Background: an optimization exercise with open tools, aiming at small area. Do not read the settings as production practice.
At most, simulation tests tie the RTL to the original design; equivalence was not proved.
The series may have gaps, and a smaller design here may also do less where the tests do not look.
No functional check of the RTL was part of runs 2 and 3.
No activity file was given, so power comes from the tool's default toggle rates.

Run 1, clock routing:
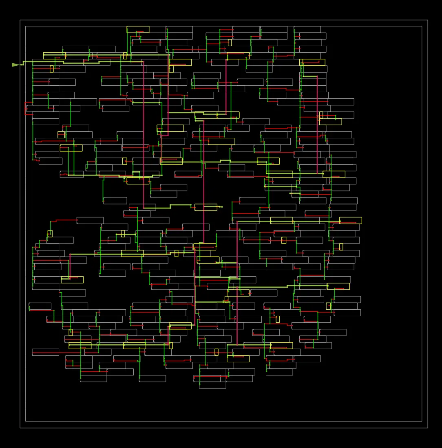
Run 1, routed clock nets over the placement:
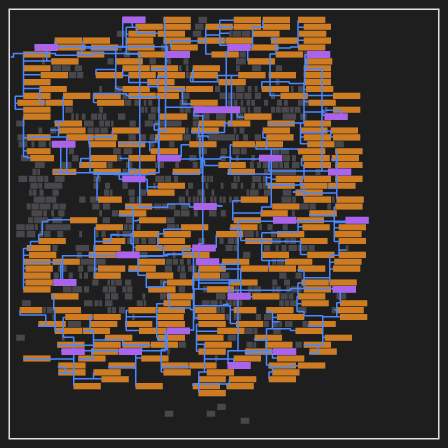
Run 1, local utilization:
The die is cut into 17 by 17 equal tiles; dark blue is low, red is high, 0 to 100% covered.
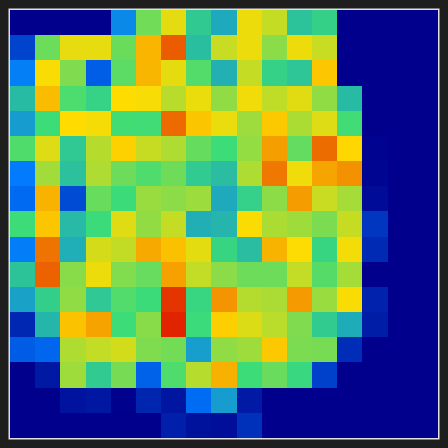
Run 1, routed metal per tile:
The die is cut into 34 by 34 equal tiles; dark blue is low, red is high, scaled to the fullest tile. Values are wire area over tile area, all layers added.
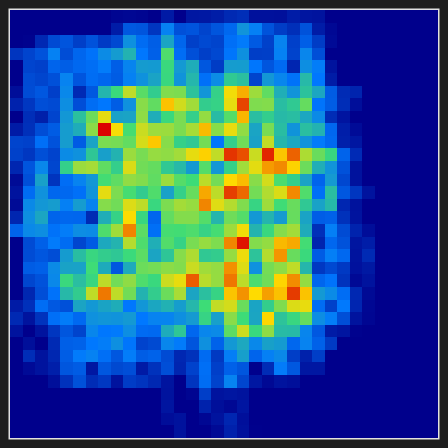
`run.sh`:
```
#!/bin/bash
# synth_recipe.tcl (not shown) runs the flow's synth.tcl, then flattens the netlist and writes it again
# the make line also repeats each setting of config.mk as NAME=value (left out here)
make -C /OpenROAD-flow-scripts/flow DESIGN_CONFIG=/design/flow/config.mk WORK_HOME=/design/flow/orfs CLKGATE_MAP_FILE= SYNTH_SCRIPT=/design/flow/synth_recipe.tcl finish
```
`config.mk`:
```
export PLATFORM = sky130hd
export DESIGN_NAME = queue_non_fsm
export DESIGN_NICKNAME = queue_non_fsm
export VERILOG_FILES = /design/flow/design.v
export SDC_FILE = /design/flow/constraint.sdc
export NUM_CORES = 4
export LEC_CHECK = 0
export CAP_MARGIN = 20
export CORE_MARGIN = 2
export CORE_UTILIZATION = 40
export SLEW_MARGIN = 20
```
`constraint.sdc`:
```
create_clock -name core_clock -period 5.0 [get_ports {clk}]
set_input_delay 1.0000 -clock core_clock [delete_from_list [all_inputs] [get_ports {clk}]]
set_output_delay 1.0000 -clock core_clock [all_outputs]
set_load 0.01 [all_outputs]
```
`design.v`:
```
`timescale 1ns / 1ps
module queue_non_fsm(
    clk,
    reset,
    data_in,
    write_to_stack,
    read_from_stack,
    stack_full,
    stack_empty,
    data_out
    );
    input  [7:0] data_in;
    input        clk,
                 reset,
                 write_to_stack,
                 read_from_stack;
    output       stack_full,
                 stack_empty;
    output [7:0] data_out;
    reg    [7:0] data_out;
    reg [7:0] mem [0:31];
    reg [5:0] c;
    assign stack_empty = c[5];
    assign stack_full  = ~c[5] & (&c[4:0]);
    wire wr = write_to_stack & ~stack_full;
    wire rd = read_from_stack & ~stack_empty & ~wr;
    integer i;
    always @(posedge clk) begin
        if (wr) begin
            mem[0] <= data_in;
            for (i = 1; i < 32; i = i + 1) mem[i] <= mem[i-1];
        end
    end
    always @(posedge clk or posedge reset) begin
        if (reset) begin
            c        <= 6'b111111;
            data_out <= 8'b0;
        end else begin
            if (wr)      c <= c + 6'd1;
            else if (rd) c <= c - 6'd1;
            if (rd) data_out <= mem[c[4:0]];
        end
    end
endmodule
```
==> qor.txt, run 1 <==
Synth Warn # = 2
Synth Area in Adders = 0.648%
Critical path buffers and inverters = 1
endpoints failing setup = 0
CTS Buf Count = 27
family with the most delay on the worst path = flip-flops
max incr delay on CP = 1.15 ns
global-route wire length before repair = 43.2 mm
routability cong. = 0.912
drt pass-1 iters = 6
combinational family with the most area after synthesis = compound AO/OA/AOI/OAI gates
Area Growth Syn to Fin = 12.8%
nets = 722
DR top layer = met4
CP endpoint kind = output pin
Synth Cell Area = 10800 µm²
number of synthesized register bits = 270
met2 wire len = 13.9 mm
outcome = finished clean
met1 wire length = 11.5 mm
initial antenna violation count = 0
routed wl met3 = 2.92 mm
total setup buffers inserted after CTS = 0
Vias = 6706
Total GRT Usage = 20.4%
final period utilization = 74.6%
Final Cell Area = 12200 µm²
XOR/XNOR share of the synthesized area = 0.324%
layout cell share with drive strength beyond 1 = 10.8%
Top FF cell, synth = edfxtp_1
Fillers = 2334
Routed Antenna Nets = 0
DRC = 0
Max Cap Viol = 0
hpwl dp = 19.0 mm
starting density of the core = 40.5%
CP arrival = 2.73 ns
Core Area = 26700 µm²
Post-synth EDFFs = 256
CTS Buffer Depth = 3
M2 GR Usage = 33.2%
Post-Synth Simple-Gate Area = 8.55%
die span in x = 168 µm
GRT busiest layer = met2
leakage power = 4.11 nW
CTS sink cnt = 270
Crit-path slowest cell = dfstp_2
num rows = 60
routed wire length = 29.3 mm
Die ar. = 28400 µm²
top-count cell post-synth = edfxtp_1
CTS tree = yes
Notes on 'clock routing' above:
Worst-Skew Late Latency: 0.54 ns
Seq cells: 270

Notes on 'routed clock nets over the placement' above:
clock wires: marked blue, length 3130 µm. flip-flops: marked orange, count 270. clock-net drivers: marked purple, count 27.
There are 28 routed clock nets.

Notes on 'local utilization' above:
25% of the tiles are nearly empty. 12% of the tiles are over 75% full. The emptiest ninth of the die: south-east.

Notes on 'routed metal per tile' above:
32% of the tiles are nearly empty. The fullest tile reaches 0.73. 19% of the tiles are over half the peak.

-- run 1: where the power goes --
group,switching [W],leakage (nW),internal (W)
clock,0.000837,0.414,0.00114
combinational,0.00115,1.03,0.000641
sequential,0.000383,2.66,0.00283
-- run 1: per-stage QoR --
step,worst slack [ns],total power [W],TNS (ns)
2_1_floorplan,-0.505,0.00432,-129.50
3_3_place_gp,1.48,0.00497,0
3_5_place_dp,1.38,0.00500,0
4_1_cts,1.25,0.00695,0
5_1_grt,1.13,0.00720,0
6_report,1.27,0.00698,0
-- run 1: final cells by class --
cell class	count	area, µm²	share of cell area (%)
Clock inverter	18	156	1.28
Multi-Input combinational cell	364	2540	20.8
Timing Repair Buffer	34	308	2.52
Sequential cell	270	8050	65.9
Inverter	8	33.8	0.277
Tap cell	341	427	3.50
Clock buffer	31	691	5.66
-- run 1: path summary, 6_finish.rpt --
| path | from | endpoint | slack (ns) | cells after the start |
|---|---|---|---|---|
| worst max-delay path | c[1]$_DFFE_PP1P_ | stack_full | 1.27 | 4 |
| worst min-delay path | mem[27][5]$_DFFE_PP_ | mem[28][5]$_DFFE_PP_ | 0.44 | 0 |
| worst max register to register | c[1]$_DFFE_PP1P_ | data_out[5]$_DFFE_PP0P_ | 1.57 | 6 |
| worst min register to register | mem[27][5]$_DFFE_PP_ | mem[28][5]$_DFFE_PP_ | 0.44 | 0 |
| max in group asynchronous | reset | data_out[2]$_DFFE_PP0P_ | 3.58 | 2 |
| min in group asynchronous | reset | data_out[1]$_DFFE_PP0P_ | 0.91 | 2 |
-- run 1: placed cells by master, fill, tap and decap left out, types with 4 or more instances in the layout --
cell / n
edfxtp_1: 256
nor2_1: 42
a22oi_1: 36
clkbuf_16: 27
nand2_1: 25
a21oi_1: 24
nand3_1: 21
clkdlybuf4s50_1: 21
a32oi_1: 16
mux2i_1: 15
nor3_1: 13
buf_4: 13
nand4_1: 12
a22o_1: 12
o21ai_0: 10
and3_1: 10
clkinv_1: 10
nor2b_1: 10
mux2_2: 8
dfrtp_1: 8
a31oi_1: 7
inv_1: 6
a221oi_1: 6
dfstp_2: 6
a32o_1: 5
clkinv_2: 5
nand2b_1: 4
and2_1: 4
o31ai_1: 4
nor4_1: 4
ha_1: 4
clkbuf_1: 4
-- run 1: sequential cells by signal, indices dropped and copies added (netlist names) --
register  cells
data_out      8
mem         256
c             6
==> run 1 -> run 2 <==
--- a/design.v
+++ b/design.v
@@ -26,2 +26,28 @@
     wire rd = read_from_stack & ~stack_empty & ~wr;
+    wire [32:0] sel;
+    genvar g;
+    generate for (g = 0; g < 32; g = g + 1) begin : dec
+        assign sel[g] = rd & (c[4:0] == g);
+    end endgenerate
+    assign sel[32] = ~rd;
+    wire [7:0] rd_next;
+    generate for (g = 0; g < 8; g = g + 1) begin : rbit
+        wire [32:0] d;
+        genvar k;
+        for (k = 0; k < 32; k = k + 1) begin : dk
+            assign d[k] = mem[k][g];
+        end
+        assign d[32] = data_out[g];
+        wire [10:0] y;
+        for (k = 0; k < 11; k = k + 1) begin : t
+            aoi222 u (.a1(sel[3*k]),   .a2(d[3*k]),
+                      .b1(sel[3*k+1]), .b2(d[3*k+1]),
+                      .c1(sel[3*k+2]), .c2(d[3*k+2]), .y(y[k]));
+        end
+        wire p0, p1, p2;
+        nand4 n0 (.a(y[0]), .b(y[1]), .c(y[2]),  .d(y[3]), .y(p0));
+        nand4 n1 (.a(y[4]), .b(y[5]), .c(y[6]),  .d(y[7]), .y(p1));
+        nand3 n2 (.a(y[8]), .b(y[9]), .c(y[10]),            .y(p2));
+        assign rd_next[g] = p0 | p1 | p2;
+    end endgenerate
     integer i;
@@ -40,3 +66,3 @@
             else if (rd) c <= c - 6'd1;
-            if (rd) data_out <= mem[c[4:0]];
+            data_out <= rd_next;
         end
@@ -44 +70,10 @@
 endmodule
+module aoi222(input a1, a2, b1, b2, c1, c2, output y);
+    assign y = ~((a1 & a2) | (b1 & b2) | (c1 & c2));
+endmodule
+module nand4(input a, b, c, d, output y);
+    assign y = ~(a & b & c & d);
+endmodule
+module nand3(input a, b, c, output y);
+    assign y = ~(a & b & c);
+endmodule
--- a/config.mk
+++ b/config.mk
@@ -11 +11,3 @@
 export SLEW_MARGIN = 20
+export SYNTH_HIERARCHICAL = 1
+export SYNTH_MINIMUM_KEEP_SIZE = 0
Run 2, clock routing:
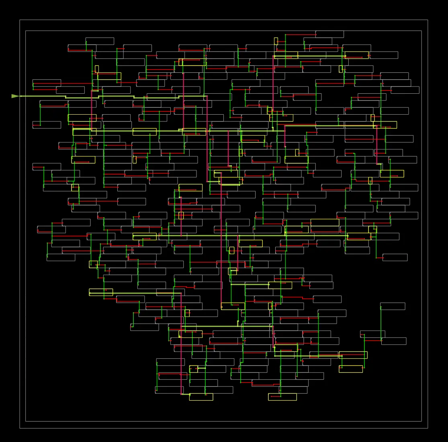
clock network power: 0.00203 W
Clock Skew: 0.0133 ns
CTS Buf Count: 27
clk_buf instances: 34

Run 2, placement by cell class:
Bar = 50 µm.
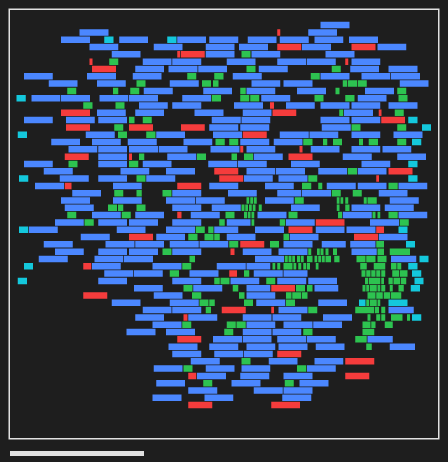
registers: marked blue, cells 270, share of their area 75%. remaining buffers and delay cells: marked cyan, cells 23, share of their area 2.2%. remaining logic cells: marked green, cells 212, share of their area 15%. clock drivers and dummy loads: marked red, cells 50, share of their area 8.3%.

Run 2, local utilization:
The die is cut into 16 by 16 equal tiles; dark blue is low, red is high, 0 to 100% covered.
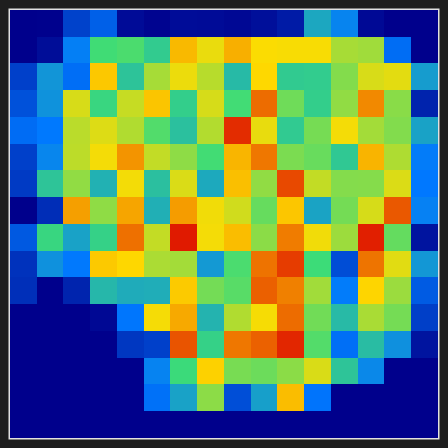
The densest ninth of the die: center. 16% of the tiles are over 75% full. 20% of the tiles are nearly empty. The mean over all tiles is 43%.

Run 2, routed metal per tile:
The die is cut into 32 by 32 equal tiles; dark blue is low, red is high, scaled to the fullest tile. Values are wire area over tile area, all layers added.
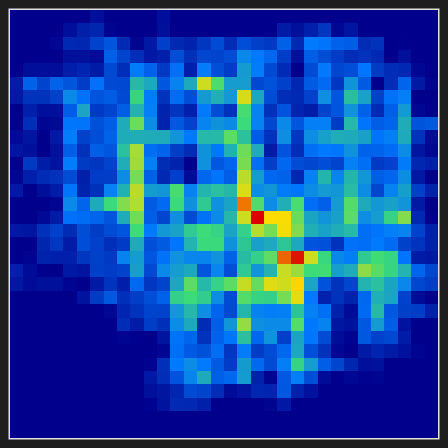
The mean over all tiles is 0.14. 30% of the tiles are nearly empty. The fullest tile reaches 0.85. The emptiest ninth of the die: south-west.

==> run 2 against run 1 <==
  * Routed wire length decreased by 28%
  * Clock power grew 3%
  * Via count is 20% lower
==> qor.txt, run 2 <==
outcome = finished clean
Fillers = 1990 (-15%)
nets = 552 (-24%)
Die ar. = 25400 µm² (-11%)
die span in x = 159 µm (-5.4%)
layout cell share with drive strength beyond 1 = 9.91% (-0.85 points)
top-count cell post-synth = edfxtp_1
Crit-path slowest cell = nor2_1
Final Critical Period = 3.22 ns
sequential power = 0.00295 W (-8.4%)
Max Cap Viol = 0 (unchanged)
CP endpoint kind = flop
initial antenna violation count = 1 (+1)
most frequent cells in the layout = 256 x edfxtp_1, 88 x a222oi_1, 32 x nor2_1
switching power = 0.00138 W (-42%)
max reg flops = 256 (unchanged)
num rows = 56 (-6.7%)
PnR Total Power = 0.00557 W (-20%)
CTS Buffer Depth = 3 (unchanged)
Comb power frac = 10.6% (-15 points)
combinational cell power = 0.000590 W (-67%)
Core Area = 23500 µm² (-12%)
multi-input logic area = 1580 µm² (-38%)
Area Growth Syn to Fin = 15.9%
Total GRT Usage = 16.3% (-4.1 points)
Reg clk slew, reported paths = 0.06 ns
Synth Cell Area = 9650 µm² (-11%)
post-route setup slack = 1.78 ns (+0.503 ns)
routability cong. = 0.818 (-10%)
final period utilization = 64.5% (-10 points)
hold buffer count at CTS = 0
Pwr top = registers
setup TNS = 0 ns (unchanged)
Top FF cell, synth = edfxtp_1
starting density of the core = 41.0% (+0.50 points)
total setup buffers inserted after CTS = 0 (unchanged)
drt pass-1 iters = 10 (+4)
largest register by flop count = mem
Seq. cell area = 8050 µm² (unchanged)
CTS tree = yes
hpwl dp = 13.5 mm (-29%)
Vias = 5351 (-20%)
leakage power = 3.67 nW (-11%)
post-place setup slack = 1.29 ns (-0.0907 ns)
Largest regs = mem (256), data_out (8), c (6)
CP arrival = 3.70 ns (+0.97 ns)
Post-synth EDFFs = 256 (unchanged)
switching share of power = 24.7% (-9.3 points)
H-Tree Depth = 1
Post-synth ARST share = 5.19%
Final Cell Area = 11200 µm² (-8.3%)
Routed Antenna Nets = 0 (unchanged)
most common cell after layout, fill and taps aside = edfxtp_1
endpoints failing setup = 0 (unchanged)
Synth Warn # = 8 (+6)
clock network power share = 36.5% (+8.2 points)
-- run 2: changes by cell type after synthesis, moves of 8 or more --
cell and change:
a222oi_1 +86, a22oi_1 -36, a21oi_1 -22, buf_2 -19, a32oi_1 -16, mux2i_1 -15, nand2_1 -15, a22o_1 -12
nor3_1 -12, and3_1 -11, nor2_1 -10, o21ai_0 -9, mux2_2 -8
-- run 2: layer usage --
metal / vias to the layer above / routed length, µm / GRT usage, % / share of wire [%]
met1: 2711 / 8380 / 21.8 / 39
met3: 56 / 2080 / 3.65 / 9.8
li1: 2276 / - / - / -
met5: - / 13 / 0 / 0.061
met2: 306 / 9990 / 26.1 / 47
met4: 2 / 767 / 6.45 / 3.6
-- run 2: path summary, 6_finish.rpt --
check / start / endpoint / slack [ns] / cells after the start
max in group asynchronous: reset / data_out[1]$_DFF_PP0_ / 3.74 / 2
worst max register to register: c[0]$_DFFE_PP1P_ / data_out[7]$_DFF_PP0_ / 1.98 / 6
worst max-delay path: read_from_stack / data_out[0]$_DFF_PP0_ / 1.78 / 8
worst min register to register: mem[4][1]$_DFFE_PP_ / mem[5][1]$_DFFE_PP_ / 0.45 / 0
min in group asynchronous: reset / data_out[0]$_DFF_PP0_ / 0.85 / 2
worst min-delay path: mem[4][1]$_DFFE_PP_ / mem[5][1]$_DFFE_PP_ / 0.45 / 0
-- run 2: metrics by stage --
stage	cells	utilization, %
5_1_grt	874	47.5
4_1_cts	874	47.5
3_5_place_dp	824	43.7
2_1_floorplan	483	-
6_report	874	47.5
3_3_place_gp	824	43.7
-- run 2: cell type report --
cell class / instances / share of cell area [%]
flip-flops and latches: 270 / 71.9
multi-input cells: 206 / 14.1
clock buffers: 34 / 6.28
well taps: 319 / 3.57
repair buffers: 23 / 2.13
clock inverters: 16 / 1.73
inverters: 6 / 0.235
-- run 2: kinds of logic after synthesis --
group	Yosys count	share of synthesized area, %
AOI/OAI and AO/OA	102	10.2
xor gates and xnor gates	3	0.272
adders and majority gates	6	0.856
buffers and inverters	7	0.272
DFF	270	83.4
and+or+nand+nor	95	4.97
-- run 2: Yosys stat by module, one instance, submodules excluded --
module         area [µm²]  cells  copies in the design
queue_non_fsm        8630    371                     1
nand3                5.00      1                     8
aoi222               10.0      1                    88
nand4                6.26      1                    16
-- run 2: critical path, delay by kind of cell --
kind	cells	cell delay, ns
compound gates	1	0.23
buf+inv	1	0.52
simple gates	6	1.93
Run 2, routed clock nets over the placement:
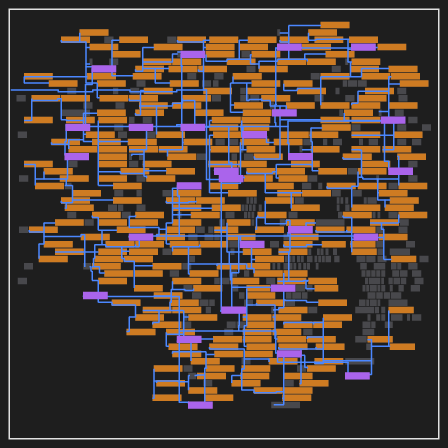

==> run 2 -> run 3 <==
--- a/config.mk
+++ b/config.mk
@@ -9,3 +9,4 @@
 export CORE_MARGIN = 2
-export CORE_UTILIZATION = 40
+export CORE_UTILIZATION = 65
+export CTS_BUF_LIST = sky130_fd_sc_hd__clkbuf_4
 export SLEW_MARGIN = 20
Run 3, routed clock nets over the placement:
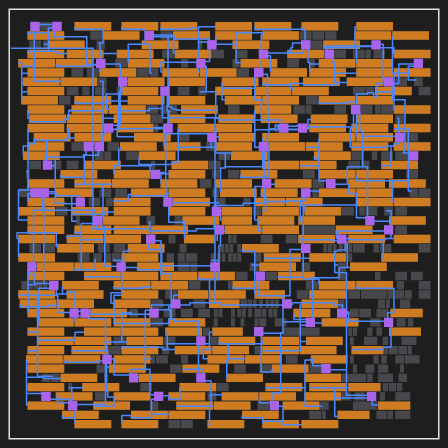
clock wires: marked blue, length 3530 µm. flip-flops: marked orange, count 270. clock-net drivers: marked purple, count 67.
There are 68 routed clock nets. Position of the flops: spread over the die.

Run 3, routed metal per tile:
The die is cut into 25 by 25 equal tiles; dark blue is low, red is high, scaled to the fullest tile. Values are wire area over tile area, all layers added.
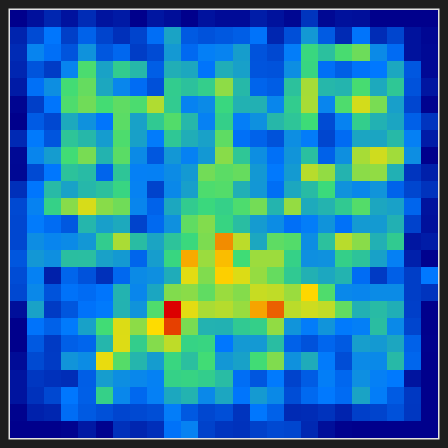
The mean over all tiles is 0.23. 6.4% of the tiles are nearly empty. The fullest tile reaches 0.75. The densest ninth of the die: center.

==> run 3 against run 2 <==
  * Still clean
  * Final cell count down 8.0%
  * Count of clock-buffer cells in the layout grew 62
  * Routed wire length rose by 0.74%
  * Global-route usage rose by 12 points
  * Sequential share of layout area rose by 1.5 points
  * First-iteration DRC count is 4.7% higher
  * Synthesized cell count unchanged
  * Non-clock buffer count increased by 1
  * Synthesized area did not move
  * Via count rose by 5.3%
  * Fmax is 1.1% lower
  * Critical path depth is the same
  * Largest cell class unchanged
  * Largest power group unchanged
==> qor.txt, run 3 <==
outcome = finished clean
WHS Path Cells = 0 (unchanged)
Synth Area in Compound Gates = 10.2% (unchanged)
Crit Reg-Reg Startpoint = c[0]$_DFFE_PP1P_
num rows = 44 (-21%)
Post-synth EDFFs = 256 (unchanged)
total setup buffers inserted after CTS = 0 (unchanged)
Hold Startpoint = mem[27][0]$_DFFE_PP_
combinational family with the most area after synthesis = compound AO/OA/AOI/OAI gates
top-count cell post-synth = edfxtp_1
Routed Antenna Nets = 0 (unchanged)
routability cong. = 0.817 (-0.20%)
Synth Area in Adders = 0.856% (unchanged)
CP arrival = 3.86 ns (+0.16 ns)
layout cell share with drive strength beyond 1 = 18.9% (+9.0 points)
WHS Endpoint = mem[28][0]$_DFFE_PP_
starting density of the core = 66.4% (+25 points)
Post-Synth Simple-Gate Area = 4.97% (unchanged)
Reg clk slew, reported paths = 0.07 ns (about the same)
Synth Cell Area = 9650 µm² (unchanged)
Max Cap Viol = 0 (unchanged)
Clock Skew = 0.0460 ns (+0.0328 ns)
Final Critical Period = 3.26 ns (+0.0364 ns)
Final Core Density = 75.4% (+28 points)
drt pass-1 iters = 9 (-1)
Top FF cell, synth = edfxtp_1
CP endpoint kind = flop
Die ar. = 15800 µm² (-38%)
CTS tree = yes
multiplexer share of the synthesized area = 0% (unchanged)
final period utilization = 65.2% (+0.73 points)
Synth Warn # = 8 (unchanged)
CTS Buffer Depth = 3 (unchanged)
Final Cell Area = 11000 µm² (-2.0%)
XOR/XNOR share of the synthesized area = 0.272% (unchanged)
Total GRT Usage = 27.9% (+12 points)
Post-synth ARST share = 5.19% (unchanged)
R2R Path End = data_out[6]$_DFF_PP0_
CTS Buf Count = 67 (+150%)
Reg2Reg Depth = 6 (unchanged)
hold buffer count at CTS = 0 (unchanged)
endpoints failing setup = 0 (unchanged)
leakage power = 3.74 nW (+1.7%)
largest register by flop count = mem
Largest regs = mem (256), data_out (8), c (6)
nets = 593 (+7.4%)
hpwl dp = 12.8 mm (-5.0%)
most common cell after layout, fill and taps aside = edfxtp_1
initial antenna violation count = 1 (unchanged)
Core Area = 14500 µm² (-38%)
Crit-path slowest cell = nor2_1
Run 3, local utilization:
The die is cut into 13 by 13 equal tiles; dark blue is low, red is high, 0 to 100% covered.
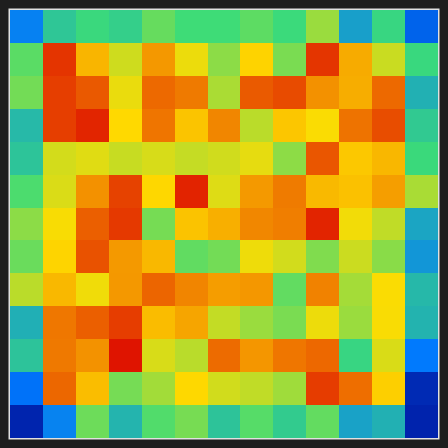
The emptiest ninth of the die: south-east. 43% of the tiles are over 75% full. The mean over all tiles is 68%.

Run 3, placement by cell class:
Bar = 50 µm.
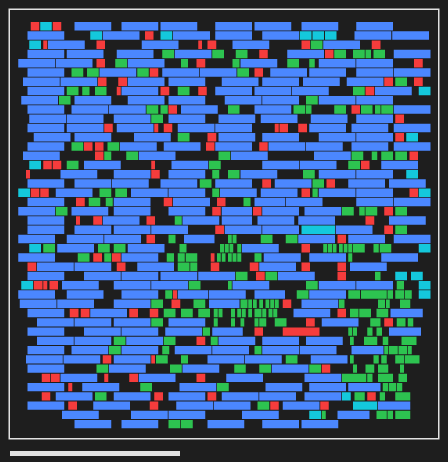
registers: marked blue, cells 270, share of their area 75%. remaining buffers and delay cells: marked cyan, cells 24, share of their area 2.5%. remaining logic cells: marked green, cells 212, share of their area 15%. clock drivers and dummy loads: marked red, cells 112, share of their area 7.6%.

[run 3: cells by family after synthesis]
family / after synthesis
fa+ha+maj: 6
xor+xnor: 3
buf+inv: 7
compound gates: 102
flops: 270
simple gates: 95
[run 3: critical path: cells and delay by family]
family	cells	cell delay, ns
AOI/OAI and AO/OA	1	0.26
buffers and inverters	1	0.52
and+or+nand+nor	6	2.06
[run 3: worst max path at each step]
stage | from | end | cells past startpoint
global placement | read_from_stack | data_out[7]$_DFF_PP0_ | 8
global route | c[0]$_DFFE_PP1P_ | stack_full | 3
floorplan | c[0]$_DFFE_PP1P_ | c[4]$_DFFE_PP1P_ | 8
finish | read_from_stack | data_out[7]$_DFF_PP0_ | 8
CTS | c[0]$_DFFE_PP1P_ | stack_full | 3
detailed placement | read_from_stack | data_out[7]$_DFF_PP0_ | 8
[run 3: final cells by class]
class,instances,area [µm²]
well taps,184,230
clock buffers,96,721
diodes,2,5.00
clock inverters,16,90.1
multi-input cells,206,1580
fillers,882,3570
inverters,6,26.3
flip-flops and latches,270,8050
repair buffers,24,265
[run 3: through the flow]
step	setup WS (ns)	total power (W)	std cells	hold WS, ns
global route	1.65	0.00555	803	0.435
detailed placement	1.27	0.00356	689	0.433
finish	1.74	0.00531	804	0.421
global placement	1.26	0.00353	689	0.429
floorplan	-1.57	0.00327	483	0.425
CTS	1.78	0.00534	801	0.430
[run 3: per-layer routing]
layer,vias to the layer above,wire [µm],GRT usage [%]
met5,-,0,0
li1,2395,-,-
met1,2778,8410,41.7
met3,55,2400,6.80
met2,408,10000,41.2
met4,0,536,10.1
[run 3: power by group]
group | internal [W] | switching (W)
Combinational | 0.000228 | 0.000341
Sequential | 0.00276 | 0.000192
Clock | 0.000932 | 0.000855
Total | 0.00392 | 0.00139
[run 3: per-module statistics from Yosys (local to each module, per instance)]
module	cells	flip-flops and latches	area (µm²)	times used
queue_non_fsm	371	270	8630	1
nand3	1	0	5.00	8
aoi222	1	0	10.0	88
nand4	1	0	6.26	16
Run 3, clock routing:
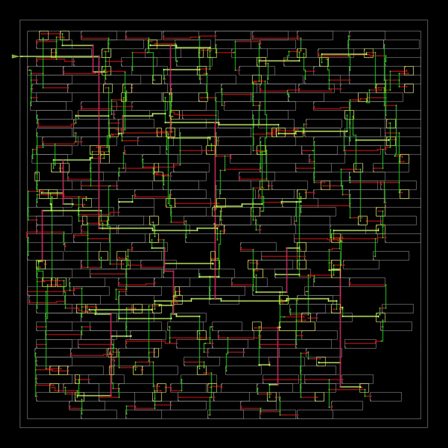

==> run 3 -> run 4 <==
--- a/design.v
+++ b/design.v
@@ -21,3 +21,4 @@
     reg [7:0] mem [0:31];
-    reg [5:0] c;
+    reg  [5:0] cn;
+    wire [5:0] c = ~cn;
     assign stack_empty = c[5];
@@ -61,7 +62,7 @@
         if (reset) begin
-            c        <= 6'b111111;
+            cn       <= 6'b000000;
             data_out <= 8'b0;
         end else begin
-            if (wr)      c <= c + 6'd1;
-            else if (rd) c <= c - 6'd1;
+            if (wr)      cn <= cn - 6'd1;
+            else if (rd) cn <= cn + 6'd1;
             data_out <= rd_next;
--- a/config.mk
+++ b/config.mk
@@ -9,4 +9,6 @@
 export CORE_MARGIN = 2
-export CORE_UTILIZATION = 65
-export CTS_BUF_LIST = sky130_fd_sc_hd__clkbuf_4
+export CORE_UTILIZATION = 60
+export CTS_BUF_LIST = sky130_fd_sc_hd__clkbuf_8
+export CTS_CLUSTER_DIAMETER = 50
+export CTS_CLUSTER_SIZE = 20
 export SLEW_MARGIN = 20
Run 4, clock routing:
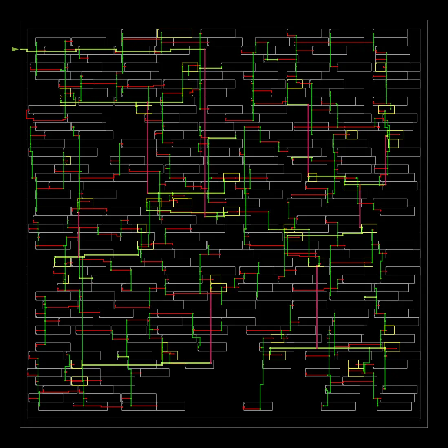
Clock Skew: 0.0305 ns
CTS Buf Count: 23

Run 4, routed metal per tile:
The die is cut into 26 by 26 equal tiles; dark blue is low, red is high, scaled to the fullest tile. Values are wire area over tile area, all layers added.
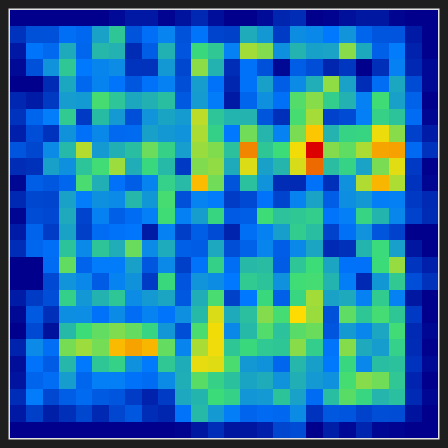
14% of the tiles are over half the peak. The fullest tile reaches 0.64. The mean over all tiles is 0.18.

==> run 4 against run 3 <==
  * Still clean
  * Non-clock buffer count fell by 1
  * Synthesized area fell by 0.12%
  * Combinational power rose by 11%
  * Routed wire length fell by 11%
  * Count of clock-buffer cells in the layout fell by 73
  * Final cell count fell by 5.3%
  * Clock skew fell by 0.016 ns
  * Core utilization fell by 7.8 points
  * Global-route usage fell by 5.6 points
  * Critical path depth fell by 5
  * Critical endpoint is now stack_full
  * Highest routed layer is now met5
==> qor.txt, run 4 <==
Routed Antenna Nets = 0 (unchanged)
Largest regs = mem (256), data_out (8), cn (6)
drt pass-1 iters = 9 (unchanged)
fin cells = 761 (-5.3%)
Crit-path slowest cell = clkdlybuf4s50_1
total setup buffers inserted after CTS = 0 (unchanged)
Post-synth ARST share = 5.19% (unchanged)
WHS Path Cells = 0 (unchanged)
Critical path buffers and inverters = 1 (unchanged)
CTS Buffer Depth = 3 (unchanged)
final period utilization = 61.9% (-3.3 points)
endpoints failing setup = 0 (unchanged)
Post-synth EDFFs = 256 (unchanged)
hpwl dp = 12.2 mm (-4.8%)
CP arrival = 2.09 ns (-1.77 ns)
Antenna Cells = 0 (-2)
largest register by flop count = mem
Hold Startpoint = mem[28][7]$_DFFE_PP_
starting density of the core = 61.1% (-5.3 points)
initial antenna violation count = 2 (+1)
CP endpoint kind = output pin
CP Depth = 3 (-5)
Synth Warn # = 8 (unchanged)
Final Critical Period = 3.09 ns (-0.166 ns)
most common cell after layout, fill and taps aside = edfxtp_1
layout cell share with drive strength beyond 1 = 9.54% (-9.4 points)
Core Area = 15800 µm² (+8.5%)
Reg2Reg Depth = 7 (+1)
Crit Reg-Reg Startpoint = cn[3]$_DFFE_PP0P_
leakage power = 3.53 nW (-5.4%)
fin. max-slew vios = 0
outcome = finished clean
Die ar. = 17100 µm² (+7.9%)
Total GRT Usage = 22.3% (-5.6 points)
Placed Instances = 718 (+4.2%)
hold buffer count at CTS = 0 (unchanged)
Top FF cell, synth = edfxtp_1
top-count cell post-synth = edfxtp_1
CTS tree = yes
Reg clk slew, reported paths = 0.12 ns (+0.05 ns)
Max Cap Viol = 0 (unchanged)
Run 4, placement by cell class:
Bar = 50 µm.
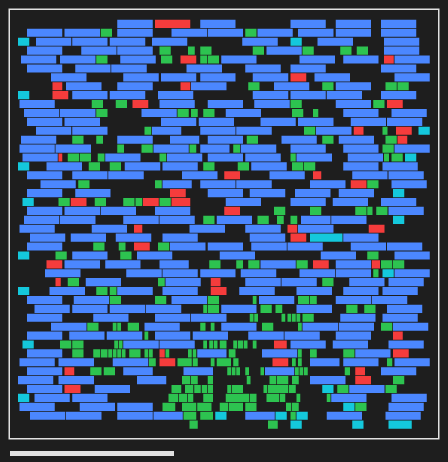
clock drivers and dummy loads: marked red, cells 42, share of their area 4.8%. remaining logic cells: marked green, cells 210, share of their area 15%. registers: marked blue, cells 270, share of their area 77%. remaining buffers and delay cells: marked cyan, cells 23, share of their area 2.5%.

Run 4, routed clock nets over the placement:
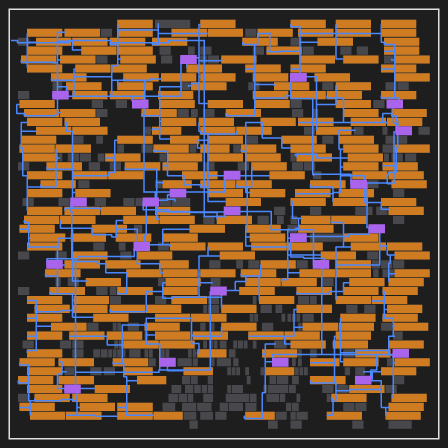
flip-flops: marked orange, count 270. clock wires: marked blue, length 2780 µm. clock-net drivers: marked purple, count 23.
Position of the flops: spread over the die.

[run 4: cell count changes after synthesis, sizes merged, moves of 2 or more]
| cell | previous run | this run |
|---|---|---|
| dfrtp | 8 | 14 |
| a21boi | 2 | 0 |
| o21a | 0 | 2 |
| dfstp | 6 | 0 |
| a211o | 2 | 0 |
| nand3 | 16 | 14 |
| and3 | 0 | 3 |
| o21ai | 4 | 2 |
[run 4: area by class of cell]
class                   count  area, µm²  area share, %
flip-flops and latches    270       8040           75.3
multi-input cells         204       1580           14.8
clock buffers              23        317           2.97
well taps                 216        270           2.53
repair buffers             23        258           2.42
clock inverters            19        181           1.70
inverters                   6       30.0          0.281
[run 4: final timing paths]
check | endpoint | slack [ns]
worst max-delay path | stack_full | 1.91
worst min-delay path | mem[29][7]$_DFFE_PP_ | 0.43
worst max register to register | cn[5]$_DFFE_PP0P_ | 2.37
worst min register to register | mem[29][7]$_DFFE_PP_ | 0.43
max in group asynchronous | cn[1]$_DFFE_PP0P_ | 3.72
min in group asynchronous | cn[3]$_DFFE_PP0P_ | 0.83
[run 4: power breakdown]
part | switching (W) | internal, W
logic | 0.000378 | 0.000251
clock network | 0.000781 | 0.000532
registers | 0.000209 | 0.00285
total | 0.00137 | 0.00363
[run 4: metal layers]
metal	global-route usage [%]	share of wire (%)	wire length, µm	up-vias
met5	0	0.042	8	-
met4	4.57	1.1	210	2
met3	5.09	8.6	1640	20
met2	34.5	47	9010	262
met1	33.4	43	8140	2652
li1	-	-	-	2249
[run 4: stage by stage]
stage | utilization (%) | area (µm²) | power [W] | hold WS, ns | setup slack, ns
6_report | 67.7 | 10700 | 0.00500 | 0.435 | 1.91
3_5_place_dp | 64.3 | 10100 | 0.00373 | 0.433 | 1.47
2_1_floorplan | - | 9640 | 0.00343 | 0.425 | 0.500
5_1_grt | 67.7 | 10700 | 0.00520 | 0.450 | 1.76
3_3_place_gp | 64.3 | 10100 | 0.00371 | 0.429 | 1.42
4_1_cts | 67.5 | 10600 | 0.00502 | 0.426 | 1.87
[run 4: logic make-up (layout without fill, tap and decap cells)]
group	after synthesis	in the layout	share of synthesized area, %
flops	270	270	83.4
mux	2	2	0.221
xor+xnor	3	3	0.273
simple gates	95	95	5.04
fa+ha+maj	5	5	0.727
buf+inv	6	71	0.234
compound gates	99	99	10.1
==> run 4 -> run 5 <==
==> flow/run.sh (new file) <==
#!/bin/bash
# The standard ORFS layout (standard.sh, unchanged synthesis), with three
# changes to what it builds around the design:
#  - port buffers are the smallest buffer, buf_1;
#  - clock tree synthesis uses small clock buffers and inserts no dummy
#    loads (the tree is still built by CTS; no register gets a skew of
#    its own);
# Each tool's full output is in the ORFS logs under orfs/logs, and make's
# own output in flow_make.log.
set -euo pipefail
export BUFFER_PORTS_ARGS="-buffer_cell sky130_fd_sc_hd__buf_1"
export CTS_ARGS="-sink_clustering_enable -repair_clock_nets -dont_use_dummy_load -buf_list sky130_fd_sc_hd__clkbuf_8 -sink_clustering_size 20 -sink_clustering_max_diameter 50"
bash standard.sh > flow_make.log 2>&1
==> standard.sh (new file) <==
#!/bin/bash
# synth_recipe.tcl (not shown) runs the flow's synth.tcl, then flattens the netlist and writes it again
# the make line also repeats each setting of config.mk as NAME=value (left out here)
make -C /OpenROAD-flow-scripts/flow DESIGN_CONFIG=/design/flow/config.mk WORK_HOME=/design/flow/orfs CLKGATE_MAP_FILE= SYNTH_SCRIPT=/design/flow/synth_recipe.tcl "${@:-finish}"
--- a/config.mk
+++ b/config.mk
@@ -9,6 +9,3 @@
 export CORE_MARGIN = 2
-export CORE_UTILIZATION = 60
-export CTS_BUF_LIST = sky130_fd_sc_hd__clkbuf_8
-export CTS_CLUSTER_DIAMETER = 50
-export CTS_CLUSTER_SIZE = 20
+export CORE_UTILIZATION = 40
 export SLEW_MARGIN = 20
removed: run.sh
==> run 5 against run 4 <==
  * Still clean
  * Largest cell class unchanged
  * Combinational power shrank 8.7%
  * Largest power group unchanged
  * Worst setup slack gained 0.19 ns
  * Core utilization shrank 23 points
  * Global-route usage shrank 8.0 points
  * Non-clock buffer count is the same
  * Hold slack lost 0.040 ns
  * Design area shrank 2.2%
  * Critical path depth grew 2
  * Count of clock-buffer cells in the layout shrank 1
==> qor.txt, run 5 <==
Critical path buffers and inverters = 4 (+3)
Post-synth EDFFs = 256 (unchanged)
Final Cell Area = 10400 µm² (-2.2%)
switching power = 0.00120 W (-13%)
Seq. cell area = 8040 µm² (unchanged)
Comb power frac = 12.4% (-0.2 points)
Antenna Cells = 0 (unchanged)
Max Cap Viol = 0 (unchanged)
top-count cell post-synth = edfxtp_1
CP endpoint kind = flop
final period utilization = 58.2% (-3.7 points)
PnR Total Power = 0.00465 W (-7.1%)
CTS tree = yes
Reg clk slew, reported paths = 0.11 ns (about the same)
Synth Warn # = 8 (unchanged)
layout cell share with drive strength beyond 1 = 6.29% (-3.3 points)
Clock Skew = 0.0625 ns (+0.0320 ns)
CTS Buffer Depth = 3 (unchanged)
clock network power share = 22.2% (-4.0 points)
largest register by flop count = mem
hold buffer count at CTS = 0 (unchanged)
switching share of power = 25.7% (-1.6 points)
total setup buffers inserted after CTS = 0 (unchanged)
fin. max-slew vios = 0 (unchanged)
outcome = finished clean
drt pass-1 iters = 8 (-1)
Total GRT Usage = 14.3% (-8.0 points)
leakage power = 3.38 nW (-4.5%)
==> run 5: logic make-up (layout without fill, tap and decap cells) <==
| logic type | after synthesis | count (layout) | synth area share [%] |
|---|---|---|---|
| adders and majority gates | 5 | 5 | 0.727 |
| xor gates and xnor gates | 3 | 3 | 0.273 |
| buffers and inverters | 6 | 51 | 0.234 |
| DFF | 270 | 270 | 83.4 |
| muxes | 2 | 2 | 0.221 |
| and+or+nand+nor | 95 | 95 | 5.04 |
| AOI/OAI and AO/OA | 99 | 99 | 10.1 |
==> run 5: cell type report <==
type	count	share of cell area [%]
Tap cell	319	3.82
Timing Repair Buffer	23	0.899
Inverter	6	0.288
Sequential cell	270	77.0
Clock buffer	22	2.90
Multi-Input combinational cell	204	15.1
==> run 5: stage by stage <==
step           util [%]  setup WS (ns)  hold WS (ns)  cells
2_1_floorplan         -          0.500         0.425    480
3_3_place_gp       43.1           1.62         0.427    822
3_5_place_dp       43.1           1.54         0.432    822
4_1_cts            44.3           2.12         0.396    844
5_1_grt            44.3           1.97         0.395    844
6_report           44.3           2.09         0.394    844
==> run 5: layer usage <==
metal,GRT usage [%],vias to the layer above,routed length (µm)
met2,22.7,188,8640
met3,2.53,26,1160
li1,-,2224,-
met5,0,-,0
met1,21.0,2679,8490
met4,3.06,0,320
==> run 5: power by group through the flow <==
stage / logic [W] / clock network [W] / registers [W]
floorplan: 0.000382 / 0 / 0.00304
global placement: 0.000544 / 0 / 0.00307
detailed placement: 0.000566 / 0 / 0.00309
CTS: 0.000566 / 0.00108 / 0.00304
global route: 0.000630 / 0.00115 / 0.00308
finish: 0.000574 / 0.00103 / 0.00304
==> run 5: final timing paths <==
| path | slack (ns) | depth (start not counted) | start | endpoint |
|---|---|---|---|---|
| hold / removal | 0.39 | 0 | mem[17][0]$_DFFE_PP_ | mem[18][0]$_DFFE_PP_ |
| setup / recovery | 2.09 | 5 | write_to_stack | mem[17][0]$_DFFE_PP_ |
| min in group asynchronous | 0.49 | 2 | reset | data_out[6]$_DFF_PP0_ |
| hold reg to reg | 0.39 | 0 | mem[17][0]$_DFFE_PP_ | mem[18][0]$_DFFE_PP_ |
| max in group asynchronous | 4.04 | 2 | reset | cn[2]$_DFFE_PP0P_ |
| setup reg to reg | 2.22 | 4 | cn[0]$_DFFE_PP0P_ | mem[17][0]$_DFFE_PP_ |
Run 5, routed metal per tile:
The die is cut into 32 by 32 equal tiles; dark blue is low, red is high, scaled to the fullest tile. Values are wire area over tile area, all layers added.
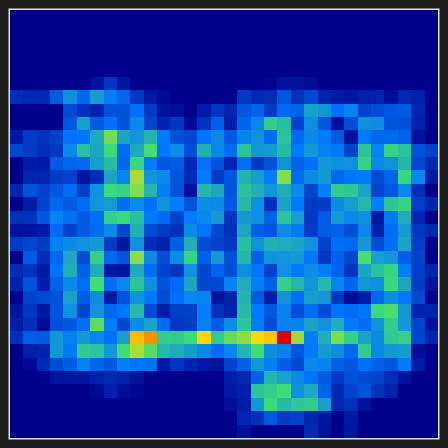
31% of the tiles are nearly empty. The mean over all tiles is 0.12. 2.4% of the tiles are over half the peak. The fullest tile reaches 0.72.

Run 5, local utilization:
The die is cut into 16 by 16 equal tiles; dark blue is low, red is high, 0 to 100% covered.
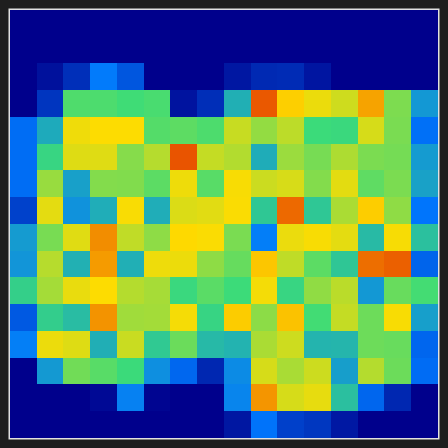
24% of the tiles are nearly empty. The mean over all tiles is 40%. 6.2% of the tiles are over 75% full. The fullest tile reaches 90%.

Run 5, routed clock nets over the placement:
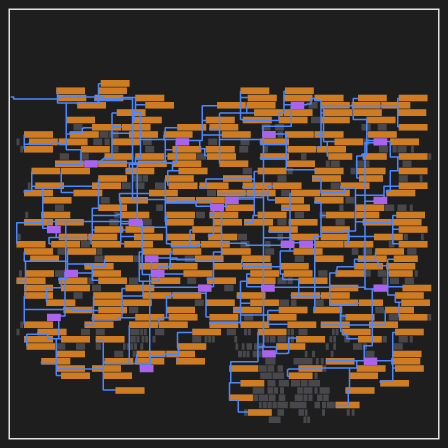
clock wires: marked blue, length 2850 µm. clock-net drivers: marked purple, count 22. flip-flops: marked orange, count 270.
There are 23 routed clock nets.

Run 5, placement by cell class:
Bar = 50 µm.
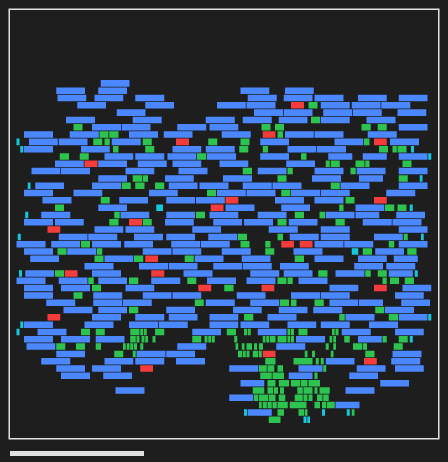
remaining logic cells: marked green, cells 210, share of their area 16%. remaining buffers and delay cells: marked cyan, cells 23, share of their area 0.93%. registers: marked blue, cells 270, share of their area 80%. clock-net drivers: marked red, cells 22, share of their area 3.0%.

==> run 5 -> run 6 <==
==> flow/run.sh (replaced) <==
#!/bin/bash
# The standard ORFS layout (standard.sh, with its synthesis unchanged), with
# two changes to what it builds around the design:
#  - the port buffers are the smallest buffer, buf_1;
#  - clock tree synthesis uses clkbuf_8 only, clusters of up to 20 sinks,
#    and inserts no dummy loads. The tree is still built by CTS; no
#    register is given a skew of its own.
# Each tool's full output is in the ORFS logs under orfs/logs; make's own
# output is in flow_make.log.
set -euo pipefail
export BUFFER_PORTS_ARGS="-buffer_cell sky130_fd_sc_hd__buf_1"
export CTS_ARGS="-sink_clustering_enable -repair_clock_nets -dont_use_dummy_load -buf_list sky130_fd_sc_hd__clkbuf_8 -sink_clustering_size 20 -sink_clustering_max_diameter 50"
bash standard.sh > flow_make.log 2>&1
--- a/config.mk
+++ b/config.mk
@@ -9,3 +9,3 @@
 export CORE_MARGIN = 2
-export CORE_UTILIZATION = 40
+export CORE_UTILIZATION = 60
 export SLEW_MARGIN = 20
Run 6, placement by cell class:
Bar = 50 µm.
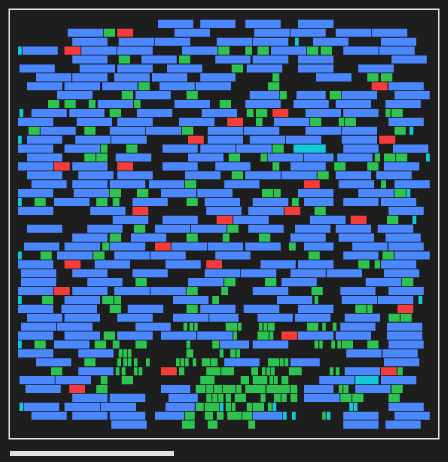
clock-net drivers: marked red, cells 23, share of their area 3.1%. remaining buffers and delay cells: marked cyan, cells 23, share of their area 1.3%. registers: marked blue, cells 270, share of their area 80%. remaining logic cells: marked green, cells 210, share of their area 16%.

Run 6, clock routing:
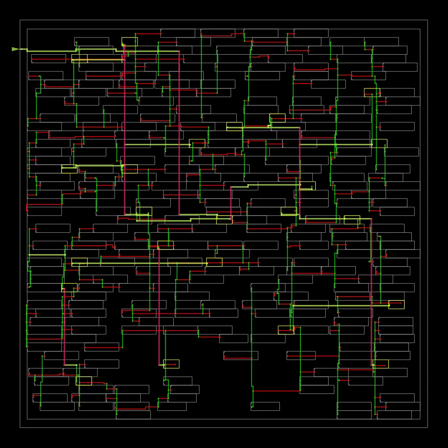
Worst-Skew Late Latency: 0.53 ns
clk_buf instances: 23
clock network power: 0.00104 W
Clock Skew: 0.0491 ns

==> run 6 against run 5 <==
  * Register-to-register slack improved by 0.11 ns
  * Design area decreased by 0.79%
  * Non-clock buffer count unchanged
  * Combinational power increased by 1%
  * Sequential power about the same
  * Sequential cell count unchanged
  * Fmax increased by 6.4%
  * Final cell count decreased by 12%
  * Critical endpoint is now cn[5]$_DFFE_PP0P_
==> qor.txt, run 6 <==
outcome = finished clean
Max Cap Viol = 0 (unchanged)
Reg clk slew, reported paths = 0.09 ns (-0.02 ns)
CTS Buffer Depth = 3 (unchanged)
Setup CP Type = input port to flop
Max VDD drop = 0.267 mV
Hold WS = 0.433 ns (+0.0390 ns)
Total GRT Usage = 21.4% (+7.0 points)
XOR/XNOR share of the synthesized area = 0.273% (unchanged)
area leader, netlist = edfxtp_1
Die ar. = 17100 µm²
hpwl dp = 11.6 mm
post-DR vias/cell = 6.72
startpoint types = input port
Post-synth ARST share = 5.19%
reg2reg setup slack = 2.33 ns (+0.11 ns)
Hold Path Class = flop to flop
I/O pins = 22
Synth Area in Adders = 0.727% (unchanged)
Synth Warn # = 8 (unchanged)
Critical path buffers and inverters = 3 (-1)
total setup buffers inserted after CTS = 0 (unchanged)
CTS tree = yes
Crit-path slowest cell = a2111o_1
Antenna Cells = 0 (unchanged)
CP endpoint kind = flop
leakage power = 3.40 nW (+0.58%)
family with the most delay on the worst path = compound AO/OA/AOI/OAI gates
Post-synth EDFFs = 256 (unchanged)
nets = 545
starting density of the core = 61.1%
Post-Synth Simple-Gate Area = 5.04% (unchanged)
layout cell share with drive strength beyond 1 = 6.46% (+0.18 points)
final period utilization = 54.7% (-3.5 points)
num rows = 46
most frequent cells in the layout = 256 x edfxtp_1, 88 x a222oi_1, 33 x nor2_1
Synth Area in Compound Gates = 10.1% (unchanged)
multiplexer share of the synthesized area = 0.221% (unchanged)
CTS sink cnt = 270
hold buffer count at CTS = 0 (unchanged)
combinational family with the most area after synthesis = compound AO/OA/AOI/OAI gates
synth top area cells = edfxtp_1 80%, a222oi_1 9.1%, dfrtp_1 3.6%, nor2_1 1.3%, nand4_1 1.1%
largest register by flop count = mem
largest net degree at the start of global routing = 209
Vias = 4986
Synth Cell Area = 9640 µm²
fin. max-slew vios = 0 (unchanged)
top-count cell post-synth = edfxtp_1
setup TNS = 0 ns
drt pass-1 iters = 6 (-2)
Avg Inst Size Synth = 20.1 µm²
Run 6, local utilization:
The die is cut into 13 by 13 equal tiles; dark blue is low, red is high, 0 to 100% covered.
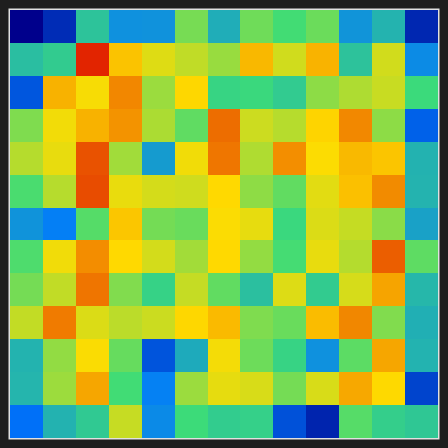
The mean over all tiles is 59%. The fullest tile reaches 96%. 22% of the tiles are over 75% full. 0.60% of the tiles are nearly empty.

Run 6, routed metal per tile:
The die is cut into 26 by 26 equal tiles; dark blue is low, red is high, scaled to the fullest tile. Values are wire area over tile area, all layers added.
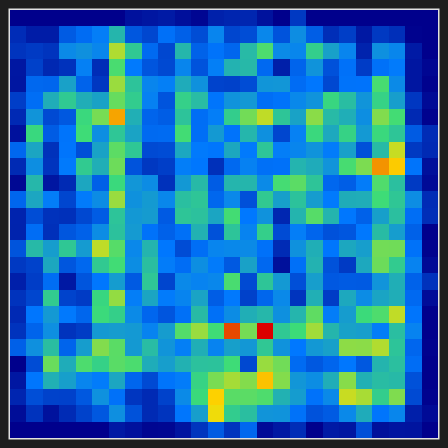
The mean over all tiles is 0.17. The fullest tile reaches 0.60. 11% of the tiles are over half the peak.

## run 6: modules after synthesis, one instance, submodules excluded
module / flops+latches / copies in the design / cell area (µm²) / cells
queue_non_fsm: 270 / 1 / 8620 / 368
aoi222: 0 / 88 / 10.0 / 1
nand4: 0 / 16 / 6.26 / 1
nand3: 0 / 8 / 5.00 / 1
## run 6: cell type report
| type | count | area (µm²) |
|---|---|---|
| clock buffer | 23 | 317 |
| timing repair buffer | 23 | 126 |
| multi-input combinational | 204 | 1580 |
| inverter | 6 | 30.0 |
| fill | 1100 | 5410 |
| tap | 216 | 270 |
| sequential | 270 | 8040 |
## run 6: path summary, 6_finish.rpt
kind                                         end                  from  cells past startpoint
setup / recovery               cn[5]$_DFFE_PP0P_        write_to_stack                      8
hold / removal              mem[31][5]$_DFFE_PP_  mem[30][5]$_DFFE_PP_                      0
setup reg to reg               cn[5]$_DFFE_PP0P_     cn[3]$_DFFE_PP0P_                      7
hold reg to reg             mem[31][5]$_DFFE_PP_  mem[30][5]$_DFFE_PP_                      0
max in group asynchronous  data_out[4]$_DFF_PP0_                 reset                      2
min in group asynchronous  data_out[5]$_DFF_PP0_                 reset                      2
## run 6: layer usage
metal / track usage, % / vias to the layer above / routed length [µm]
met5: 0 / - / 0
met4: 5.07 / 0 / 286
met3: 3.50 / 25 / 1160
met2: 34.7 / 192 / 8730
met1: 31.2 / 2540 / 7640
li1: - / 2229 / -
## run 6: cells by family after synthesis
kind of cell,after synthesis
muxes,2
and+or+nand+nor,95
buffers and inverters,6
adders and majority gates,5
DFF,270
xor gates and xnor gates,3
AOI/OAI and AO/OA,99
## run 6: metrics by stage
step / utilization, % / power [W] / instances / worst slack (ns) / cell area (µm²)
after floorplan: - / 0.00343 / 480 / 0.500 / 9640
after global placement: 63.5 / 0.00363 / 718 / 1.82 / 10000
after detailed placement: 63.5 / 0.00367 / 718 / 1.75 / 10000
after CTS: 65.5 / 0.00471 / 741 / 2.31 / 10300
after global routing: 65.7 / 0.00489 / 742 / 2.16 / 10400
final: 65.7 / 0.00467 / 742 / 2.27 / 10400
## run 6: where the power goes
part,switching [W],internal (W)
Clock,0.000630,0.000412
Sequential,0.000195,0.00285
Combinational,0.000376,0.000205
Total,0.00120,0.00347
Run 6, routed clock nets over the placement:
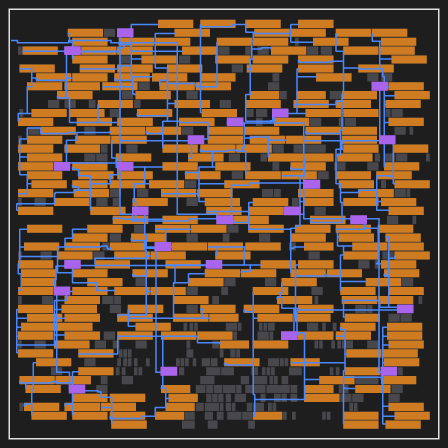

==> run 6 -> run 7 <==
--- a/design.v
+++ b/design.v
@@ -54,7 +54,13 @@
     integer i;
+    wire wrn = ~wr;
+    wire [7:0] mem_d [0:31];
+    generate for (g = 0; g < 32; g = g + 1) begin : word
+        genvar b;
+        for (b = 0; b < 8; b = b + 1) begin : bits
+            ao22 u (.a1(wr),  .a2(g == 0 ? data_in[b] : mem[g == 0 ? 0 : g-1][b]),
+                    .b1(wrn), .b2(mem[g][b]), .y(mem_d[g][b]));
+        end
+    end endgenerate
     always @(posedge clk) begin
-        if (wr) begin
-            mem[0] <= data_in;
-            for (i = 1; i < 32; i = i + 1) mem[i] <= mem[i-1];
-        end
+        for (i = 0; i < 32; i = i + 1) mem[i] <= mem_d[i];
     end
@@ -74,2 +80,5 @@
 endmodule
+module ao22(input a1, a2, b1, b2, output y);
+    assign y = (a1 & a2) | (b1 & b2);
+endmodule
 module nand4(input a, b, c, d, output y);
Run 7, routed clock nets over the placement:
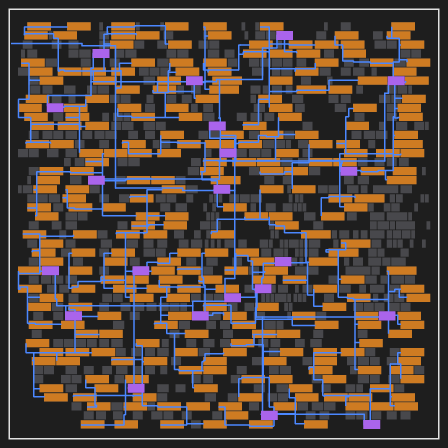
flip-flops: marked orange, count 270. clock-net drivers: marked purple, count 21. clock wires: marked blue, length 2580 µm.
There are 22 routed clock nets.

Run 7, local utilization:
The die is cut into 13 by 13 equal tiles; dark blue is low, red is high, 0 to 100% covered.
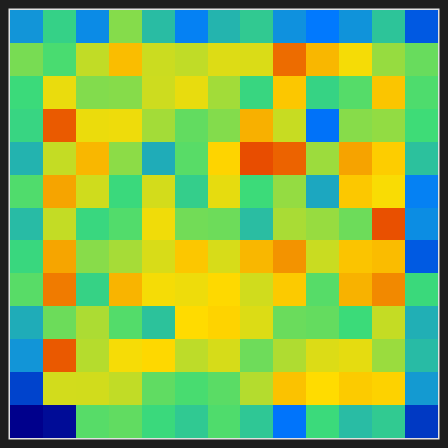
0.60% of the tiles are nearly empty. The fullest tile reaches 91%. 21% of the tiles are over 75% full. The mean over all tiles is 59%.

Run 7, clock routing:
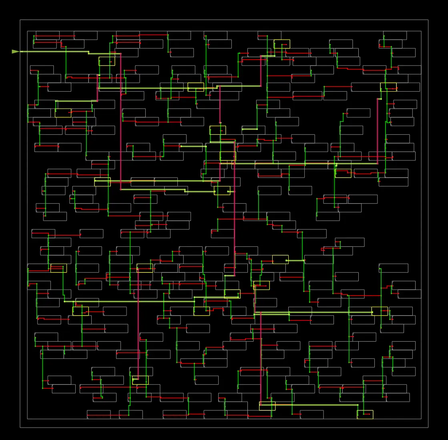
clock network power: 0.00101 W
CTS sink cnt: 270
CTS Buf Count: 21
clk_buf instances: 21
Worst-Skew Late Latency: 0.55 ns

Run 7, routed metal per tile:
The die is cut into 26 by 26 equal tiles; dark blue is low, red is high, scaled to the fullest tile. Values are wire area over tile area, all layers added.
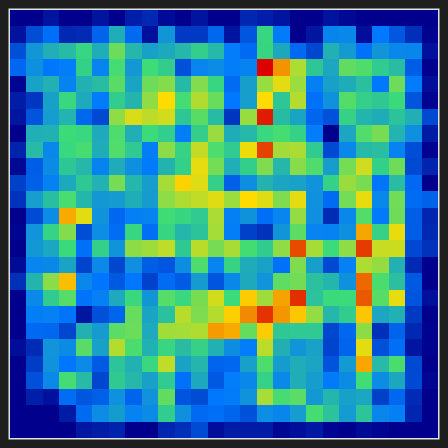
23% of the tiles are over half the peak. The emptiest ninth of the die: south-west. 8.9% of the tiles are nearly empty.

==> run 7 against run 6 <==
  * Synthesized area is 3.2% lower
  * Count of clock-buffer cells in the layout shrank 2
  * Still clean
  * Final cell count up 31%
  * Total power is 24% higher
  * First-iteration DRC count increased by 49%
  * Critical path type is now flop to flop
  * Worst setup slack got worse by 0.67 ns
==> qor.txt, run 7 <==
switching share of power = 31.8% (+6.1 points)
leakage power = 3.85 nW (+14%)
Crit Reg-Reg Startpoint = cn[3]$_DFFE_PP0P_
hpwl dp = 14.1 mm (+22%)
met1 wire length = 10.1 mm (+32%)
Max Cap Viol = 0 (unchanged)
total setup buffers inserted after CTS = 0 (unchanged)
Critical path buffers and inverters = 1 (-2)
Int Power = 0.00396 W (+14%)
Max VDD drop = 0.352 mV (+32%)
DR top layer = met4
Critical Path Sink = cn[5]$_DFFE_PP0P_
post-DR vias/cell = 7.47 (+11%)
switching power = 0.00184 W (+54%)
CTS tree = yes
outcome = finished clean
synth top area cells = dfxtp_1 55%, a22o_1 24%, a222oi_1 9.4%, dfrtp_1 3.8%, nor2_1 1.3%
family with the most delay on the worst path = compound AO/OA/AOI/OAI gates
reg2reg setup slack = 1.60 ns (-0.73 ns)
R2R Path End = cn[5]$_DFFE_PP0P_
Crit-path slowest cell = a31o_4
routed wl met3 = 1.56 mm (+34%)
Hold WS = 0.467 ns (+0.0339 ns)
largest register by flop count = mem
met2 wire len = 10.4 mm (+19%)
largest net degree at the start of global routing = 113 (-46%)
Placed Instances = 950 (+32%)
hold buffer count at CTS = 0 (unchanged)
fin cells = 971 (+31%)
starting density of the core = 61.4% (+0.27 points)
I/O pins = 22 (unchanged)
[run 7: worst reg2reg max path, stage by stage (launching register included)]
cell        delay, ns
dfrtp_1          0.49
nor3_2           0.27
a31o_4           0.70
clkinvlp_4       0.37
ha_1             0.42
and3_1           0.21
a2111o_1         0.45
o311a_4          0.39
[run 7: kinds of logic (layout without fill, tap and decap cells)]
family | after synthesis | count (layout) | synth area share (%)
xor+xnor | 3 | 3 | 0.282
fa+ha+maj | 5 | 5 | 0.751
mux | 1 | 1 | 0.107
flops | 270 | 270 | 58.7
compound gates | 355 | 355 | 34.5
buf+inv | 8 | 53 | 0.483
simple gates | 96 | 96 | 5.20
[run 7: final cells by class]
type                       count  area (µm²)
inverter                       6        38.8
clock buffer                  21         289
tap                          188         235
multi-input combinational    460        3830
sequential                   270        5480
fill                        1178        5210
timing repair buffer          26         120
[run 7: power by group through the flow]
stage               Clock, W  Combinational (W)  Sequential (W)
detailed placement         0            0.00123         0.00358
CTS                  0.00104            0.00124         0.00354
global placement           0            0.00117         0.00354
floorplan                  0           0.000991         0.00339
global route         0.00112            0.00136         0.00364
finish               0.00101            0.00124         0.00355
[run 7: worst min-delay path by stage]
| stage | from | end | slack (ns) | cells past startpoint |
|---|---|---|---|---|
| 5_1_grt | mem[31][5]$_DFF_P_ | mem[31][5]$_DFF_P_ | 0.51 | 1 |
| 4_1_cts | mem[10][0]$_DFF_P_ | mem[11][0]$_DFF_P_ | 0.47 | 1 |
| 2_1_floorplan | mem[31][0]$_DFF_P_ | mem[31][0]$_DFF_P_ | 0.44 | 1 |
| 3_5_place_dp | mem[31][5]$_DFF_P_ | mem[31][5]$_DFF_P_ | 0.46 | 1 |
| 6_report | mem[10][0]$_DFF_P_ | mem[11][0]$_DFF_P_ | 0.47 | 1 |
| 3_3_place_gp | mem[31][6]$_DFF_P_ | mem[31][6]$_DFF_P_ | 0.46 | 1 |
[run 7: metrics by stage]
step / utilization (%) / cell area (µm²) / power (W)
floorplan: - / 9390 / 0.00438
global placement: 63.8 / 9700 / 0.00471
detailed placement: 63.8 / 9700 / 0.00481
CTS: 65.7 / 9990 / 0.00581
global route: 65.7 / 9990 / 0.00612
finish: 65.7 / 9990 / 0.00580
[run 7: modules after synthesis, one instance, submodules excluded]
module,flops+latches,times used,cells inside
nand3,0,8,1
nand4,0,16,1
queue_non_fsm,270,1,370
ao22,0,256,1
aoi222,0,88,1
==> run 7 -> run 8 <==
==> run.sh (new file) <==
#!/bin/bash
# synth_recipe.tcl (not shown) runs the flow's synth.tcl, then flattens the netlist and writes it again
# the make line also repeats each setting of config.mk as NAME=value (left out here)
make -C /OpenROAD-flow-scripts/flow DESIGN_CONFIG=/design/flow/config.mk WORK_HOME=/design/flow/orfs CLKGATE_MAP_FILE= SYNTH_SCRIPT=/design/flow/synth_recipe.tcl finish
--- a/config.mk
+++ b/config.mk
@@ -10,2 +10,5 @@
 export CORE_UTILIZATION = 60
+export CTS_BUF_LIST = sky130_fd_sc_hd__clkbuf_8
+export CTS_CLUSTER_DIAMETER = 50
+export CTS_CLUSTER_SIZE = 20
 export SLEW_MARGIN = 20
removed: flow/run.sh
removed: standard.sh
==> run 8 against run 7 <==
  * Design area increased by 3.7%
  * Highest routed layer unchanged
  * Critical endpoint unchanged
  * Routed wire length fell by 0.69%
  * Register-to-register slack improved by 0.10 ns
  * Largest power group unchanged
==> qor.txt, run 8 <==
outcome = finished clean
Placed Instances = 949 (-0.11%)
area leader, netlist = dfxtp_1
Top FF cell, synth = dfxtp_1
global-route wire length before repair = 36.4 mm
Vias = 7233
CTS Buf Count = 21 (unchanged)
Max VDD drop = 0.366 mV (+4.0%)
GRT overflow = 0
Largest regs = mem (256), data_out (8), cn (6)
fin cells = 987 (+1.6%)
WL/cell = 23.0 µm
most frequent cells in the layout = 256 x a22o_1, 256 x dfxtp_1, 88 x a222oi_1
largest register by flop count = mem
port bufs = 21
total setup buffers inserted after CTS = 0 (unchanged)
WHS Path Cells = 1 (unchanged)
met2 wire len = 10.5 mm (+0.34%)
number of synthesized register bits = 270
DR top layer = met4
Final Cell Area = 10400 µm² (+3.7%)
synth top area cells = dfxtp_1 55%, a22o_1 24%, a222oi_1 9.4%, dfrtp_1 3.8%, nor2_1 1.3%
hold buffer count at CTS = 0 (unchanged)
Post-synth ARST share = 5.19%
Max Cap Viol = 0 (unchanged)
sequential-to-total area share from yosys stat = 58.7%
leakage power = 4.03 nW (+4.5%)
hpwl dp = 14.2 mm (+0.14%)
drt initial violations = 1133
routed wire length = 22.7 mm
CP endpoint kind = flop
I/O pins = 22 (unchanged)
Avg Inst Size Synth = 12.6 µm²
CTS sink cnt = 270 (unchanged)
H-Tree Depth = 1
endpoints failing setup = 0
routed wl met3 = 1.45 mm (-7.5%)
Worst-Skew Late Latency = 0.55 ns (about the same)
starting density of the core = 61.4% (unchanged)
CTS tree = yes
largest net degree at the start of global routing = 221 (+96%)
final period utilization = 71.8%
met1 wire length = 10.1 mm (+0.26%)
top cell type's share of synthesized area = 54.9%
Area after DPL = 9830 µm² (+1.4%)
root buffer cell = clkbuf_8
Crit Reg-Reg Startpoint = cn[3]$_DFFE_PP0P_
Setup CP Type = input port to flop
post-DR vias/cell = 7.33 (-1.9%)
met3 Resource Use GR = 3.62%
post-route setup slack = 1.41 ns
Reg clk slew, reported paths = 0.12 ns
top post-synthesis cells by count = 256 x a22o_1, 256 x dfxtp_1, 88 x a222oi_1
Core Area = 15200 µm²
Hold Startpoint = mem[31][2]$_DFF_P_
[run 8: changes by cell type in the layout (fill, tap and decap cells not counted), sizes merged]
cell,before,now
clkinvlp,1,2
clkdlybuf4s50,0,21
bufinv,0,3
inv,5,10
buf,26,4
clkinv,0,5
clkbuf,21,24
[run 8: cells by family after synthesis]
logic type      count (synthesis)  share of synthesized area (%)
compound gates                355                           34.5
flops                         270                           58.7
fa+ha+maj                       5                          0.751
simple gates                   96                           5.20
mux                             1                          0.107
buf+inv                         8                          0.483
xor+xnor                        3                          0.282
[run 8: path summary, 6_finish.rpt]
check / slack, ns / end
setup / recovery: 1.41 / cn[5]$_DFFE_PP0P_
hold / removal: 0.49 / mem[31][2]$_DFF_P_
setup reg to reg: 1.70 / cn[5]$_DFFE_PP0P_
min in group asynchronous: 0.85 / cn[5]$_DFFE_PP0P_
max in group asynchronous: 3.73 / data_out[4]$_DFF_PP0_
hold reg to reg: 0.49 / mem[31][2]$_DFF_P_
[run 8: critical path, stage by stage]
cell	delay [ns]
clkdlybuf4s50_1	0.58
inv_12	0.12
a31o_4	0.44
clkinvlp_4	0.42
ha_1	0.44
and3_1	0.20
a2111o_1	0.44
o311a_4	0.39
[run 8: layout make-up]
class	count	area (µm²)
Multi-Input combinational cell	460	3830
Fill cell	1163	4840
Sequential cell	270	5480
Clock buffer	24	330
Inverter	6	38.8
Clock inverter	14	196
Tap cell	188	235
Timing Repair Buffer	25	256
[run 8: per-stage QoR]
stage	TNS [ns]	hold slack (ns)	total power [W]	util, %
4_1_cts	0	0.488	0.00623	68.2
5_1_grt	0	0.513	0.00656	68.2
3_5_place_dp	0	0.459	0.00486	64.7
2_1_floorplan	-20.08	0.440	0.00438	-
3_3_place_gp	0	0.453	0.00477	64.7
6_report	0	0.487	0.00622	68.2
[run 8: where the power goes]
part / internal [W] / switching [W] / total [W]
Sequential: 0.00291 / 0.000646 / 0.00355
Clock: 0.000633 / 0.000754 / 0.00139
Combinational: 0.000727 / 0.000558 / 0.00129
Total: 0.00427 / 0.00196 / 0.00622
[run 8: per-module statistics from Yosys (local to each module, per instance)]
module | copies in the design | cells | area, µm² | flip-flops and latches
queue_non_fsm | 1 | 370 | 6070 | 270
aoi222 | 88 | 1 | 10.0 | 0
ao22 | 256 | 1 | 8.76 | 0
nand4 | 16 | 1 | 6.26 | 0
nand3 | 8 | 1 | 5.00 | 0
Run 8, placement by cell class:
Bar = 50 µm.
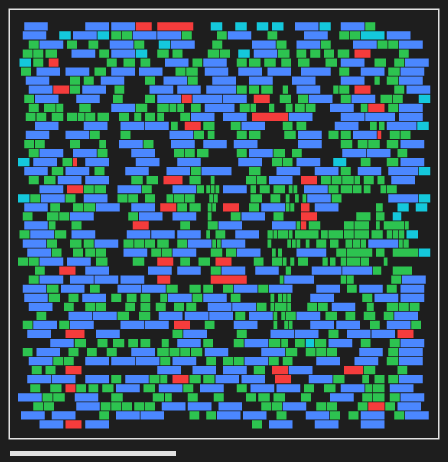
remaining logic cells: marked green, cells 466, share of their area 38%. remaining buffers and delay cells: marked cyan, cells 25, share of their area 2.5%. clock drivers and dummy loads: marked red, cells 38, share of their area 5.2%. registers: marked blue, cells 270, share of their area 54%.

Run 8, local utilization:
The die is cut into 13 by 13 equal tiles; dark blue is low, red is high, 0 to 100% covered.
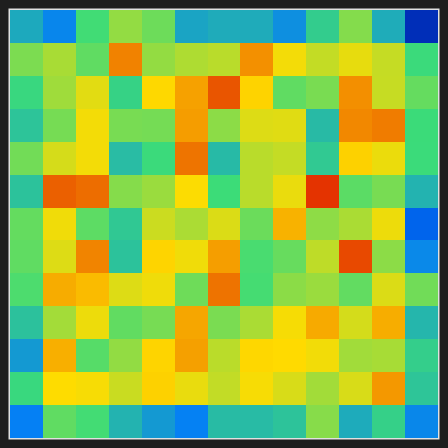
20% of the tiles are over 75% full. The mean over all tiles is 61%. The fullest tile reaches 94%.

Run 8, clock routing:
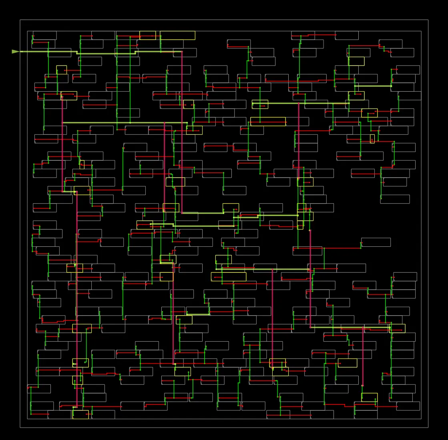
clock network power: 0.00139 W
Clock Skew: 0.0228 ns
clk_buf instances: 24

Run 8, routed clock nets over the placement:
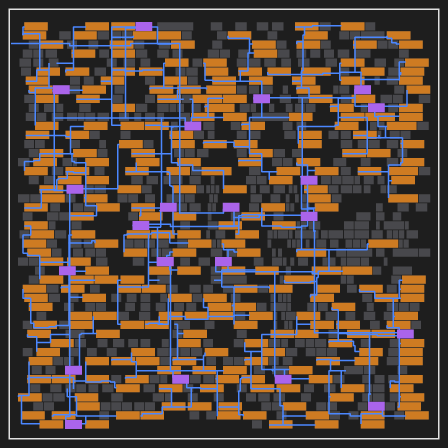
clock-net drivers: marked purple, count 21. clock wires: marked blue, length 2620 µm. flip-flops: marked orange, count 270.
There are 22 routed clock nets. Position of the flops: spread over the die.

Run 8, routed metal per tile:
The die is cut into 26 by 26 equal tiles; dark blue is low, red is high, scaled to the fullest tile. Values are wire area over tile area, all layers added.
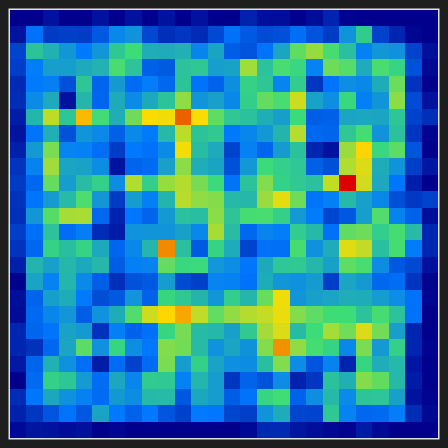

==> run 8 -> run 9 <==
==> flow/run.sh (new file) <==
#!/bin/bash
# The standard ORFS layout (standard.sh, with its synthesis unchanged), with
# these changes to what it builds around the design:
#  - the port buffers are the smallest buffer, buf_1;
#  - clock tree synthesis drives the registers from clkbuf_4 in clusters of
#    up to 10 sinks, with clkbuf_2 above them in the tree, and inserts no
#    dummy loads. The tree is still built by CTS; no register is given a
#    skew of its own;
#  - the buffers ABC inserted are removed at floorplan (repair_design then
#    buffers what needs it), and after global routing repair_timing
#    downsizes gates on paths with slack to spare (RECOVER_POWER).
# Each tool's full output is in the ORFS logs under orfs/logs; make's own
# output is in flow_make.log.
set -euo pipefail
export BUFFER_PORTS_ARGS="-buffer_cell sky130_fd_sc_hd__buf_1"
export CTS_ARGS="-sink_clustering_enable -repair_clock_nets -dont_use_dummy_load -buf_list sky130_fd_sc_hd__clkbuf_4 -root_buf sky130_fd_sc_hd__clkbuf_2 -tree_buf sky130_fd_sc_hd__clkbuf_2 -sink_clustering_size 10 -sink_clustering_max_diameter 40"
export REMOVE_ABC_BUFFERS=1
export RECOVER_POWER=100
bash standard.sh > flow_make.log 2>&1
==> standard.sh (new file) <==
#!/bin/bash
# synth_recipe.tcl (not shown) runs the flow's synth.tcl, then flattens the netlist and writes it again
# the make line also repeats each setting of config.mk as NAME=value (left out here)
make -C /OpenROAD-flow-scripts/flow DESIGN_CONFIG=/design/flow/config.mk WORK_HOME=/design/flow/orfs CLKGATE_MAP_FILE= SYNTH_SCRIPT=/design/flow/synth_recipe.tcl "${@:-finish}"
--- a/config.mk
+++ b/config.mk
@@ -10,5 +10,2 @@
 export CORE_UTILIZATION = 60
-export CTS_BUF_LIST = sky130_fd_sc_hd__clkbuf_8
-export CTS_CLUSTER_DIAMETER = 50
-export CTS_CLUSTER_SIZE = 20
 export SLEW_MARGIN = 20
removed: run.sh
Run 9, routed metal per tile:
The die is cut into 26 by 26 equal tiles; dark blue is low, red is high, scaled to the fullest tile. Values are wire area over tile area, all layers added.
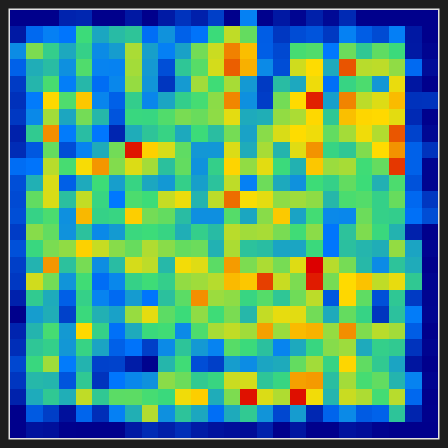
The densest ninth of the die: center. The emptiest ninth of the die: south-west. 7.2% of the tiles are nearly empty. 38% of the tiles are over half the peak. The mean over all tiles is 0.22.

Run 9, clock routing:
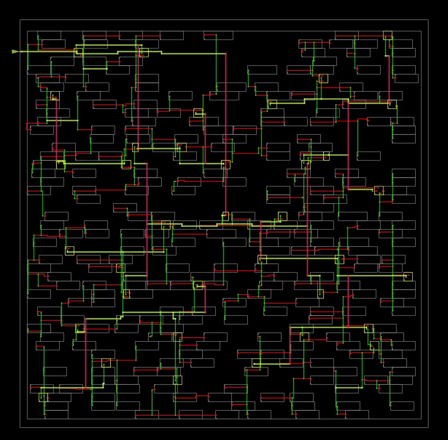
clk_buf instances: 36
clock network power: 0.000967 W
Clock Skew: 0.103 ns
CTS Buf Count: 36

==> run 9 against run 8 <==
  * Still clean on timing, DRC and antenna
  * Non-clock buffer count is the same
  * Die area is the same
  * Count of clock-buffer cells in the layout grew 12
  * Total power shrank 7.5%
  * Synthesized area is the same
  * Fmax shrank 10%
  * Clock power shrank about 30%
  * Global-route usage grew 1.1 points
  * Sequential cell count is the same
  * Routed wire length grew 1.6%
==> qor.txt, run 9 <==
outcome = finished clean
switching power = 0.00188 W (-3.9%)
switching share of power = 32.7% (+1.2 points)
global-route wire length before repair = 37.3 mm (+2.6%)
number of synthesized register bits = 270 (unchanged)
most frequent cells in the layout = 256 x a22o_1, 256 x dfxtp_1, 88 x a222oi_1
I/O pins = 22 (unchanged)
drt initial violations = 989 (-13%)
worst-path cell chain = nor3_2 -> a31o_1 -> inv_8 -> ha_1 -> and3_1 -> a2111o_1 -> o311a_2
Setup CP Type = flop to flop
top post-synthesis cells by count = 256 x a22o_1, 256 x dfxtp_1, 88 x a222oi_1
port bufs = 21 (unchanged)
clock network power share = 16.8% (-5.5 points)
total setup buffers inserted after CTS = 0 (unchanged)
Hold WS = 0.259 ns (-0.228 ns)
WL/cell = 23.4 µm (+1.7%)
synth top area cells = dfxtp_1 55%, a22o_1 24%, a222oi_1 9.4%, dfrtp_1 3.8%, nor2_1 1.3%
family with the most delay on the worst path = compound AO/OA/AOI/OAI gates
H-Tree Depth = 2 (+1)
Comb power frac = 21.1% (+0.5 points)
Max Cap Viol = 0 (unchanged)
CP endpoint kind = flop
GRT overflow = 0 (unchanged)
final period utilization = 79.8% (+8.1 points)
routed wire length = 23.0 mm (+1.6%)
Avg Inst Size Synth = 12.6 µm² (unchanged)
largest register by flop count = mem
top cell type's share of synthesized area = 54.9% (unchanged)
sequential-to-total area share from yosys stat = 58.7% (unchanged)
Critical path buffers and inverters = 1 (-2)
fin cells = 986 (-0.10%)
hpwl dp = 14.6 mm (+2.9%)
PnR Total Power = 0.00576 W (-7.5%)
hold buffer count at CTS = 0 (unchanged)
leakage power = 3.86 nW (-4.2%)
area leader, netlist = dfxtp_1
Core Area = 15200 µm² (unchanged)
Int Power = 0.00388 W (-9.2%)
setup TNS = 0 ns (unchanged)
CTS sink cnt = 270 (unchanged)
Final Core Density = 65.3% (-2.9 points)
CTS tree = yes
max incr delay on CP = 1.03 ns (+0.45 ns)
sequential power share = 62.1% (+5.0 points)
Run 9, local utilization:
The die is cut into 13 by 13 equal tiles; dark blue is low, red is high, 0 to 100% covered.
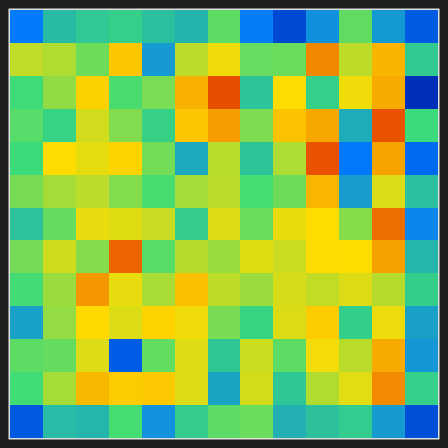
18% of the tiles are over 75% full. The fullest tile reaches 91%. The mean over all tiles is 59%.

Run 9, routed clock nets over the placement:
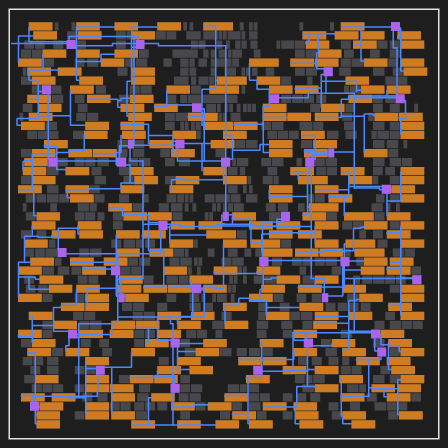
clock-net drivers: marked purple, count 36. clock wires: marked blue, length 2830 µm. flip-flops: marked orange, count 270.
There are 37 routed clock nets. Position of the flops: spread over the die.

-- run 9: path summary, 6_finish.rpt --
check	from	to	slack, ns	depth (start not counted)
min in group core_clock	mem[8][0]$_DFF_P_	mem[9][0]$_DFF_P_	0.46	1
worst max-delay path	cn[3]$_DFFE_PP0P_	cn[5]$_DFFE_PP0P_	1.01	7
worst max register to register	cn[3]$_DFFE_PP0P_	cn[5]$_DFFE_PP0P_	1.01	7
max in group asynchronous	reset	cn[5]$_DFFE_PP0P_	4.25	2
worst min register to register	mem[8][0]$_DFF_P_	mem[9][0]$_DFF_P_	0.46	1
worst min-delay path	reset	data_out[4]$_DFF_PP0_	0.26	2
-- run 9: Yosys stat by module, one instance, submodules excluded --
module,cells,copies in the design,flops+latches
nand4,1,16,0
queue_non_fsm,370,1,270
ao22,1,256,0
aoi222,1,88,0
nand3,1,8,0
-- run 9: per-layer routing --
layer	GRT usage, %	vias up	wire length, µm
li1	-	3324	-
met1	39.1	3612	9880
met2	46.4	267	11200
met3	4.70	39	1540
met4	8.38	0	423
met5	0	-	0
-- run 9: logic make-up (layout without fill, tap and decap cells) --
group	Yosys count	count (layout)	synth area share [%]
AND/OR/NAND/NOR	96	96	5.20
XOR/XNOR	3	3	0.282
flip-flops	270	270	58.7
adder cells (fa/ha/maj)	5	5	0.751
multiplexers	1	1	0.107
other	0	1	0
AO/OA/AOI/OAI	355	355	34.5
buffers and inverters	8	67	0.483
-- run 9: worst register-to-register path, delay by kind of cell (launching register included) --
family                     cells  cell delay, ns
AOI/OAI and AO/OA              3            1.85
DFF                            1            0.50
and+or+nand+nor                2            0.48
adders and majority gates      1            0.50
buffers and inverters          1            0.48
-- run 9: cell type report --
type | count | area (µm²)
Sequential cell | 270 | 5480
Fill cell | 1179 | 5280
Multi-Input combinational cell | 460 | 3810
Clock buffer | 36 | 258
Tap cell | 188 | 235
Timing Repair Buffer | 25 | 113
Inverter | 6 | 30.0
Antenna cell | 1 | 2.50
-- run 9: power by group through the flow --
stage,Combinational [W],Sequential [W],Clock (W)
3_3_place_gp,0.00117,0.00357,0
3_5_place_dp,0.00122,0.00360,0
2_1_floorplan,0.000967,0.00339,0
4_1_cts,0.00122,0.00356,0.000996
6_report,0.00122,0.00357,0.000967
5_1_grt,0.00134,0.00367,0.00109
==> run 9 -> run 10 <==
--- a/config.mk
+++ b/config.mk
@@ -9,3 +9,4 @@
 export CORE_MARGIN = 2
-export CORE_UTILIZATION = 60
+export CORE_UTILIZATION = 70
+export PLACE_DENSITY = 0.85
 export SLEW_MARGIN = 20
Run 10, placement by cell class:
Bar = 20 µm.
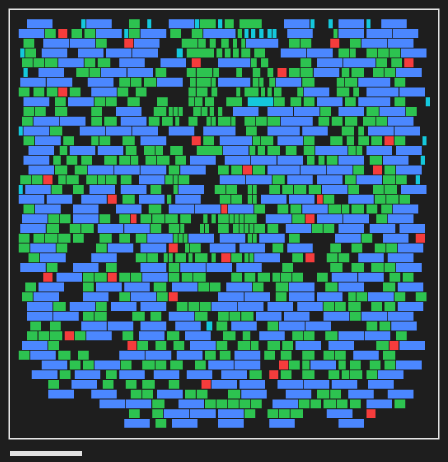
remaining logic cells: marked green, cells 466, share of their area 40%. registers: marked blue, cells 270, share of their area 57%. clock-net drivers: marked red, cells 31, share of their area 2.3%. remaining buffers and delay cells: marked cyan, cells 24, share of their area 1.1%.

Run 10, clock routing:
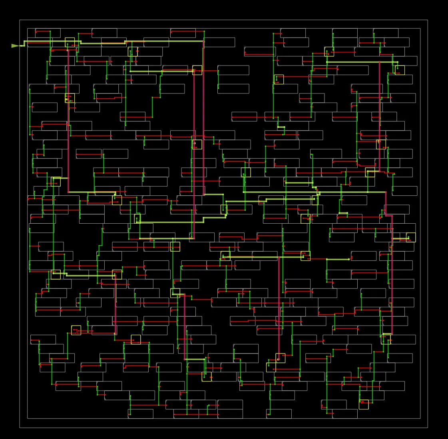
Clock Skew: 0.0265 ns
Worst-Skew Late Latency: 0.82 ns
clock network power: 0.000907 W
CTS Buf Count: 31
clk_buf instances: 31

Run 10, routed metal per tile:
The die is cut into 24 by 24 equal tiles; dark blue is low, red is high, scaled to the fullest tile. Values are wire area over tile area, all layers added.
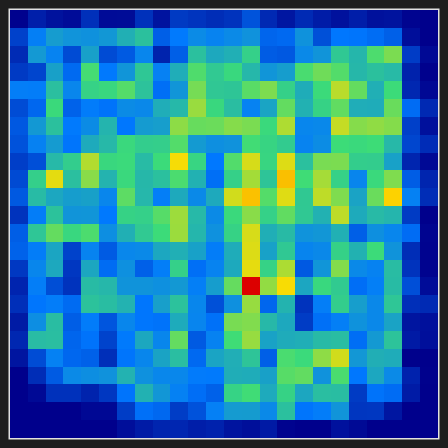
The fullest tile reaches 0.83. The emptiest ninth of the die: south-west. The densest ninth of the die: center. 7.1% of the tiles are nearly empty. 15% of the tiles are over half the peak.

Run 10, routed clock nets over the placement:
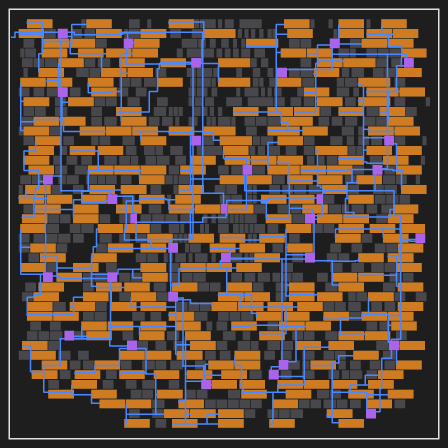
flip-flops: marked orange, count 270. clock-net drivers: marked purple, count 31. clock wires: marked blue, length 2620 µm.
There are 32 routed clock nets. Position of the flops: spread over the die.

==> run 10 against run 9 <==
  * The layout now fails its checks (max-capacitance violations, max-slew violations)
  * Critical path depth unchanged
  * Routed wire length down 2.5%
  * Sequential power about the same
  * Count of clock-buffer cells in the layout down 5
  * Design area down 0.53%
  * Synthesized area unchanged
  * Clock power down 6.2%
  * Final cell count down 1.9%
  * Non-clock buffer count down 1
  * Register-to-register slack better by 0.60 ns
  * Sequential share of layout area up 0.29 points
  * Synthesized cell count unchanged
  * Critical path type unchanged
  * Highest routed layer unchanged
==> qor.txt, run 10 <==
Fillers = 917 (-22%)
Max Cap Viol = 2 (+2)
routed wire length = 22.5 mm (-2.5%)
outcome = complete, but fails checks
R2R Path End = data_out[1]$_DFF_PP0_
Core Area = 13100 µm² (-14%)
leakage power = 3.83 nW (-0.62%)
Critical Path Source = cn[3]$_DFFE_PP0P_
family with the most delay on the worst path = simple AND/OR/NAND/NOR gates
hold buffer count at CTS = 0 (unchanged)
Reg2Reg Depth = 7 (unchanged)
CP endpoint kind = flop
top cell type's share of synthesized area = 54.9% (unchanged)
Critical path buffers and inverters = 1 (unchanged)
CTS tree = yes
Fail Reasons = max-capacitance violations, max-slew violations
global-route wire length before repair = 35.6 mm (-4.7%)
most frequent cells in the layout = 256 x a22o_1, 256 x dfxtp_1, 88 x a222oi_1
CTS sink cnt = 270 (unchanged)
Setup CP Type = flop to flop
Avg Inst Size Synth = 12.6 µm² (unchanged)
hpwl dp = 14.2 mm (-2.6%)
fin. max-slew vios = 185
port bufs = 21 (unchanged)
drt initial violations = 1161 (+17%)
number of synthesized register bits = 270 (unchanged)
WL/cell = 23.2 µm (-0.59%)
top post-synthesis cells by count = 256 x a22o_1, 256 x dfxtp_1, 88 x a222oi_1
worst-path cell chain = nor3_1 -> a31o_4 -> buf_12 -> nand3_1 -> a222oi_1 -> nand3_1 -> or3_1
largest register by flop count = mem
synth top area cells = dfxtp_1 55%, a22o_1 24%, a222oi_1 9.4%, dfrtp_1 3.8%, nor2_1 1.3%
## run 10: cell counts after synthesis
Identical to the previous run, type by type.
## run 10: area by class of cell
| type | count | area (µm²) | share of cell area (%) |
|---|---|---|---|
| sequential | 270 | 5480 | 55.5 |
| multi-input combinational | 460 | 3810 | 38.6 |
| clock buffer | 31 | 225 | 2.28 |
| tap | 176 | 220 | 2.23 |
| timing repair buffer | 24 | 109 | 1.10 |
| inverter | 6 | 27.5 | 0.279 |
## run 10: logic make-up after synthesis
family / after synthesis / synth area share (%)
xor+xnor: 3 / 0.282
simple gates: 96 / 5.20
fa+ha+maj: 5 / 0.751
buf+inv: 8 / 0.483
mux: 1 / 0.107
compound gates: 355 / 34.5
flops: 270 / 58.7
## run 10: per-module statistics from Yosys, one instance, submodules excluded
module | cell area [µm²] | cells | times used
ao22 | 8.76 | 1 | 256
aoi222 | 10.0 | 1 | 88
nand3 | 5.00 | 1 | 8
nand4 | 6.26 | 1 | 16
queue_non_fsm | 6070 | 370 | 1
## run 10: worst max path at each step
stage / end / slack, ns / cells after the start
floorplan: cn[5]$_DFFE_PP0P_ / -9.11 / 7
global placement: data_out[3]$_DFF_PP0_ / 1.48 / 8
detailed placement: data_out[1]$_DFF_PP0_ / 1.35 / 8
CTS: data_out[1]$_DFF_PP0_ / 1.71 / 7
global route: data_out[7]$_DFF_PP0_ / 1.44 / 7
finish: data_out[1]$_DFF_PP0_ / 1.61 / 7
## run 10: per-layer routing
layer  track usage (%)  wire [µm]  vias to the layer above
met5                 0          0                        -
met4              13.2        880                        0
met3              4.84       1650                       58
met2              49.0      10800                      371
met1              42.0       9170                     3651
li1                  -          -                     3309
## run 10: stage by stage
stage	instance area [µm²]	total power, W	utilization (%)	cells	hold slack (ns)
4_1_cts	9880	0.00569	75.2	967	0.165
2_1_floorplan	9310	0.00436	-	736	0.440
3_5_place_dp	9660	0.00480	73.5	936	0.460
6_report	9870	0.00570	75.1	967	0.200
5_1_grt	9870	0.00599	75.1	967	0.181
3_3_place_gp	9660	0.00468	73.5	936	0.454
## run 10: report_power, final
group / total, W / switching (W) / internal (W)
logic: 0.00123 / 0.000565 / 0.000663
clock network: 0.000907 / 0.000638 / 0.000270
registers: 0.00356 / 0.000654 / 0.00291
==> run 10 -> run 11 <==
--- a/design.v
+++ b/design.v
@@ -28,5 +28,14 @@
     wire [32:0] sel;
+    wire [4:0]  ci = ~c[4:0];
+    wire [3:0]  lo_n;
+    wire [7:0]  hi_n;
     genvar g;
-    generate for (g = 0; g < 32; g = g + 1) begin : dec
-        assign sel[g] = rd & (c[4:0] == g);
+    generate for (g = 0; g < 4; g = g + 1) begin : plo
+        nand3 u (.a(rd), .b(g & 1 ? c[0] : ci[0]), .c(g & 2 ? c[1] : ci[1]), .y(lo_n[g]));
+    end
+    for (g = 0; g < 8; g = g + 1) begin : phi
+        nand3 u (.a(g & 1 ? c[2] : ci[2]), .b(g & 2 ? c[3] : ci[3]), .c(g & 4 ? c[4] : ci[4]), .y(hi_n[g]));
+    end
+    for (g = 0; g < 32; g = g + 1) begin : dec
+        nor2 u (.a(lo_n[g % 4]), .b(hi_n[g / 4]), .y(sel[g]));
     end endgenerate
@@ -89 +98,4 @@
 endmodule
+module nor2(input a, b, output y);
+    assign y = ~(a | b);
+endmodule
==> flow/run.sh (replaced) <==
#!/bin/bash
# The standard ORFS layout (standard.sh, with its synthesis unchanged), with
# these changes to what it builds around the design:
#  - the port buffers are the smallest buffer, buf_1;
#  - clock tree synthesis drives the registers from clkbuf_4 in clusters of
#    up to 10 sinks, with clkbuf_2 above them in the tree, and inserts no
#    dummy loads. The tree is still built by CTS; no register is given a
#    skew of its own;
#  - the buffers ABC inserted are removed at floorplan; repair_design then
#    buffers what needs it.
# Each tool's full output is in the ORFS logs under orfs/logs; make's own
# output is in flow_make.log.
set -euo pipefail
export BUFFER_PORTS_ARGS="-buffer_cell sky130_fd_sc_hd__buf_1"
export CTS_ARGS="-sink_clustering_enable -repair_clock_nets -dont_use_dummy_load -buf_list sky130_fd_sc_hd__clkbuf_4 -root_buf sky130_fd_sc_hd__clkbuf_2 -tree_buf sky130_fd_sc_hd__clkbuf_2 -sink_clustering_size 10 -sink_clustering_max_diameter 60"
export REMOVE_ABC_BUFFERS=1
bash standard.sh > flow_make.log 2>&1
--- a/config.mk
+++ b/config.mk
@@ -9,4 +9,3 @@
 export CORE_MARGIN = 2
-export CORE_UTILIZATION = 70
-export PLACE_DENSITY = 0.85
+export CORE_UTILIZATION = 60
 export SLEW_MARGIN = 20
==> run 11 against run 10 <==
  * Largest power group unchanged
  * Routed wire length rose by 5.4%
  * Total power shrank 4.2%
  * Largest cell class unchanged
  * Sequential cell count unchanged
  * Final cell count increased by 1.2%
  * Design area rose by 0.30%
  * Now clean on timing, DRC and antenna
  * First-iteration DRC count is 19% higher
==> qor.txt, run 11 <==
outcome = finished clean
drt initial violations = 1382 (+19%)
Final Core Density = 65.4% (-9.8 points)
fin. max-slew vios = 0 (-100%)
sequential power = 0.00346 W (-3%)
R2R Path End = data_out[4]$_DFF_PP0_
Int Power = 0.00368 W (-4.2%)
Pwr top = registers
CTS sink cnt = 270 (unchanged)
Comb power frac = 19.9% (-1.7 points)
Fillers = 1171 (+28%)
Worst-Skew Late Latency = 0.86 ns (+0.04 ns)
CTS Buf Count = 30 (-3.2%)
synth top area cells = dfxtp_1 55%, a22o_1 24%, a222oi_1 9.5%, dfrtp_1 3.8%, nor2_1 1.3%
Critical Path Source = cn[4]$_DFFE_PP0P_
switching share of power = 32.5% (-0.051 points)
clock network power share = 16.6% (+0.7 points)
Core Area = 15100 µm² (+15%)
CP endpoint kind = flop
fin cells = 979 (+1.2%)
top cell type's share of synthesized area = 55.1% (+0.18 points)
Placed Instances = 947 (+1.2%)
M2 GR Usage = 39.6% (-9.4 points)
CTS tree = yes
largest register by flop count = mem
sequential power share = 63.5% (+1.0 points)
grt met1 use = 43.8% (+1.8 points)
port bufs = 21 (unchanged)
Reg2Reg Depth = 9 (+2)
hpwl dp = 14.6 mm (+3.1%)
combinational cell power = 0.00108 W (-12%)
[run 11: cell count changes after synthesis, moves of 2 or more]
cell / delta
nand2_1: -8
nand3_1: +8
inv_1: +5
and2_1: -2
and2b_2: -2
buf_6: -2
o211ai_1: +2
o21ai_0: -2
[run 11: worst max-delay path by stage]
stage | to | cells after the start
global placement | data_out[3]$_DFF_PP0_ | 9
floorplan | cn[5]$_DFFE_PP0P_ | 8
finish | data_out[4]$_DFF_PP0_ | 9
CTS | data_out[1]$_DFF_PP0_ | 9
detailed placement | data_out[3]$_DFF_PP0_ | 9
global route | data_out[4]$_DFF_PP0_ | 9
[run 11: per-layer routing]
| metal | routed length (µm) | vias up |
|---|---|---|
| li1 | - | 3298 |
| met1 | 10500 | 3651 |
| met2 | 10300 | 381 |
| met3 | 2200 | 60 |
| met4 | 743 | 0 |
| met5 | 0 | - |
[run 11: logic make-up (layout without fill, tap and decap cells)]
logic type	after synthesis	in the layout	synth area share, %
adders and majority gates	5	5	0.754
DFF	270	270	58.9
and+or+nand+nor	88	88	4.84
buffers and inverters	11	67	0.444
muxes	2	2	0.215
xor gates and xnor gates	3	3	0.283
AOI/OAI and AO/OA	355	355	34.6
other	0	1	0
[run 11: final cells by class]
cell class / count / area, µm² / area share [%]
Inverter: 11 / 48.8 / 0.493
Multi-Input combinational cell: 453 / 3780 / 38.2
Clock buffer: 30 / 218 / 2.20
Antenna cell: 1 / 2.50 / 0.0253
Timing Repair Buffer: 26 / 136 / 1.38
Tap cell: 188 / 235 / 2.38
Sequential cell: 270 / 5480 / 55.3
[run 11: through the flow]
step	hold WS, ns	total power (W)	instance area, µm²	setup TNS (ns)
2_1_floorplan	0.440	0.00414	9300	-2211.16
3_3_place_gp	0.454	0.00448	9650	0
3_5_place_dp	0.457	0.00455	9650	0
4_1_cts	0.140	0.00545	9870	0
5_1_grt	0.219	0.00577	9900	0
6_report	0.213	0.00545	9900	0
[run 11: worst max-delay path, stage by stage, from the launching register on]
cell and delay (ns):
dfrtp_1 0.50, or4b_4 0.54, o31ai_4 0.35, nand3_1 0.43
inv_1 0.25, nand3_1 0.29, nor2_1 0.72, a222oi_1 0.25
nand4_1 0.22, or3_1 0.14
[run 11: modules after synthesis, one instance, submodules excluded]
module	cells inside	area, µm²
ao22	1	8.76
aoi222	1	10.0
nand3	1	5.00
nand4	1	6.26
nor2	1	3.75
queue_non_fsm	322	5860
Run 11, clock routing:
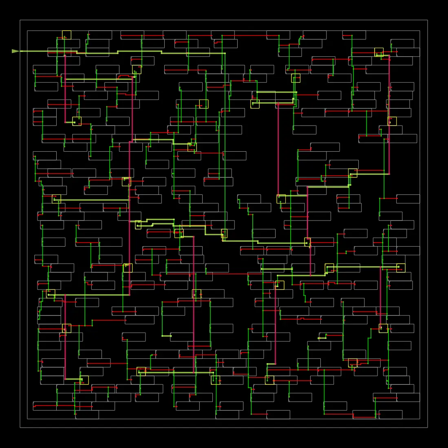
clock network power: 0.000905 W
clk_buf instances: 30
Clock Skew: 0.0674 ns

Run 11, placement by cell class:
Bar = 50 µm.
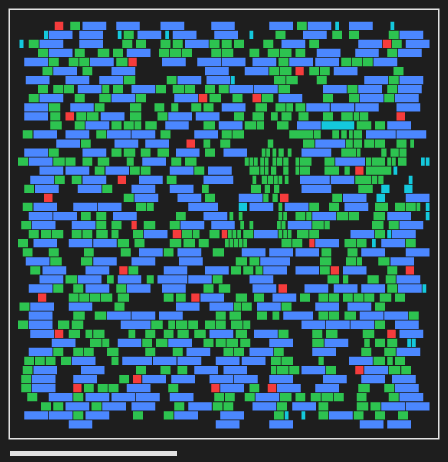
clock-net drivers: marked red, cells 30, share of their area 2.3%. remaining buffers and delay cells: marked cyan, cells 26, share of their area 1.4%. remaining logic cells: marked green, cells 464, share of their area 40%. registers: marked blue, cells 270, share of their area 57%.

Run 11, routed clock nets over the placement:
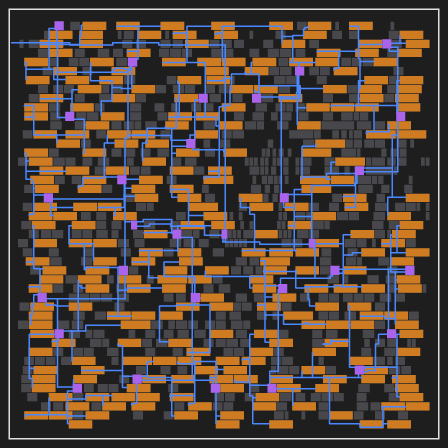
clock wires: marked blue, length 2770 µm. clock-net drivers: marked purple, count 30. flip-flops: marked orange, count 270.
There are 31 routed clock nets.

Run 11, local utilization:
The die is cut into 13 by 13 equal tiles; dark blue is low, red is high, 0 to 100% covered.
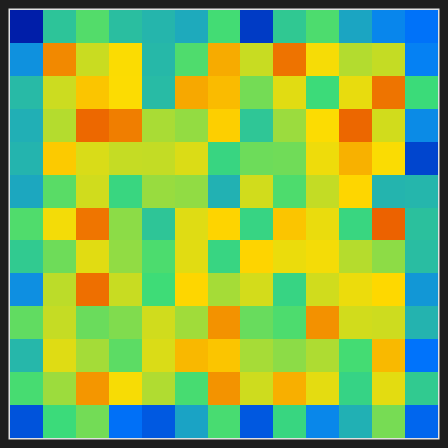
18% of the tiles are over 75% full. The mean over all tiles is 59%. The fullest tile reaches 89%.

==> run 11 -> run 12 <==
--- a/design.v
+++ b/design.v
@@ -25,4 +25,7 @@
     assign stack_full  = ~c[5] & (&c[4:0]);
-    wire wr = write_to_stack & ~stack_full;
-    wire rd = read_from_stack & ~stack_empty & ~wr;
+    wire wr, wrn, rd, rdn;
+    nand2b g_wrn (.an(stack_full), .b(write_to_stack), .y(wrn));
+    inv    g_wr  (.a(wrn), .y(wr));
+    and3   g_rd  (.a(read_from_stack), .b(~c[5]), .c(wrn), .y(rd));
+    nand3  g_rdn (.a(read_from_stack), .b(~c[5]), .c(wrn), .y(rdn));
     wire [32:0] sel;
@@ -41,3 +44,3 @@
     end endgenerate
-    assign sel[32] = ~rd;
+    assign sel[32] = rdn;
     wire [7:0] rd_next;
@@ -63,3 +66,2 @@
     integer i;
-    wire wrn = ~wr;
     wire [7:0] mem_d [0:31];
@@ -101 +103,10 @@
 endmodule
+module nand2b(input an, b, output y);
+    assign y = ~(~an & b);
+endmodule
+module inv(input a, output y);
+    assign y = ~a;
+endmodule
+module and3(input a, b, c, output y);
+    assign y = a & b & c;
+endmodule
Run 12, local utilization:
The die is cut into 13 by 13 equal tiles; dark blue is low, red is high, 0 to 100% covered.
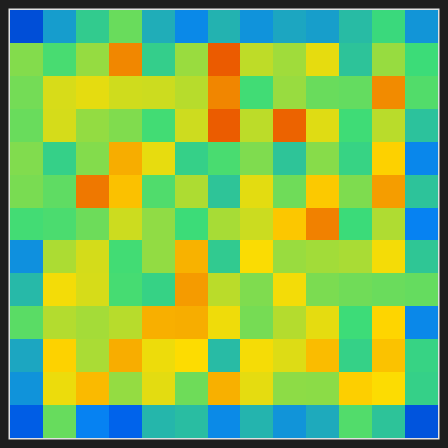
The fullest tile reaches 90%. 15% of the tiles are over 75% full. The mean over all tiles is 58%.

Run 12, placement by cell class:
Bar = 50 µm.
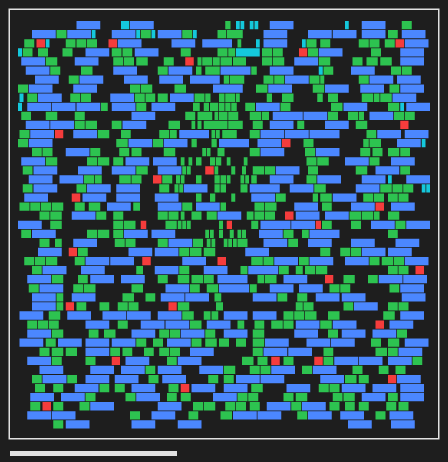
remaining buffers and delay cells: marked cyan, cells 23, share of their area 1.1%. registers: marked blue, cells 270, share of their area 57%. clock-net drivers: marked red, cells 30, share of their area 2.3%. remaining logic cells: marked green, cells 465, share of their area 40%.

Run 12, routed clock nets over the placement:
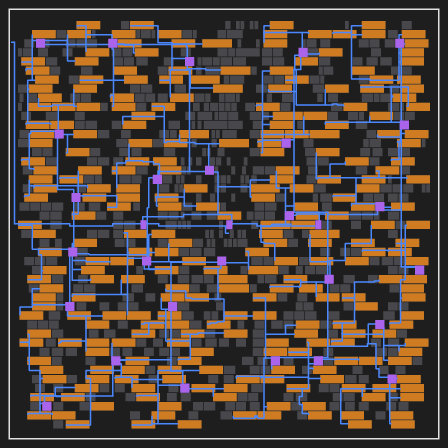
flip-flops: marked orange, count 270. clock wires: marked blue, length 2650 µm. clock-net drivers: marked purple, count 30.
Position of the flops: spread over the die. There are 31 routed clock nets.

Run 12, routed metal per tile:
The die is cut into 26 by 26 equal tiles; dark blue is low, red is high, scaled to the fullest tile. Values are wire area over tile area, all layers added.
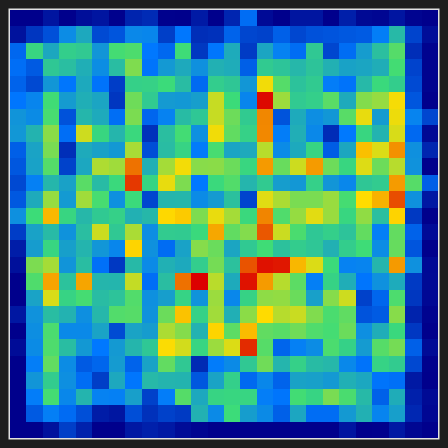
The mean over all tiles is 0.23. The fullest tile reaches 0.63. 7.7% of the tiles are nearly empty.

==> run 12 against run 11 <==
  * Count of clock-buffer cells in the layout is the same
  * Routed wire length decreased by 0.73%
  * Highest routed layer unchanged
  * Still clean
  * Synthesized cell count is 0.14% higher
  * First-iteration DRC count decreased by 21%
==> qor.txt, run 12 <==
outcome = finished clean
Max VDD drop = 0.291 mV
max incr delay on CP = 0.66 ns (-0.06 ns)
Synth Area in Adders = 0.756% (+0.0022 points)
switching share of power = 31.3% (-1.2 points)
fin. max-slew vios = 0 (unchanged)
Synth Area in Compound Gates = 34.6% (about the same)
GRT overflow = 0
port bufs = 21 (unchanged)
Area after DPL = 9630 µm² (-0.23%)
worst-path cell chain = inv_1 -> nand4_1 -> nor3_1 -> nand2b_4 -> buf_12 -> nand3_1 -> a222oi_1 -> nand3_1 -> or3_1
CTS tree = yes
multiplexer share of the synthesized area = 0.108% (-0.11 points)
sequential power share = 64.1% (+0.6 points)
synth top area cells = dfxtp_1 55%, a22o_1 24%, a222oi_1 9.5%, dfrtp_1 3.8%, nor2_1 1.3%
CP dominant cell by count = nand3_1
CTS sink cnt = 270 (unchanged)
CTS Buffer Depth = 3
fin cells = 978 (-0.10%)
combinational cell power = 0.000955 W (-12%)
hpwl dp = 14.8 mm (+1.4%)
Reg2Reg Depth = 9 (unchanged)
largest register by flop count = mem
XOR/XNOR share of the synthesized area = 0.378% (+0.095 points)
Pwr top = registers
largest net degree at the start of global routing = 258
R2R Path End = data_out[4]$_DFF_PP0_
top cell type's share of synthesized area = 55.3% (+0.16 points)
Final Cell Area = 9850 µm² (-0.48%)
sequential power = 0.00330 W (-5%)
CTS Buf Count = 30 (unchanged)
Comb power frac = 18.5% (-1.4 points)
Core Area = 15100 µm² (unchanged)
CP endpoint kind = flop
Post-Synth Simple-Gate Area = 4.74% (-0.11 points)
clock network power share = 17.4% (+0.8 points)
Crit-path slowest cell = buf_12
Hold WS = 0.203 ns (-0.0100 ns)
combinational family with the most area after synthesis = compound AO/OA/AOI/OAI gates
Int Power = 0.00353 W (-3.9%)
-- run 12: worst max path at each step --
stage	depth (start not counted)	endpoint	startpoint	slack (ns)
global route	9	data_out[4]$_DFF_PP0_	cn[4]$_DFFE_PP0P_	1.04
CTS	9	data_out[4]$_DFF_PP0_	cn[4]$_DFFE_PP0P_	1.20
floorplan	10	cn[5]$_DFFE_PP0P_	cn[4]$_DFFE_PP0P_	-9.22
finish	9	data_out[4]$_DFF_PP0_	cn[4]$_DFFE_PP0P_	1.31
detailed placement	7	data_out[1]$_DFF_PP0_	write_to_stack	1.28
global placement	7	data_out[1]$_DFF_PP0_	write_to_stack	1.37
-- run 12: cell families after synthesis --
| logic type | after synthesis |
|---|---|
| AOI/OAI and AO/OA | 357 |
| and+or+nand+nor | 88 |
| buffers and inverters | 10 |
| adders and majority gates | 5 |
| DFF | 270 |
| xor gates and xnor gates | 4 |
| muxes | 1 |
-- run 12: per-layer routing --
| layer | track usage, % | wire (µm) | vias up | share of wire (%) |
|---|---|---|---|---|
| li1 | - | - | 3300 | - |
| met1 | 39.5 | 10100 | 3587 | 43 |
| met2 | 44.8 | 11200 | 293 | 48 |
| met3 | 4.05 | 1480 | 58 | 6.3 |
| met4 | 10.2 | 798 | 0 | 3.4 |
| met5 | 0 | 0 | - | 0 |
-- run 12: critical path, delay by kind of cell (launching register included) --
kind | cells | cell delay, ns
AO/OA/AOI/OAI | 1 | 0.46
buffers and inverters | 2 | 0.85
flip-flops | 1 | 0.46
AND/OR/NAND/NOR | 6 | 1.73
-- run 12: area by class of cell --
class	count	area [µm²]
fillers	1163	5300
well taps	188	235
flip-flops and latches	270	5480
clock buffers	30	218
repair buffers	23	106
diodes	2	5.00
multi-input cells	455	3770
inverters	10	45.0
-- run 12: through the flow --
step | worst slack, ns | TNS (ns) | power, W | utilization (%)
floorplan | -9.22 | -2233.42 | 0.00393 | -
global placement | 1.37 | 0 | 0.00420 | 63.6
detailed placement | 1.28 | 0 | 0.00428 | 63.6
CTS | 1.20 | 0 | 0.00516 | 65.0
global route | 1.04 | 0 | 0.00543 | 65.0
finish | 1.31 | 0 | 0.00515 | 65.0
==> run 12 -> run 13 <==
--- a/design.v
+++ b/design.v
@@ -23,4 +23,16 @@
     wire [5:0] c = ~cn;
+    genvar g;
+    wire [5:1] a, z;
+    assign a[1] = c[0];
+    assign z[1] = cn[0];
+    nor2  g_a2 (.a(cn[0]), .b(cn[1]), .y(a[2]));
+    nor2  g_z2 (.a(c[0]),  .b(c[1]),  .y(z[2]));
+    and3  g_a3 (.a(c[0]),  .b(c[1]),  .c(c[2]),  .y(a[3]));
+    and3  g_z3 (.a(cn[0]), .b(cn[1]), .c(cn[2]), .y(z[3]));
+    and4  g_a4 (.a(c[0]),  .b(c[1]),  .c(c[2]),  .d(c[3]),  .y(a[4]));
+    and4  g_z4 (.a(cn[0]), .b(cn[1]), .c(cn[2]), .d(cn[3]), .y(z[4]));
+    and2  g_a5 (.a(a[4]), .b(c[4]),  .y(a[5]));
+    and2  g_z5 (.a(z[4]), .b(cn[4]), .y(z[5]));
     assign stack_empty = c[5];
-    assign stack_full  = ~c[5] & (&c[4:0]);
+    and2  g_full (.a(cn[5]), .b(a[5]), .y(stack_full));
     wire wr, wrn, rd, rdn;
@@ -34,8 +46,7 @@
     wire [7:0]  hi_n;
-    genvar g;
     generate for (g = 0; g < 4; g = g + 1) begin : plo
-        nand3 u (.a(rd), .b(g & 1 ? c[0] : ci[0]), .c(g & 2 ? c[1] : ci[1]), .y(lo_n[g]));
+        nand3 u (.a(rd), .b(((g & 1) != 0) ? c[0] : ci[0]), .c(((g & 2) != 0) ? c[1] : ci[1]), .y(lo_n[g]));
     end
     for (g = 0; g < 8; g = g + 1) begin : phi
-        nand3 u (.a(g & 1 ? c[2] : ci[2]), .b(g & 2 ? c[3] : ci[3]), .c(g & 4 ? c[4] : ci[4]), .y(hi_n[g]));
+        nand3 u (.a(((g & 1) != 0) ? c[2] : ci[2]), .b(((g & 2) != 0) ? c[3] : ci[3]), .c(((g & 4) != 0) ? c[4] : ci[4]), .y(hi_n[g]));
     end
@@ -65,2 +76,10 @@
     end endgenerate
+    wire [5:0] t, cn_next;
+    or2   g_t0 (.a(wr), .b(rd), .y(t[0]));
+    generate for (g = 1; g < 6; g = g + 1) begin : cnt
+        ao22 u (.a1(wr), .a2(a[g]), .b1(rd), .b2(z[g]), .y(t[g]));
+    end
+    for (g = 0; g < 6; g = g + 1) begin : cnx
+        xor2 u (.a(cn[g]), .b(t[g]), .y(cn_next[g]));
+    end endgenerate
     integer i;
@@ -82,4 +101,3 @@
         end else begin
-            if (wr)      cn <= cn - 6'd1;
-            else if (rd) cn <= cn + 6'd1;
+            cn       <= cn_next;
             data_out <= rd_next;
@@ -112 +130,13 @@
 endmodule
+module and4(input a, b, c, d, output y);
+    assign y = a & b & c & d;
+endmodule
+module and2(input a, b, output y);
+    assign y = a & b;
+endmodule
+module or2(input a, b, output y);
+    assign y = a | b;
+endmodule
+module xor2(input a, b, output y);
+    assign y = a ^ b;
+endmodule
Run 13, routed metal per tile:
The die is cut into 26 by 26 equal tiles; dark blue is low, red is high, scaled to the fullest tile. Values are wire area over tile area, all layers added.
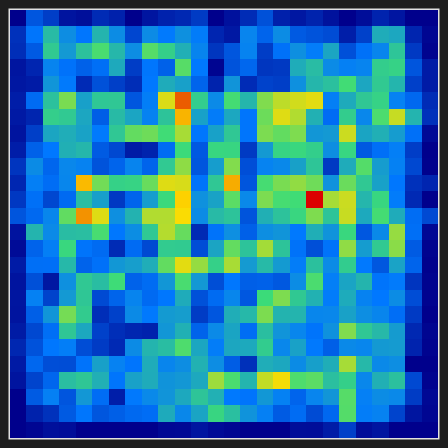
The fullest tile reaches 0.78. 6.4% of the tiles are nearly empty. 13% of the tiles are over half the peak. The densest ninth of the die: center. The mean over all tiles is 0.23. The emptiest ninth of the die: south-west.

Run 13, routed clock nets over the placement:
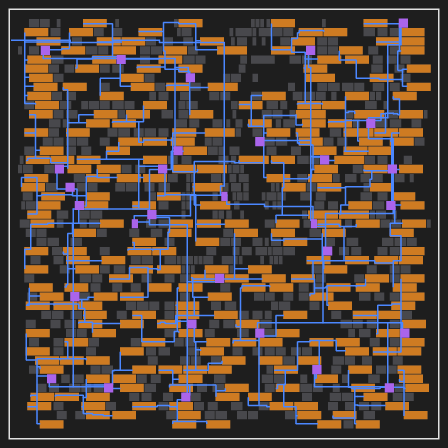
clock wires: marked blue, length 2720 µm. flip-flops: marked orange, count 270. clock-net drivers: marked purple, count 30.
There are 31 routed clock nets. Position of the flops: spread over the die.

==> run 13 against run 12 <==
  * Still clean on timing, DRC and antenna
  * Critical path depth up 2
  * Non-clock buffer count is 1 higher
  * Sequential power grew 2%
  * Design area fell by 0.95%
  * Sequential share of layout area up 0.53 points
  * Clock skew is 0.035 ns lower
  * Critical path type unchanged
  * Largest cell class unchanged
==> qor.txt, run 13 <==
routed wl met3 = 1.55 mm (+4.8%)
met1 wire length = 10.1 mm (+0.83%)
multiplexer share of the synthesized area = 0% (-0.11 points)
Post-Synth Simple-Gate Area = 4.91% (+0.17 points)
largest net degree at the start of global routing = 259 (+0.39%)
met3 Resource Use GR = 4.51% (+0.46 points)
fin cells = 964 (-1.4%)
PnR Total Power = 0.00520 W (+0.98%)
post-route setup slack = 1.16 ns (-0.150 ns)
XOR/XNOR share of the synthesized area = 0.573% (+0.19 points)
M2 GR Usage = 39.5% (-5.3 points)
Core Area = 15100 µm² (-0.37%)
fin. max-slew vios = 0 (unchanged)
port bufs = 21 (unchanged)
Max VDD drop = 0.267 mV (-8.5%)
Antenna Cells = 0 (-2)
outcome = finished clean
Final Cell Area = 9760 µm² (-0.95%)
CTS tree = yes
Reg2Reg Depth = 11 (+2)
grt met1 use = 39.6% (+0.16 points)
largest register by flop count = mem
post-place setup slack = 1.31 ns (+0.0273 ns)
synth top area cells = dfxtp_1 56%, a22o_1 25%, a222oi_1 9.6%, dfrtp_1 3.8%, nor2_1 1.4%
Area after DPL = 9540 µm² (-0.92%)
Synth Area in Adders = 0% (-0.76 points)
GRT busiest layer = met1
DR top layer = met4
Run 13, local utilization:
The die is cut into 13 by 13 equal tiles; dark blue is low, red is high, 0 to 100% covered.
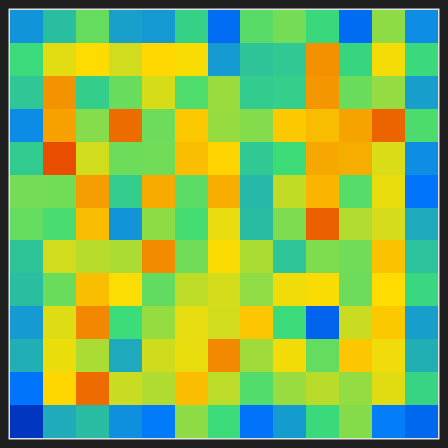
The mean over all tiles is 58%. The fullest tile reaches 91%. 20% of the tiles are over 75% full.

Run 13, placement by cell class:
Bar = 50 µm.
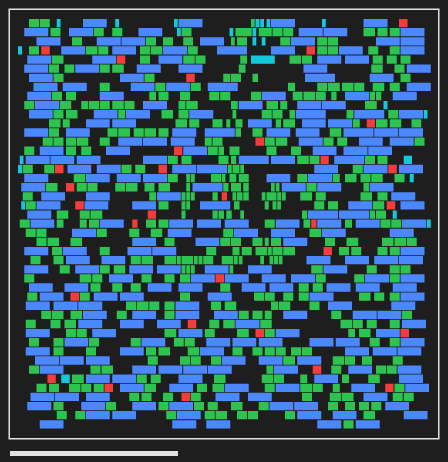
remaining logic cells: marked green, cells 452, share of their area 39%. remaining buffers and delay cells: marked cyan, cells 24, share of their area 1.2%. clock-net drivers: marked red, cells 30, share of their area 2.3%. registers: marked blue, cells 270, share of their area 58%.

==> run 13: critical path, cell delays in order (launching register included) <==
cell	delay [ns]
dfrtp_1	0.49
inv_1	0.15
and4_1	0.25
and2_1	0.17
and2_1	0.15
nand2b_4	0.15
and3_1	0.29
nand3_1	0.39
nor2_1	0.26
a222oi_1	0.72
nand4_1	0.26
or3_1	0.42
==> run 13: final cells by class <==
class	instances	area (µm²)	share of cell area [%]
clock buffer	30	218	2.23
inverter	8	37.5	0.385
multi-input combinational	444	3680	37.7
sequential	270	5480	56.1
tap	188	235	2.41
timing repair buffer	24	114	1.17
==> run 13: worst paths after layout <==
check                                        start  slack [ns]               endpoint
worst max-delay path               cn[2]$_DFF_PP0_        1.16  data_out[7]$_DFF_PP0_
worst max register to register     cn[2]$_DFF_PP0_        1.16  data_out[7]$_DFF_PP0_
worst min register to register  mem[31][1]$_DFF_P_        0.49     mem[31][1]$_DFF_P_
max in group asynchronous                    reset        4.38  data_out[3]$_DFF_PP0_
worst min-delay path                         reset        0.18        cn[5]$_DFF_PP0_
min in group core_clock                 data_in[3]        0.37      mem[0][3]$_DFF_P_
==> run 13: per-stage QoR <==
step,hold slack [ns],TNS (ns)
finish,0.183,0
global route,0.184,0
CTS,0.141,0
detailed placement,0.461,0
global placement,0.456,0
floorplan,0.440,-2254.06
==> run 13: cells by family after synthesis <==
group                     count (synthesis)
AOI/OAI and AO/OA                       349
DFF                                     270
and+or+nand+nor                          89
buffers and inverters                     8
xor gates and xnor gates                  6
==> run 13: per-module statistics from Yosys (local to each module, per instance), excerpt <==
| module | cell area (µm²) | times used | cells |
|---|---|---|---|
| and3 | 6.26 | 3 | 1 |
| queue_non_fsm | 5550 | 1 | 285 |
| nand2b | 6.26 | 1 | 1 |
| ao22 | 8.76 | 261 | 1 |
| or2 | 6.26 | 1 | 1 |
| inv | 3.75 | 1 | 1 |
| xor2 | 8.76 | 6 | 1 |
| aoi222 | 10.0 | 88 | 1 |
| and2 | 6.26 | 3 | 1 |
==> run 13: report_power, final <==
part | total, W | switching [W] | leakage, nW | internal (W)
clock | 0.000901 | 0.000640 | 0.137 | 0.000261
sequential | 0.00336 | 0.000559 | 2.28 | 0.00280
combinational | 0.000941 | 0.000418 | 1.36 | 0.000523
total | 0.00520 | 0.00162 | 3.78 | 0.00358

==> layout pictures side by side <==
Clock routing.
panel A
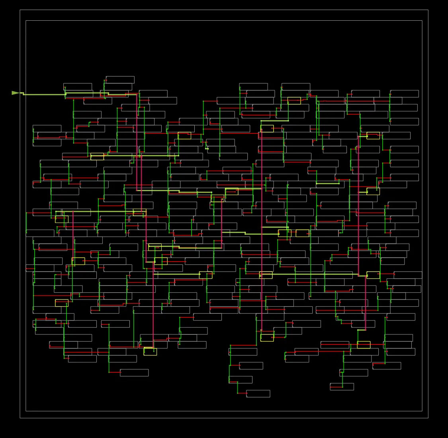
panel B
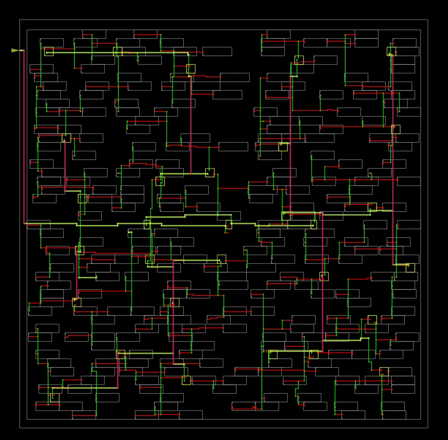
panel C
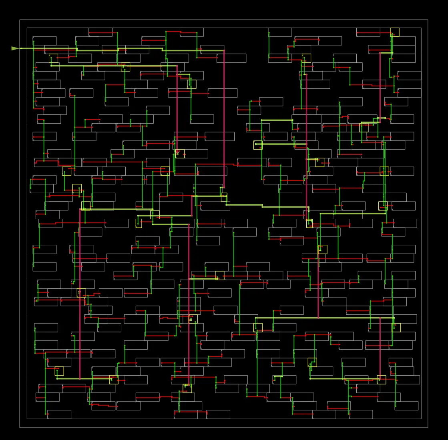
Of these, fewest clock buffers: panel A
Run 13 is panel C.
Run 5 is panel A.
Run 12 is panel B.


==> notes/layouts.md <==
Pictures saved along the way, in no particular order.

Placement by cell class.
Bar = 50 µm.
shot_01.png
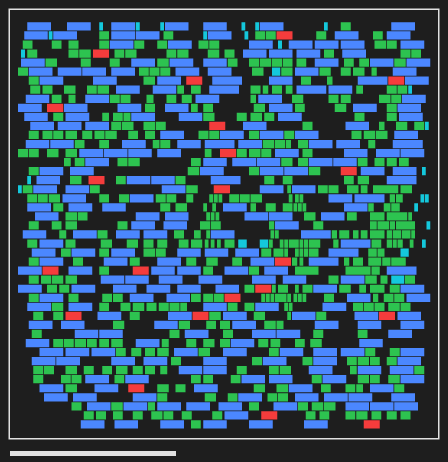
shot_02.png
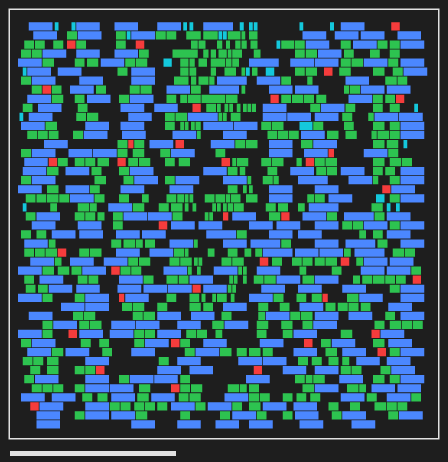
shot_03.png
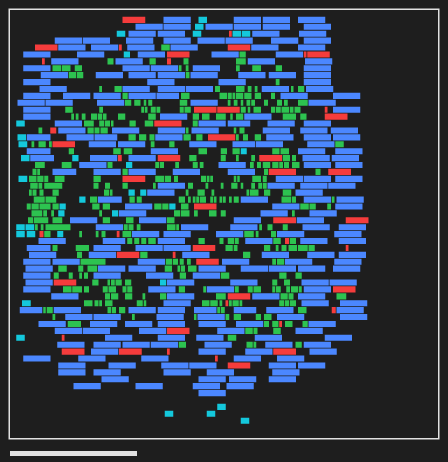
- shot_03.png = run 1
- shot_01.png = run 7
- shot_02.png = run 9

Key to shot_01.png:
remaining buffers and delay cells: marked cyan, cells 26, share of their area 1.2%. registers: marked blue, cells 270, share of their area 56%. remaining logic cells: marked green, cells 466, share of their area 40%. clock-net drivers: marked red, cells 21, share of their area 3.0%.

## what the ideal ports hide
Ports are ideal in the flow. The routed layouts listed here were re-timed in OpenROAD. Step 1 assumes that a clkbuf_16 drives the clock port and a buf_2 every other input. Step 2 adds t to the input delays and takes it off the output delays; t is the mean of the earliest and latest rising clock arrival at the registers after step 1. Input paths then give back, and output paths get back, about the clock's delay inside the block. a / b / c = ideal ports / drivers / drivers and shift; a / b = the first two.
run	t (ns)	setup slack, ns	hold slack, ns	worst setup path at the end	slew at the worst register clock pin (ns)
run 1	0.585	1.272 / 1.225 / 1.378	0.442 / 0.442 / 0.442	input to register	0.07 / 0.07
run 2	0.564	1.776 / 1.787 / 1.223	0.447 / 0.447 / 0.447	input to register	0.07 / 0.07
run 3	0.675	1.739 / 1.752 / 1.076	0.421 / 0.421 / 0.421	input to register	0.07 / 0.07
run 4	0.584	1.905 / 1.865 / 1.350	0.435 / 0.435 / 0.435	input to register	0.12 / 0.12
run 5	0.550	2.091 / 2.103 / 1.553	0.394 / 0.394 / 0.394	input to register	0.11 / 0.11
run 6	0.549	2.267 / 2.276 / 1.727	0.433 / 0.433 / 0.433	input to register	0.11 / 0.11
run 7	0.561	1.596 / 1.596 / 1.153	0.467 / 0.467 / 0.467	input to register	0.11 / 0.11
run 8	0.579	1.412 / 1.428 / 0.848	0.487 / 0.487 / 0.487	input to register	0.12 / 0.12
run 9	0.758	1.009 / 1.009 / 0.660	0.259 / 0.240 / 0.463	input to register	0.10 / 0.10
run 10	0.847	1.608 / 1.608 / 1.214	0.200 / 0.184 / 0.488	input to register	0.11 / 0.11
run 11	0.861	1.259 / 1.259 / 1.219	0.213 / 0.197 / 0.479	input to register	0.12 / 0.12
run 12	0.846	1.311 / 1.311 / 1.311	0.203 / 0.194 / 0.478	register to register	0.11 / 0.11
run 13	0.857	1.162 / 1.162 / 1.162	0.183 / 0.167 / 0.488	register to register	0.12 / 0.12
The setup slack of run 3, which loses most, moves by +0.013 ns with the drivers and by -0.663 ns with both steps.
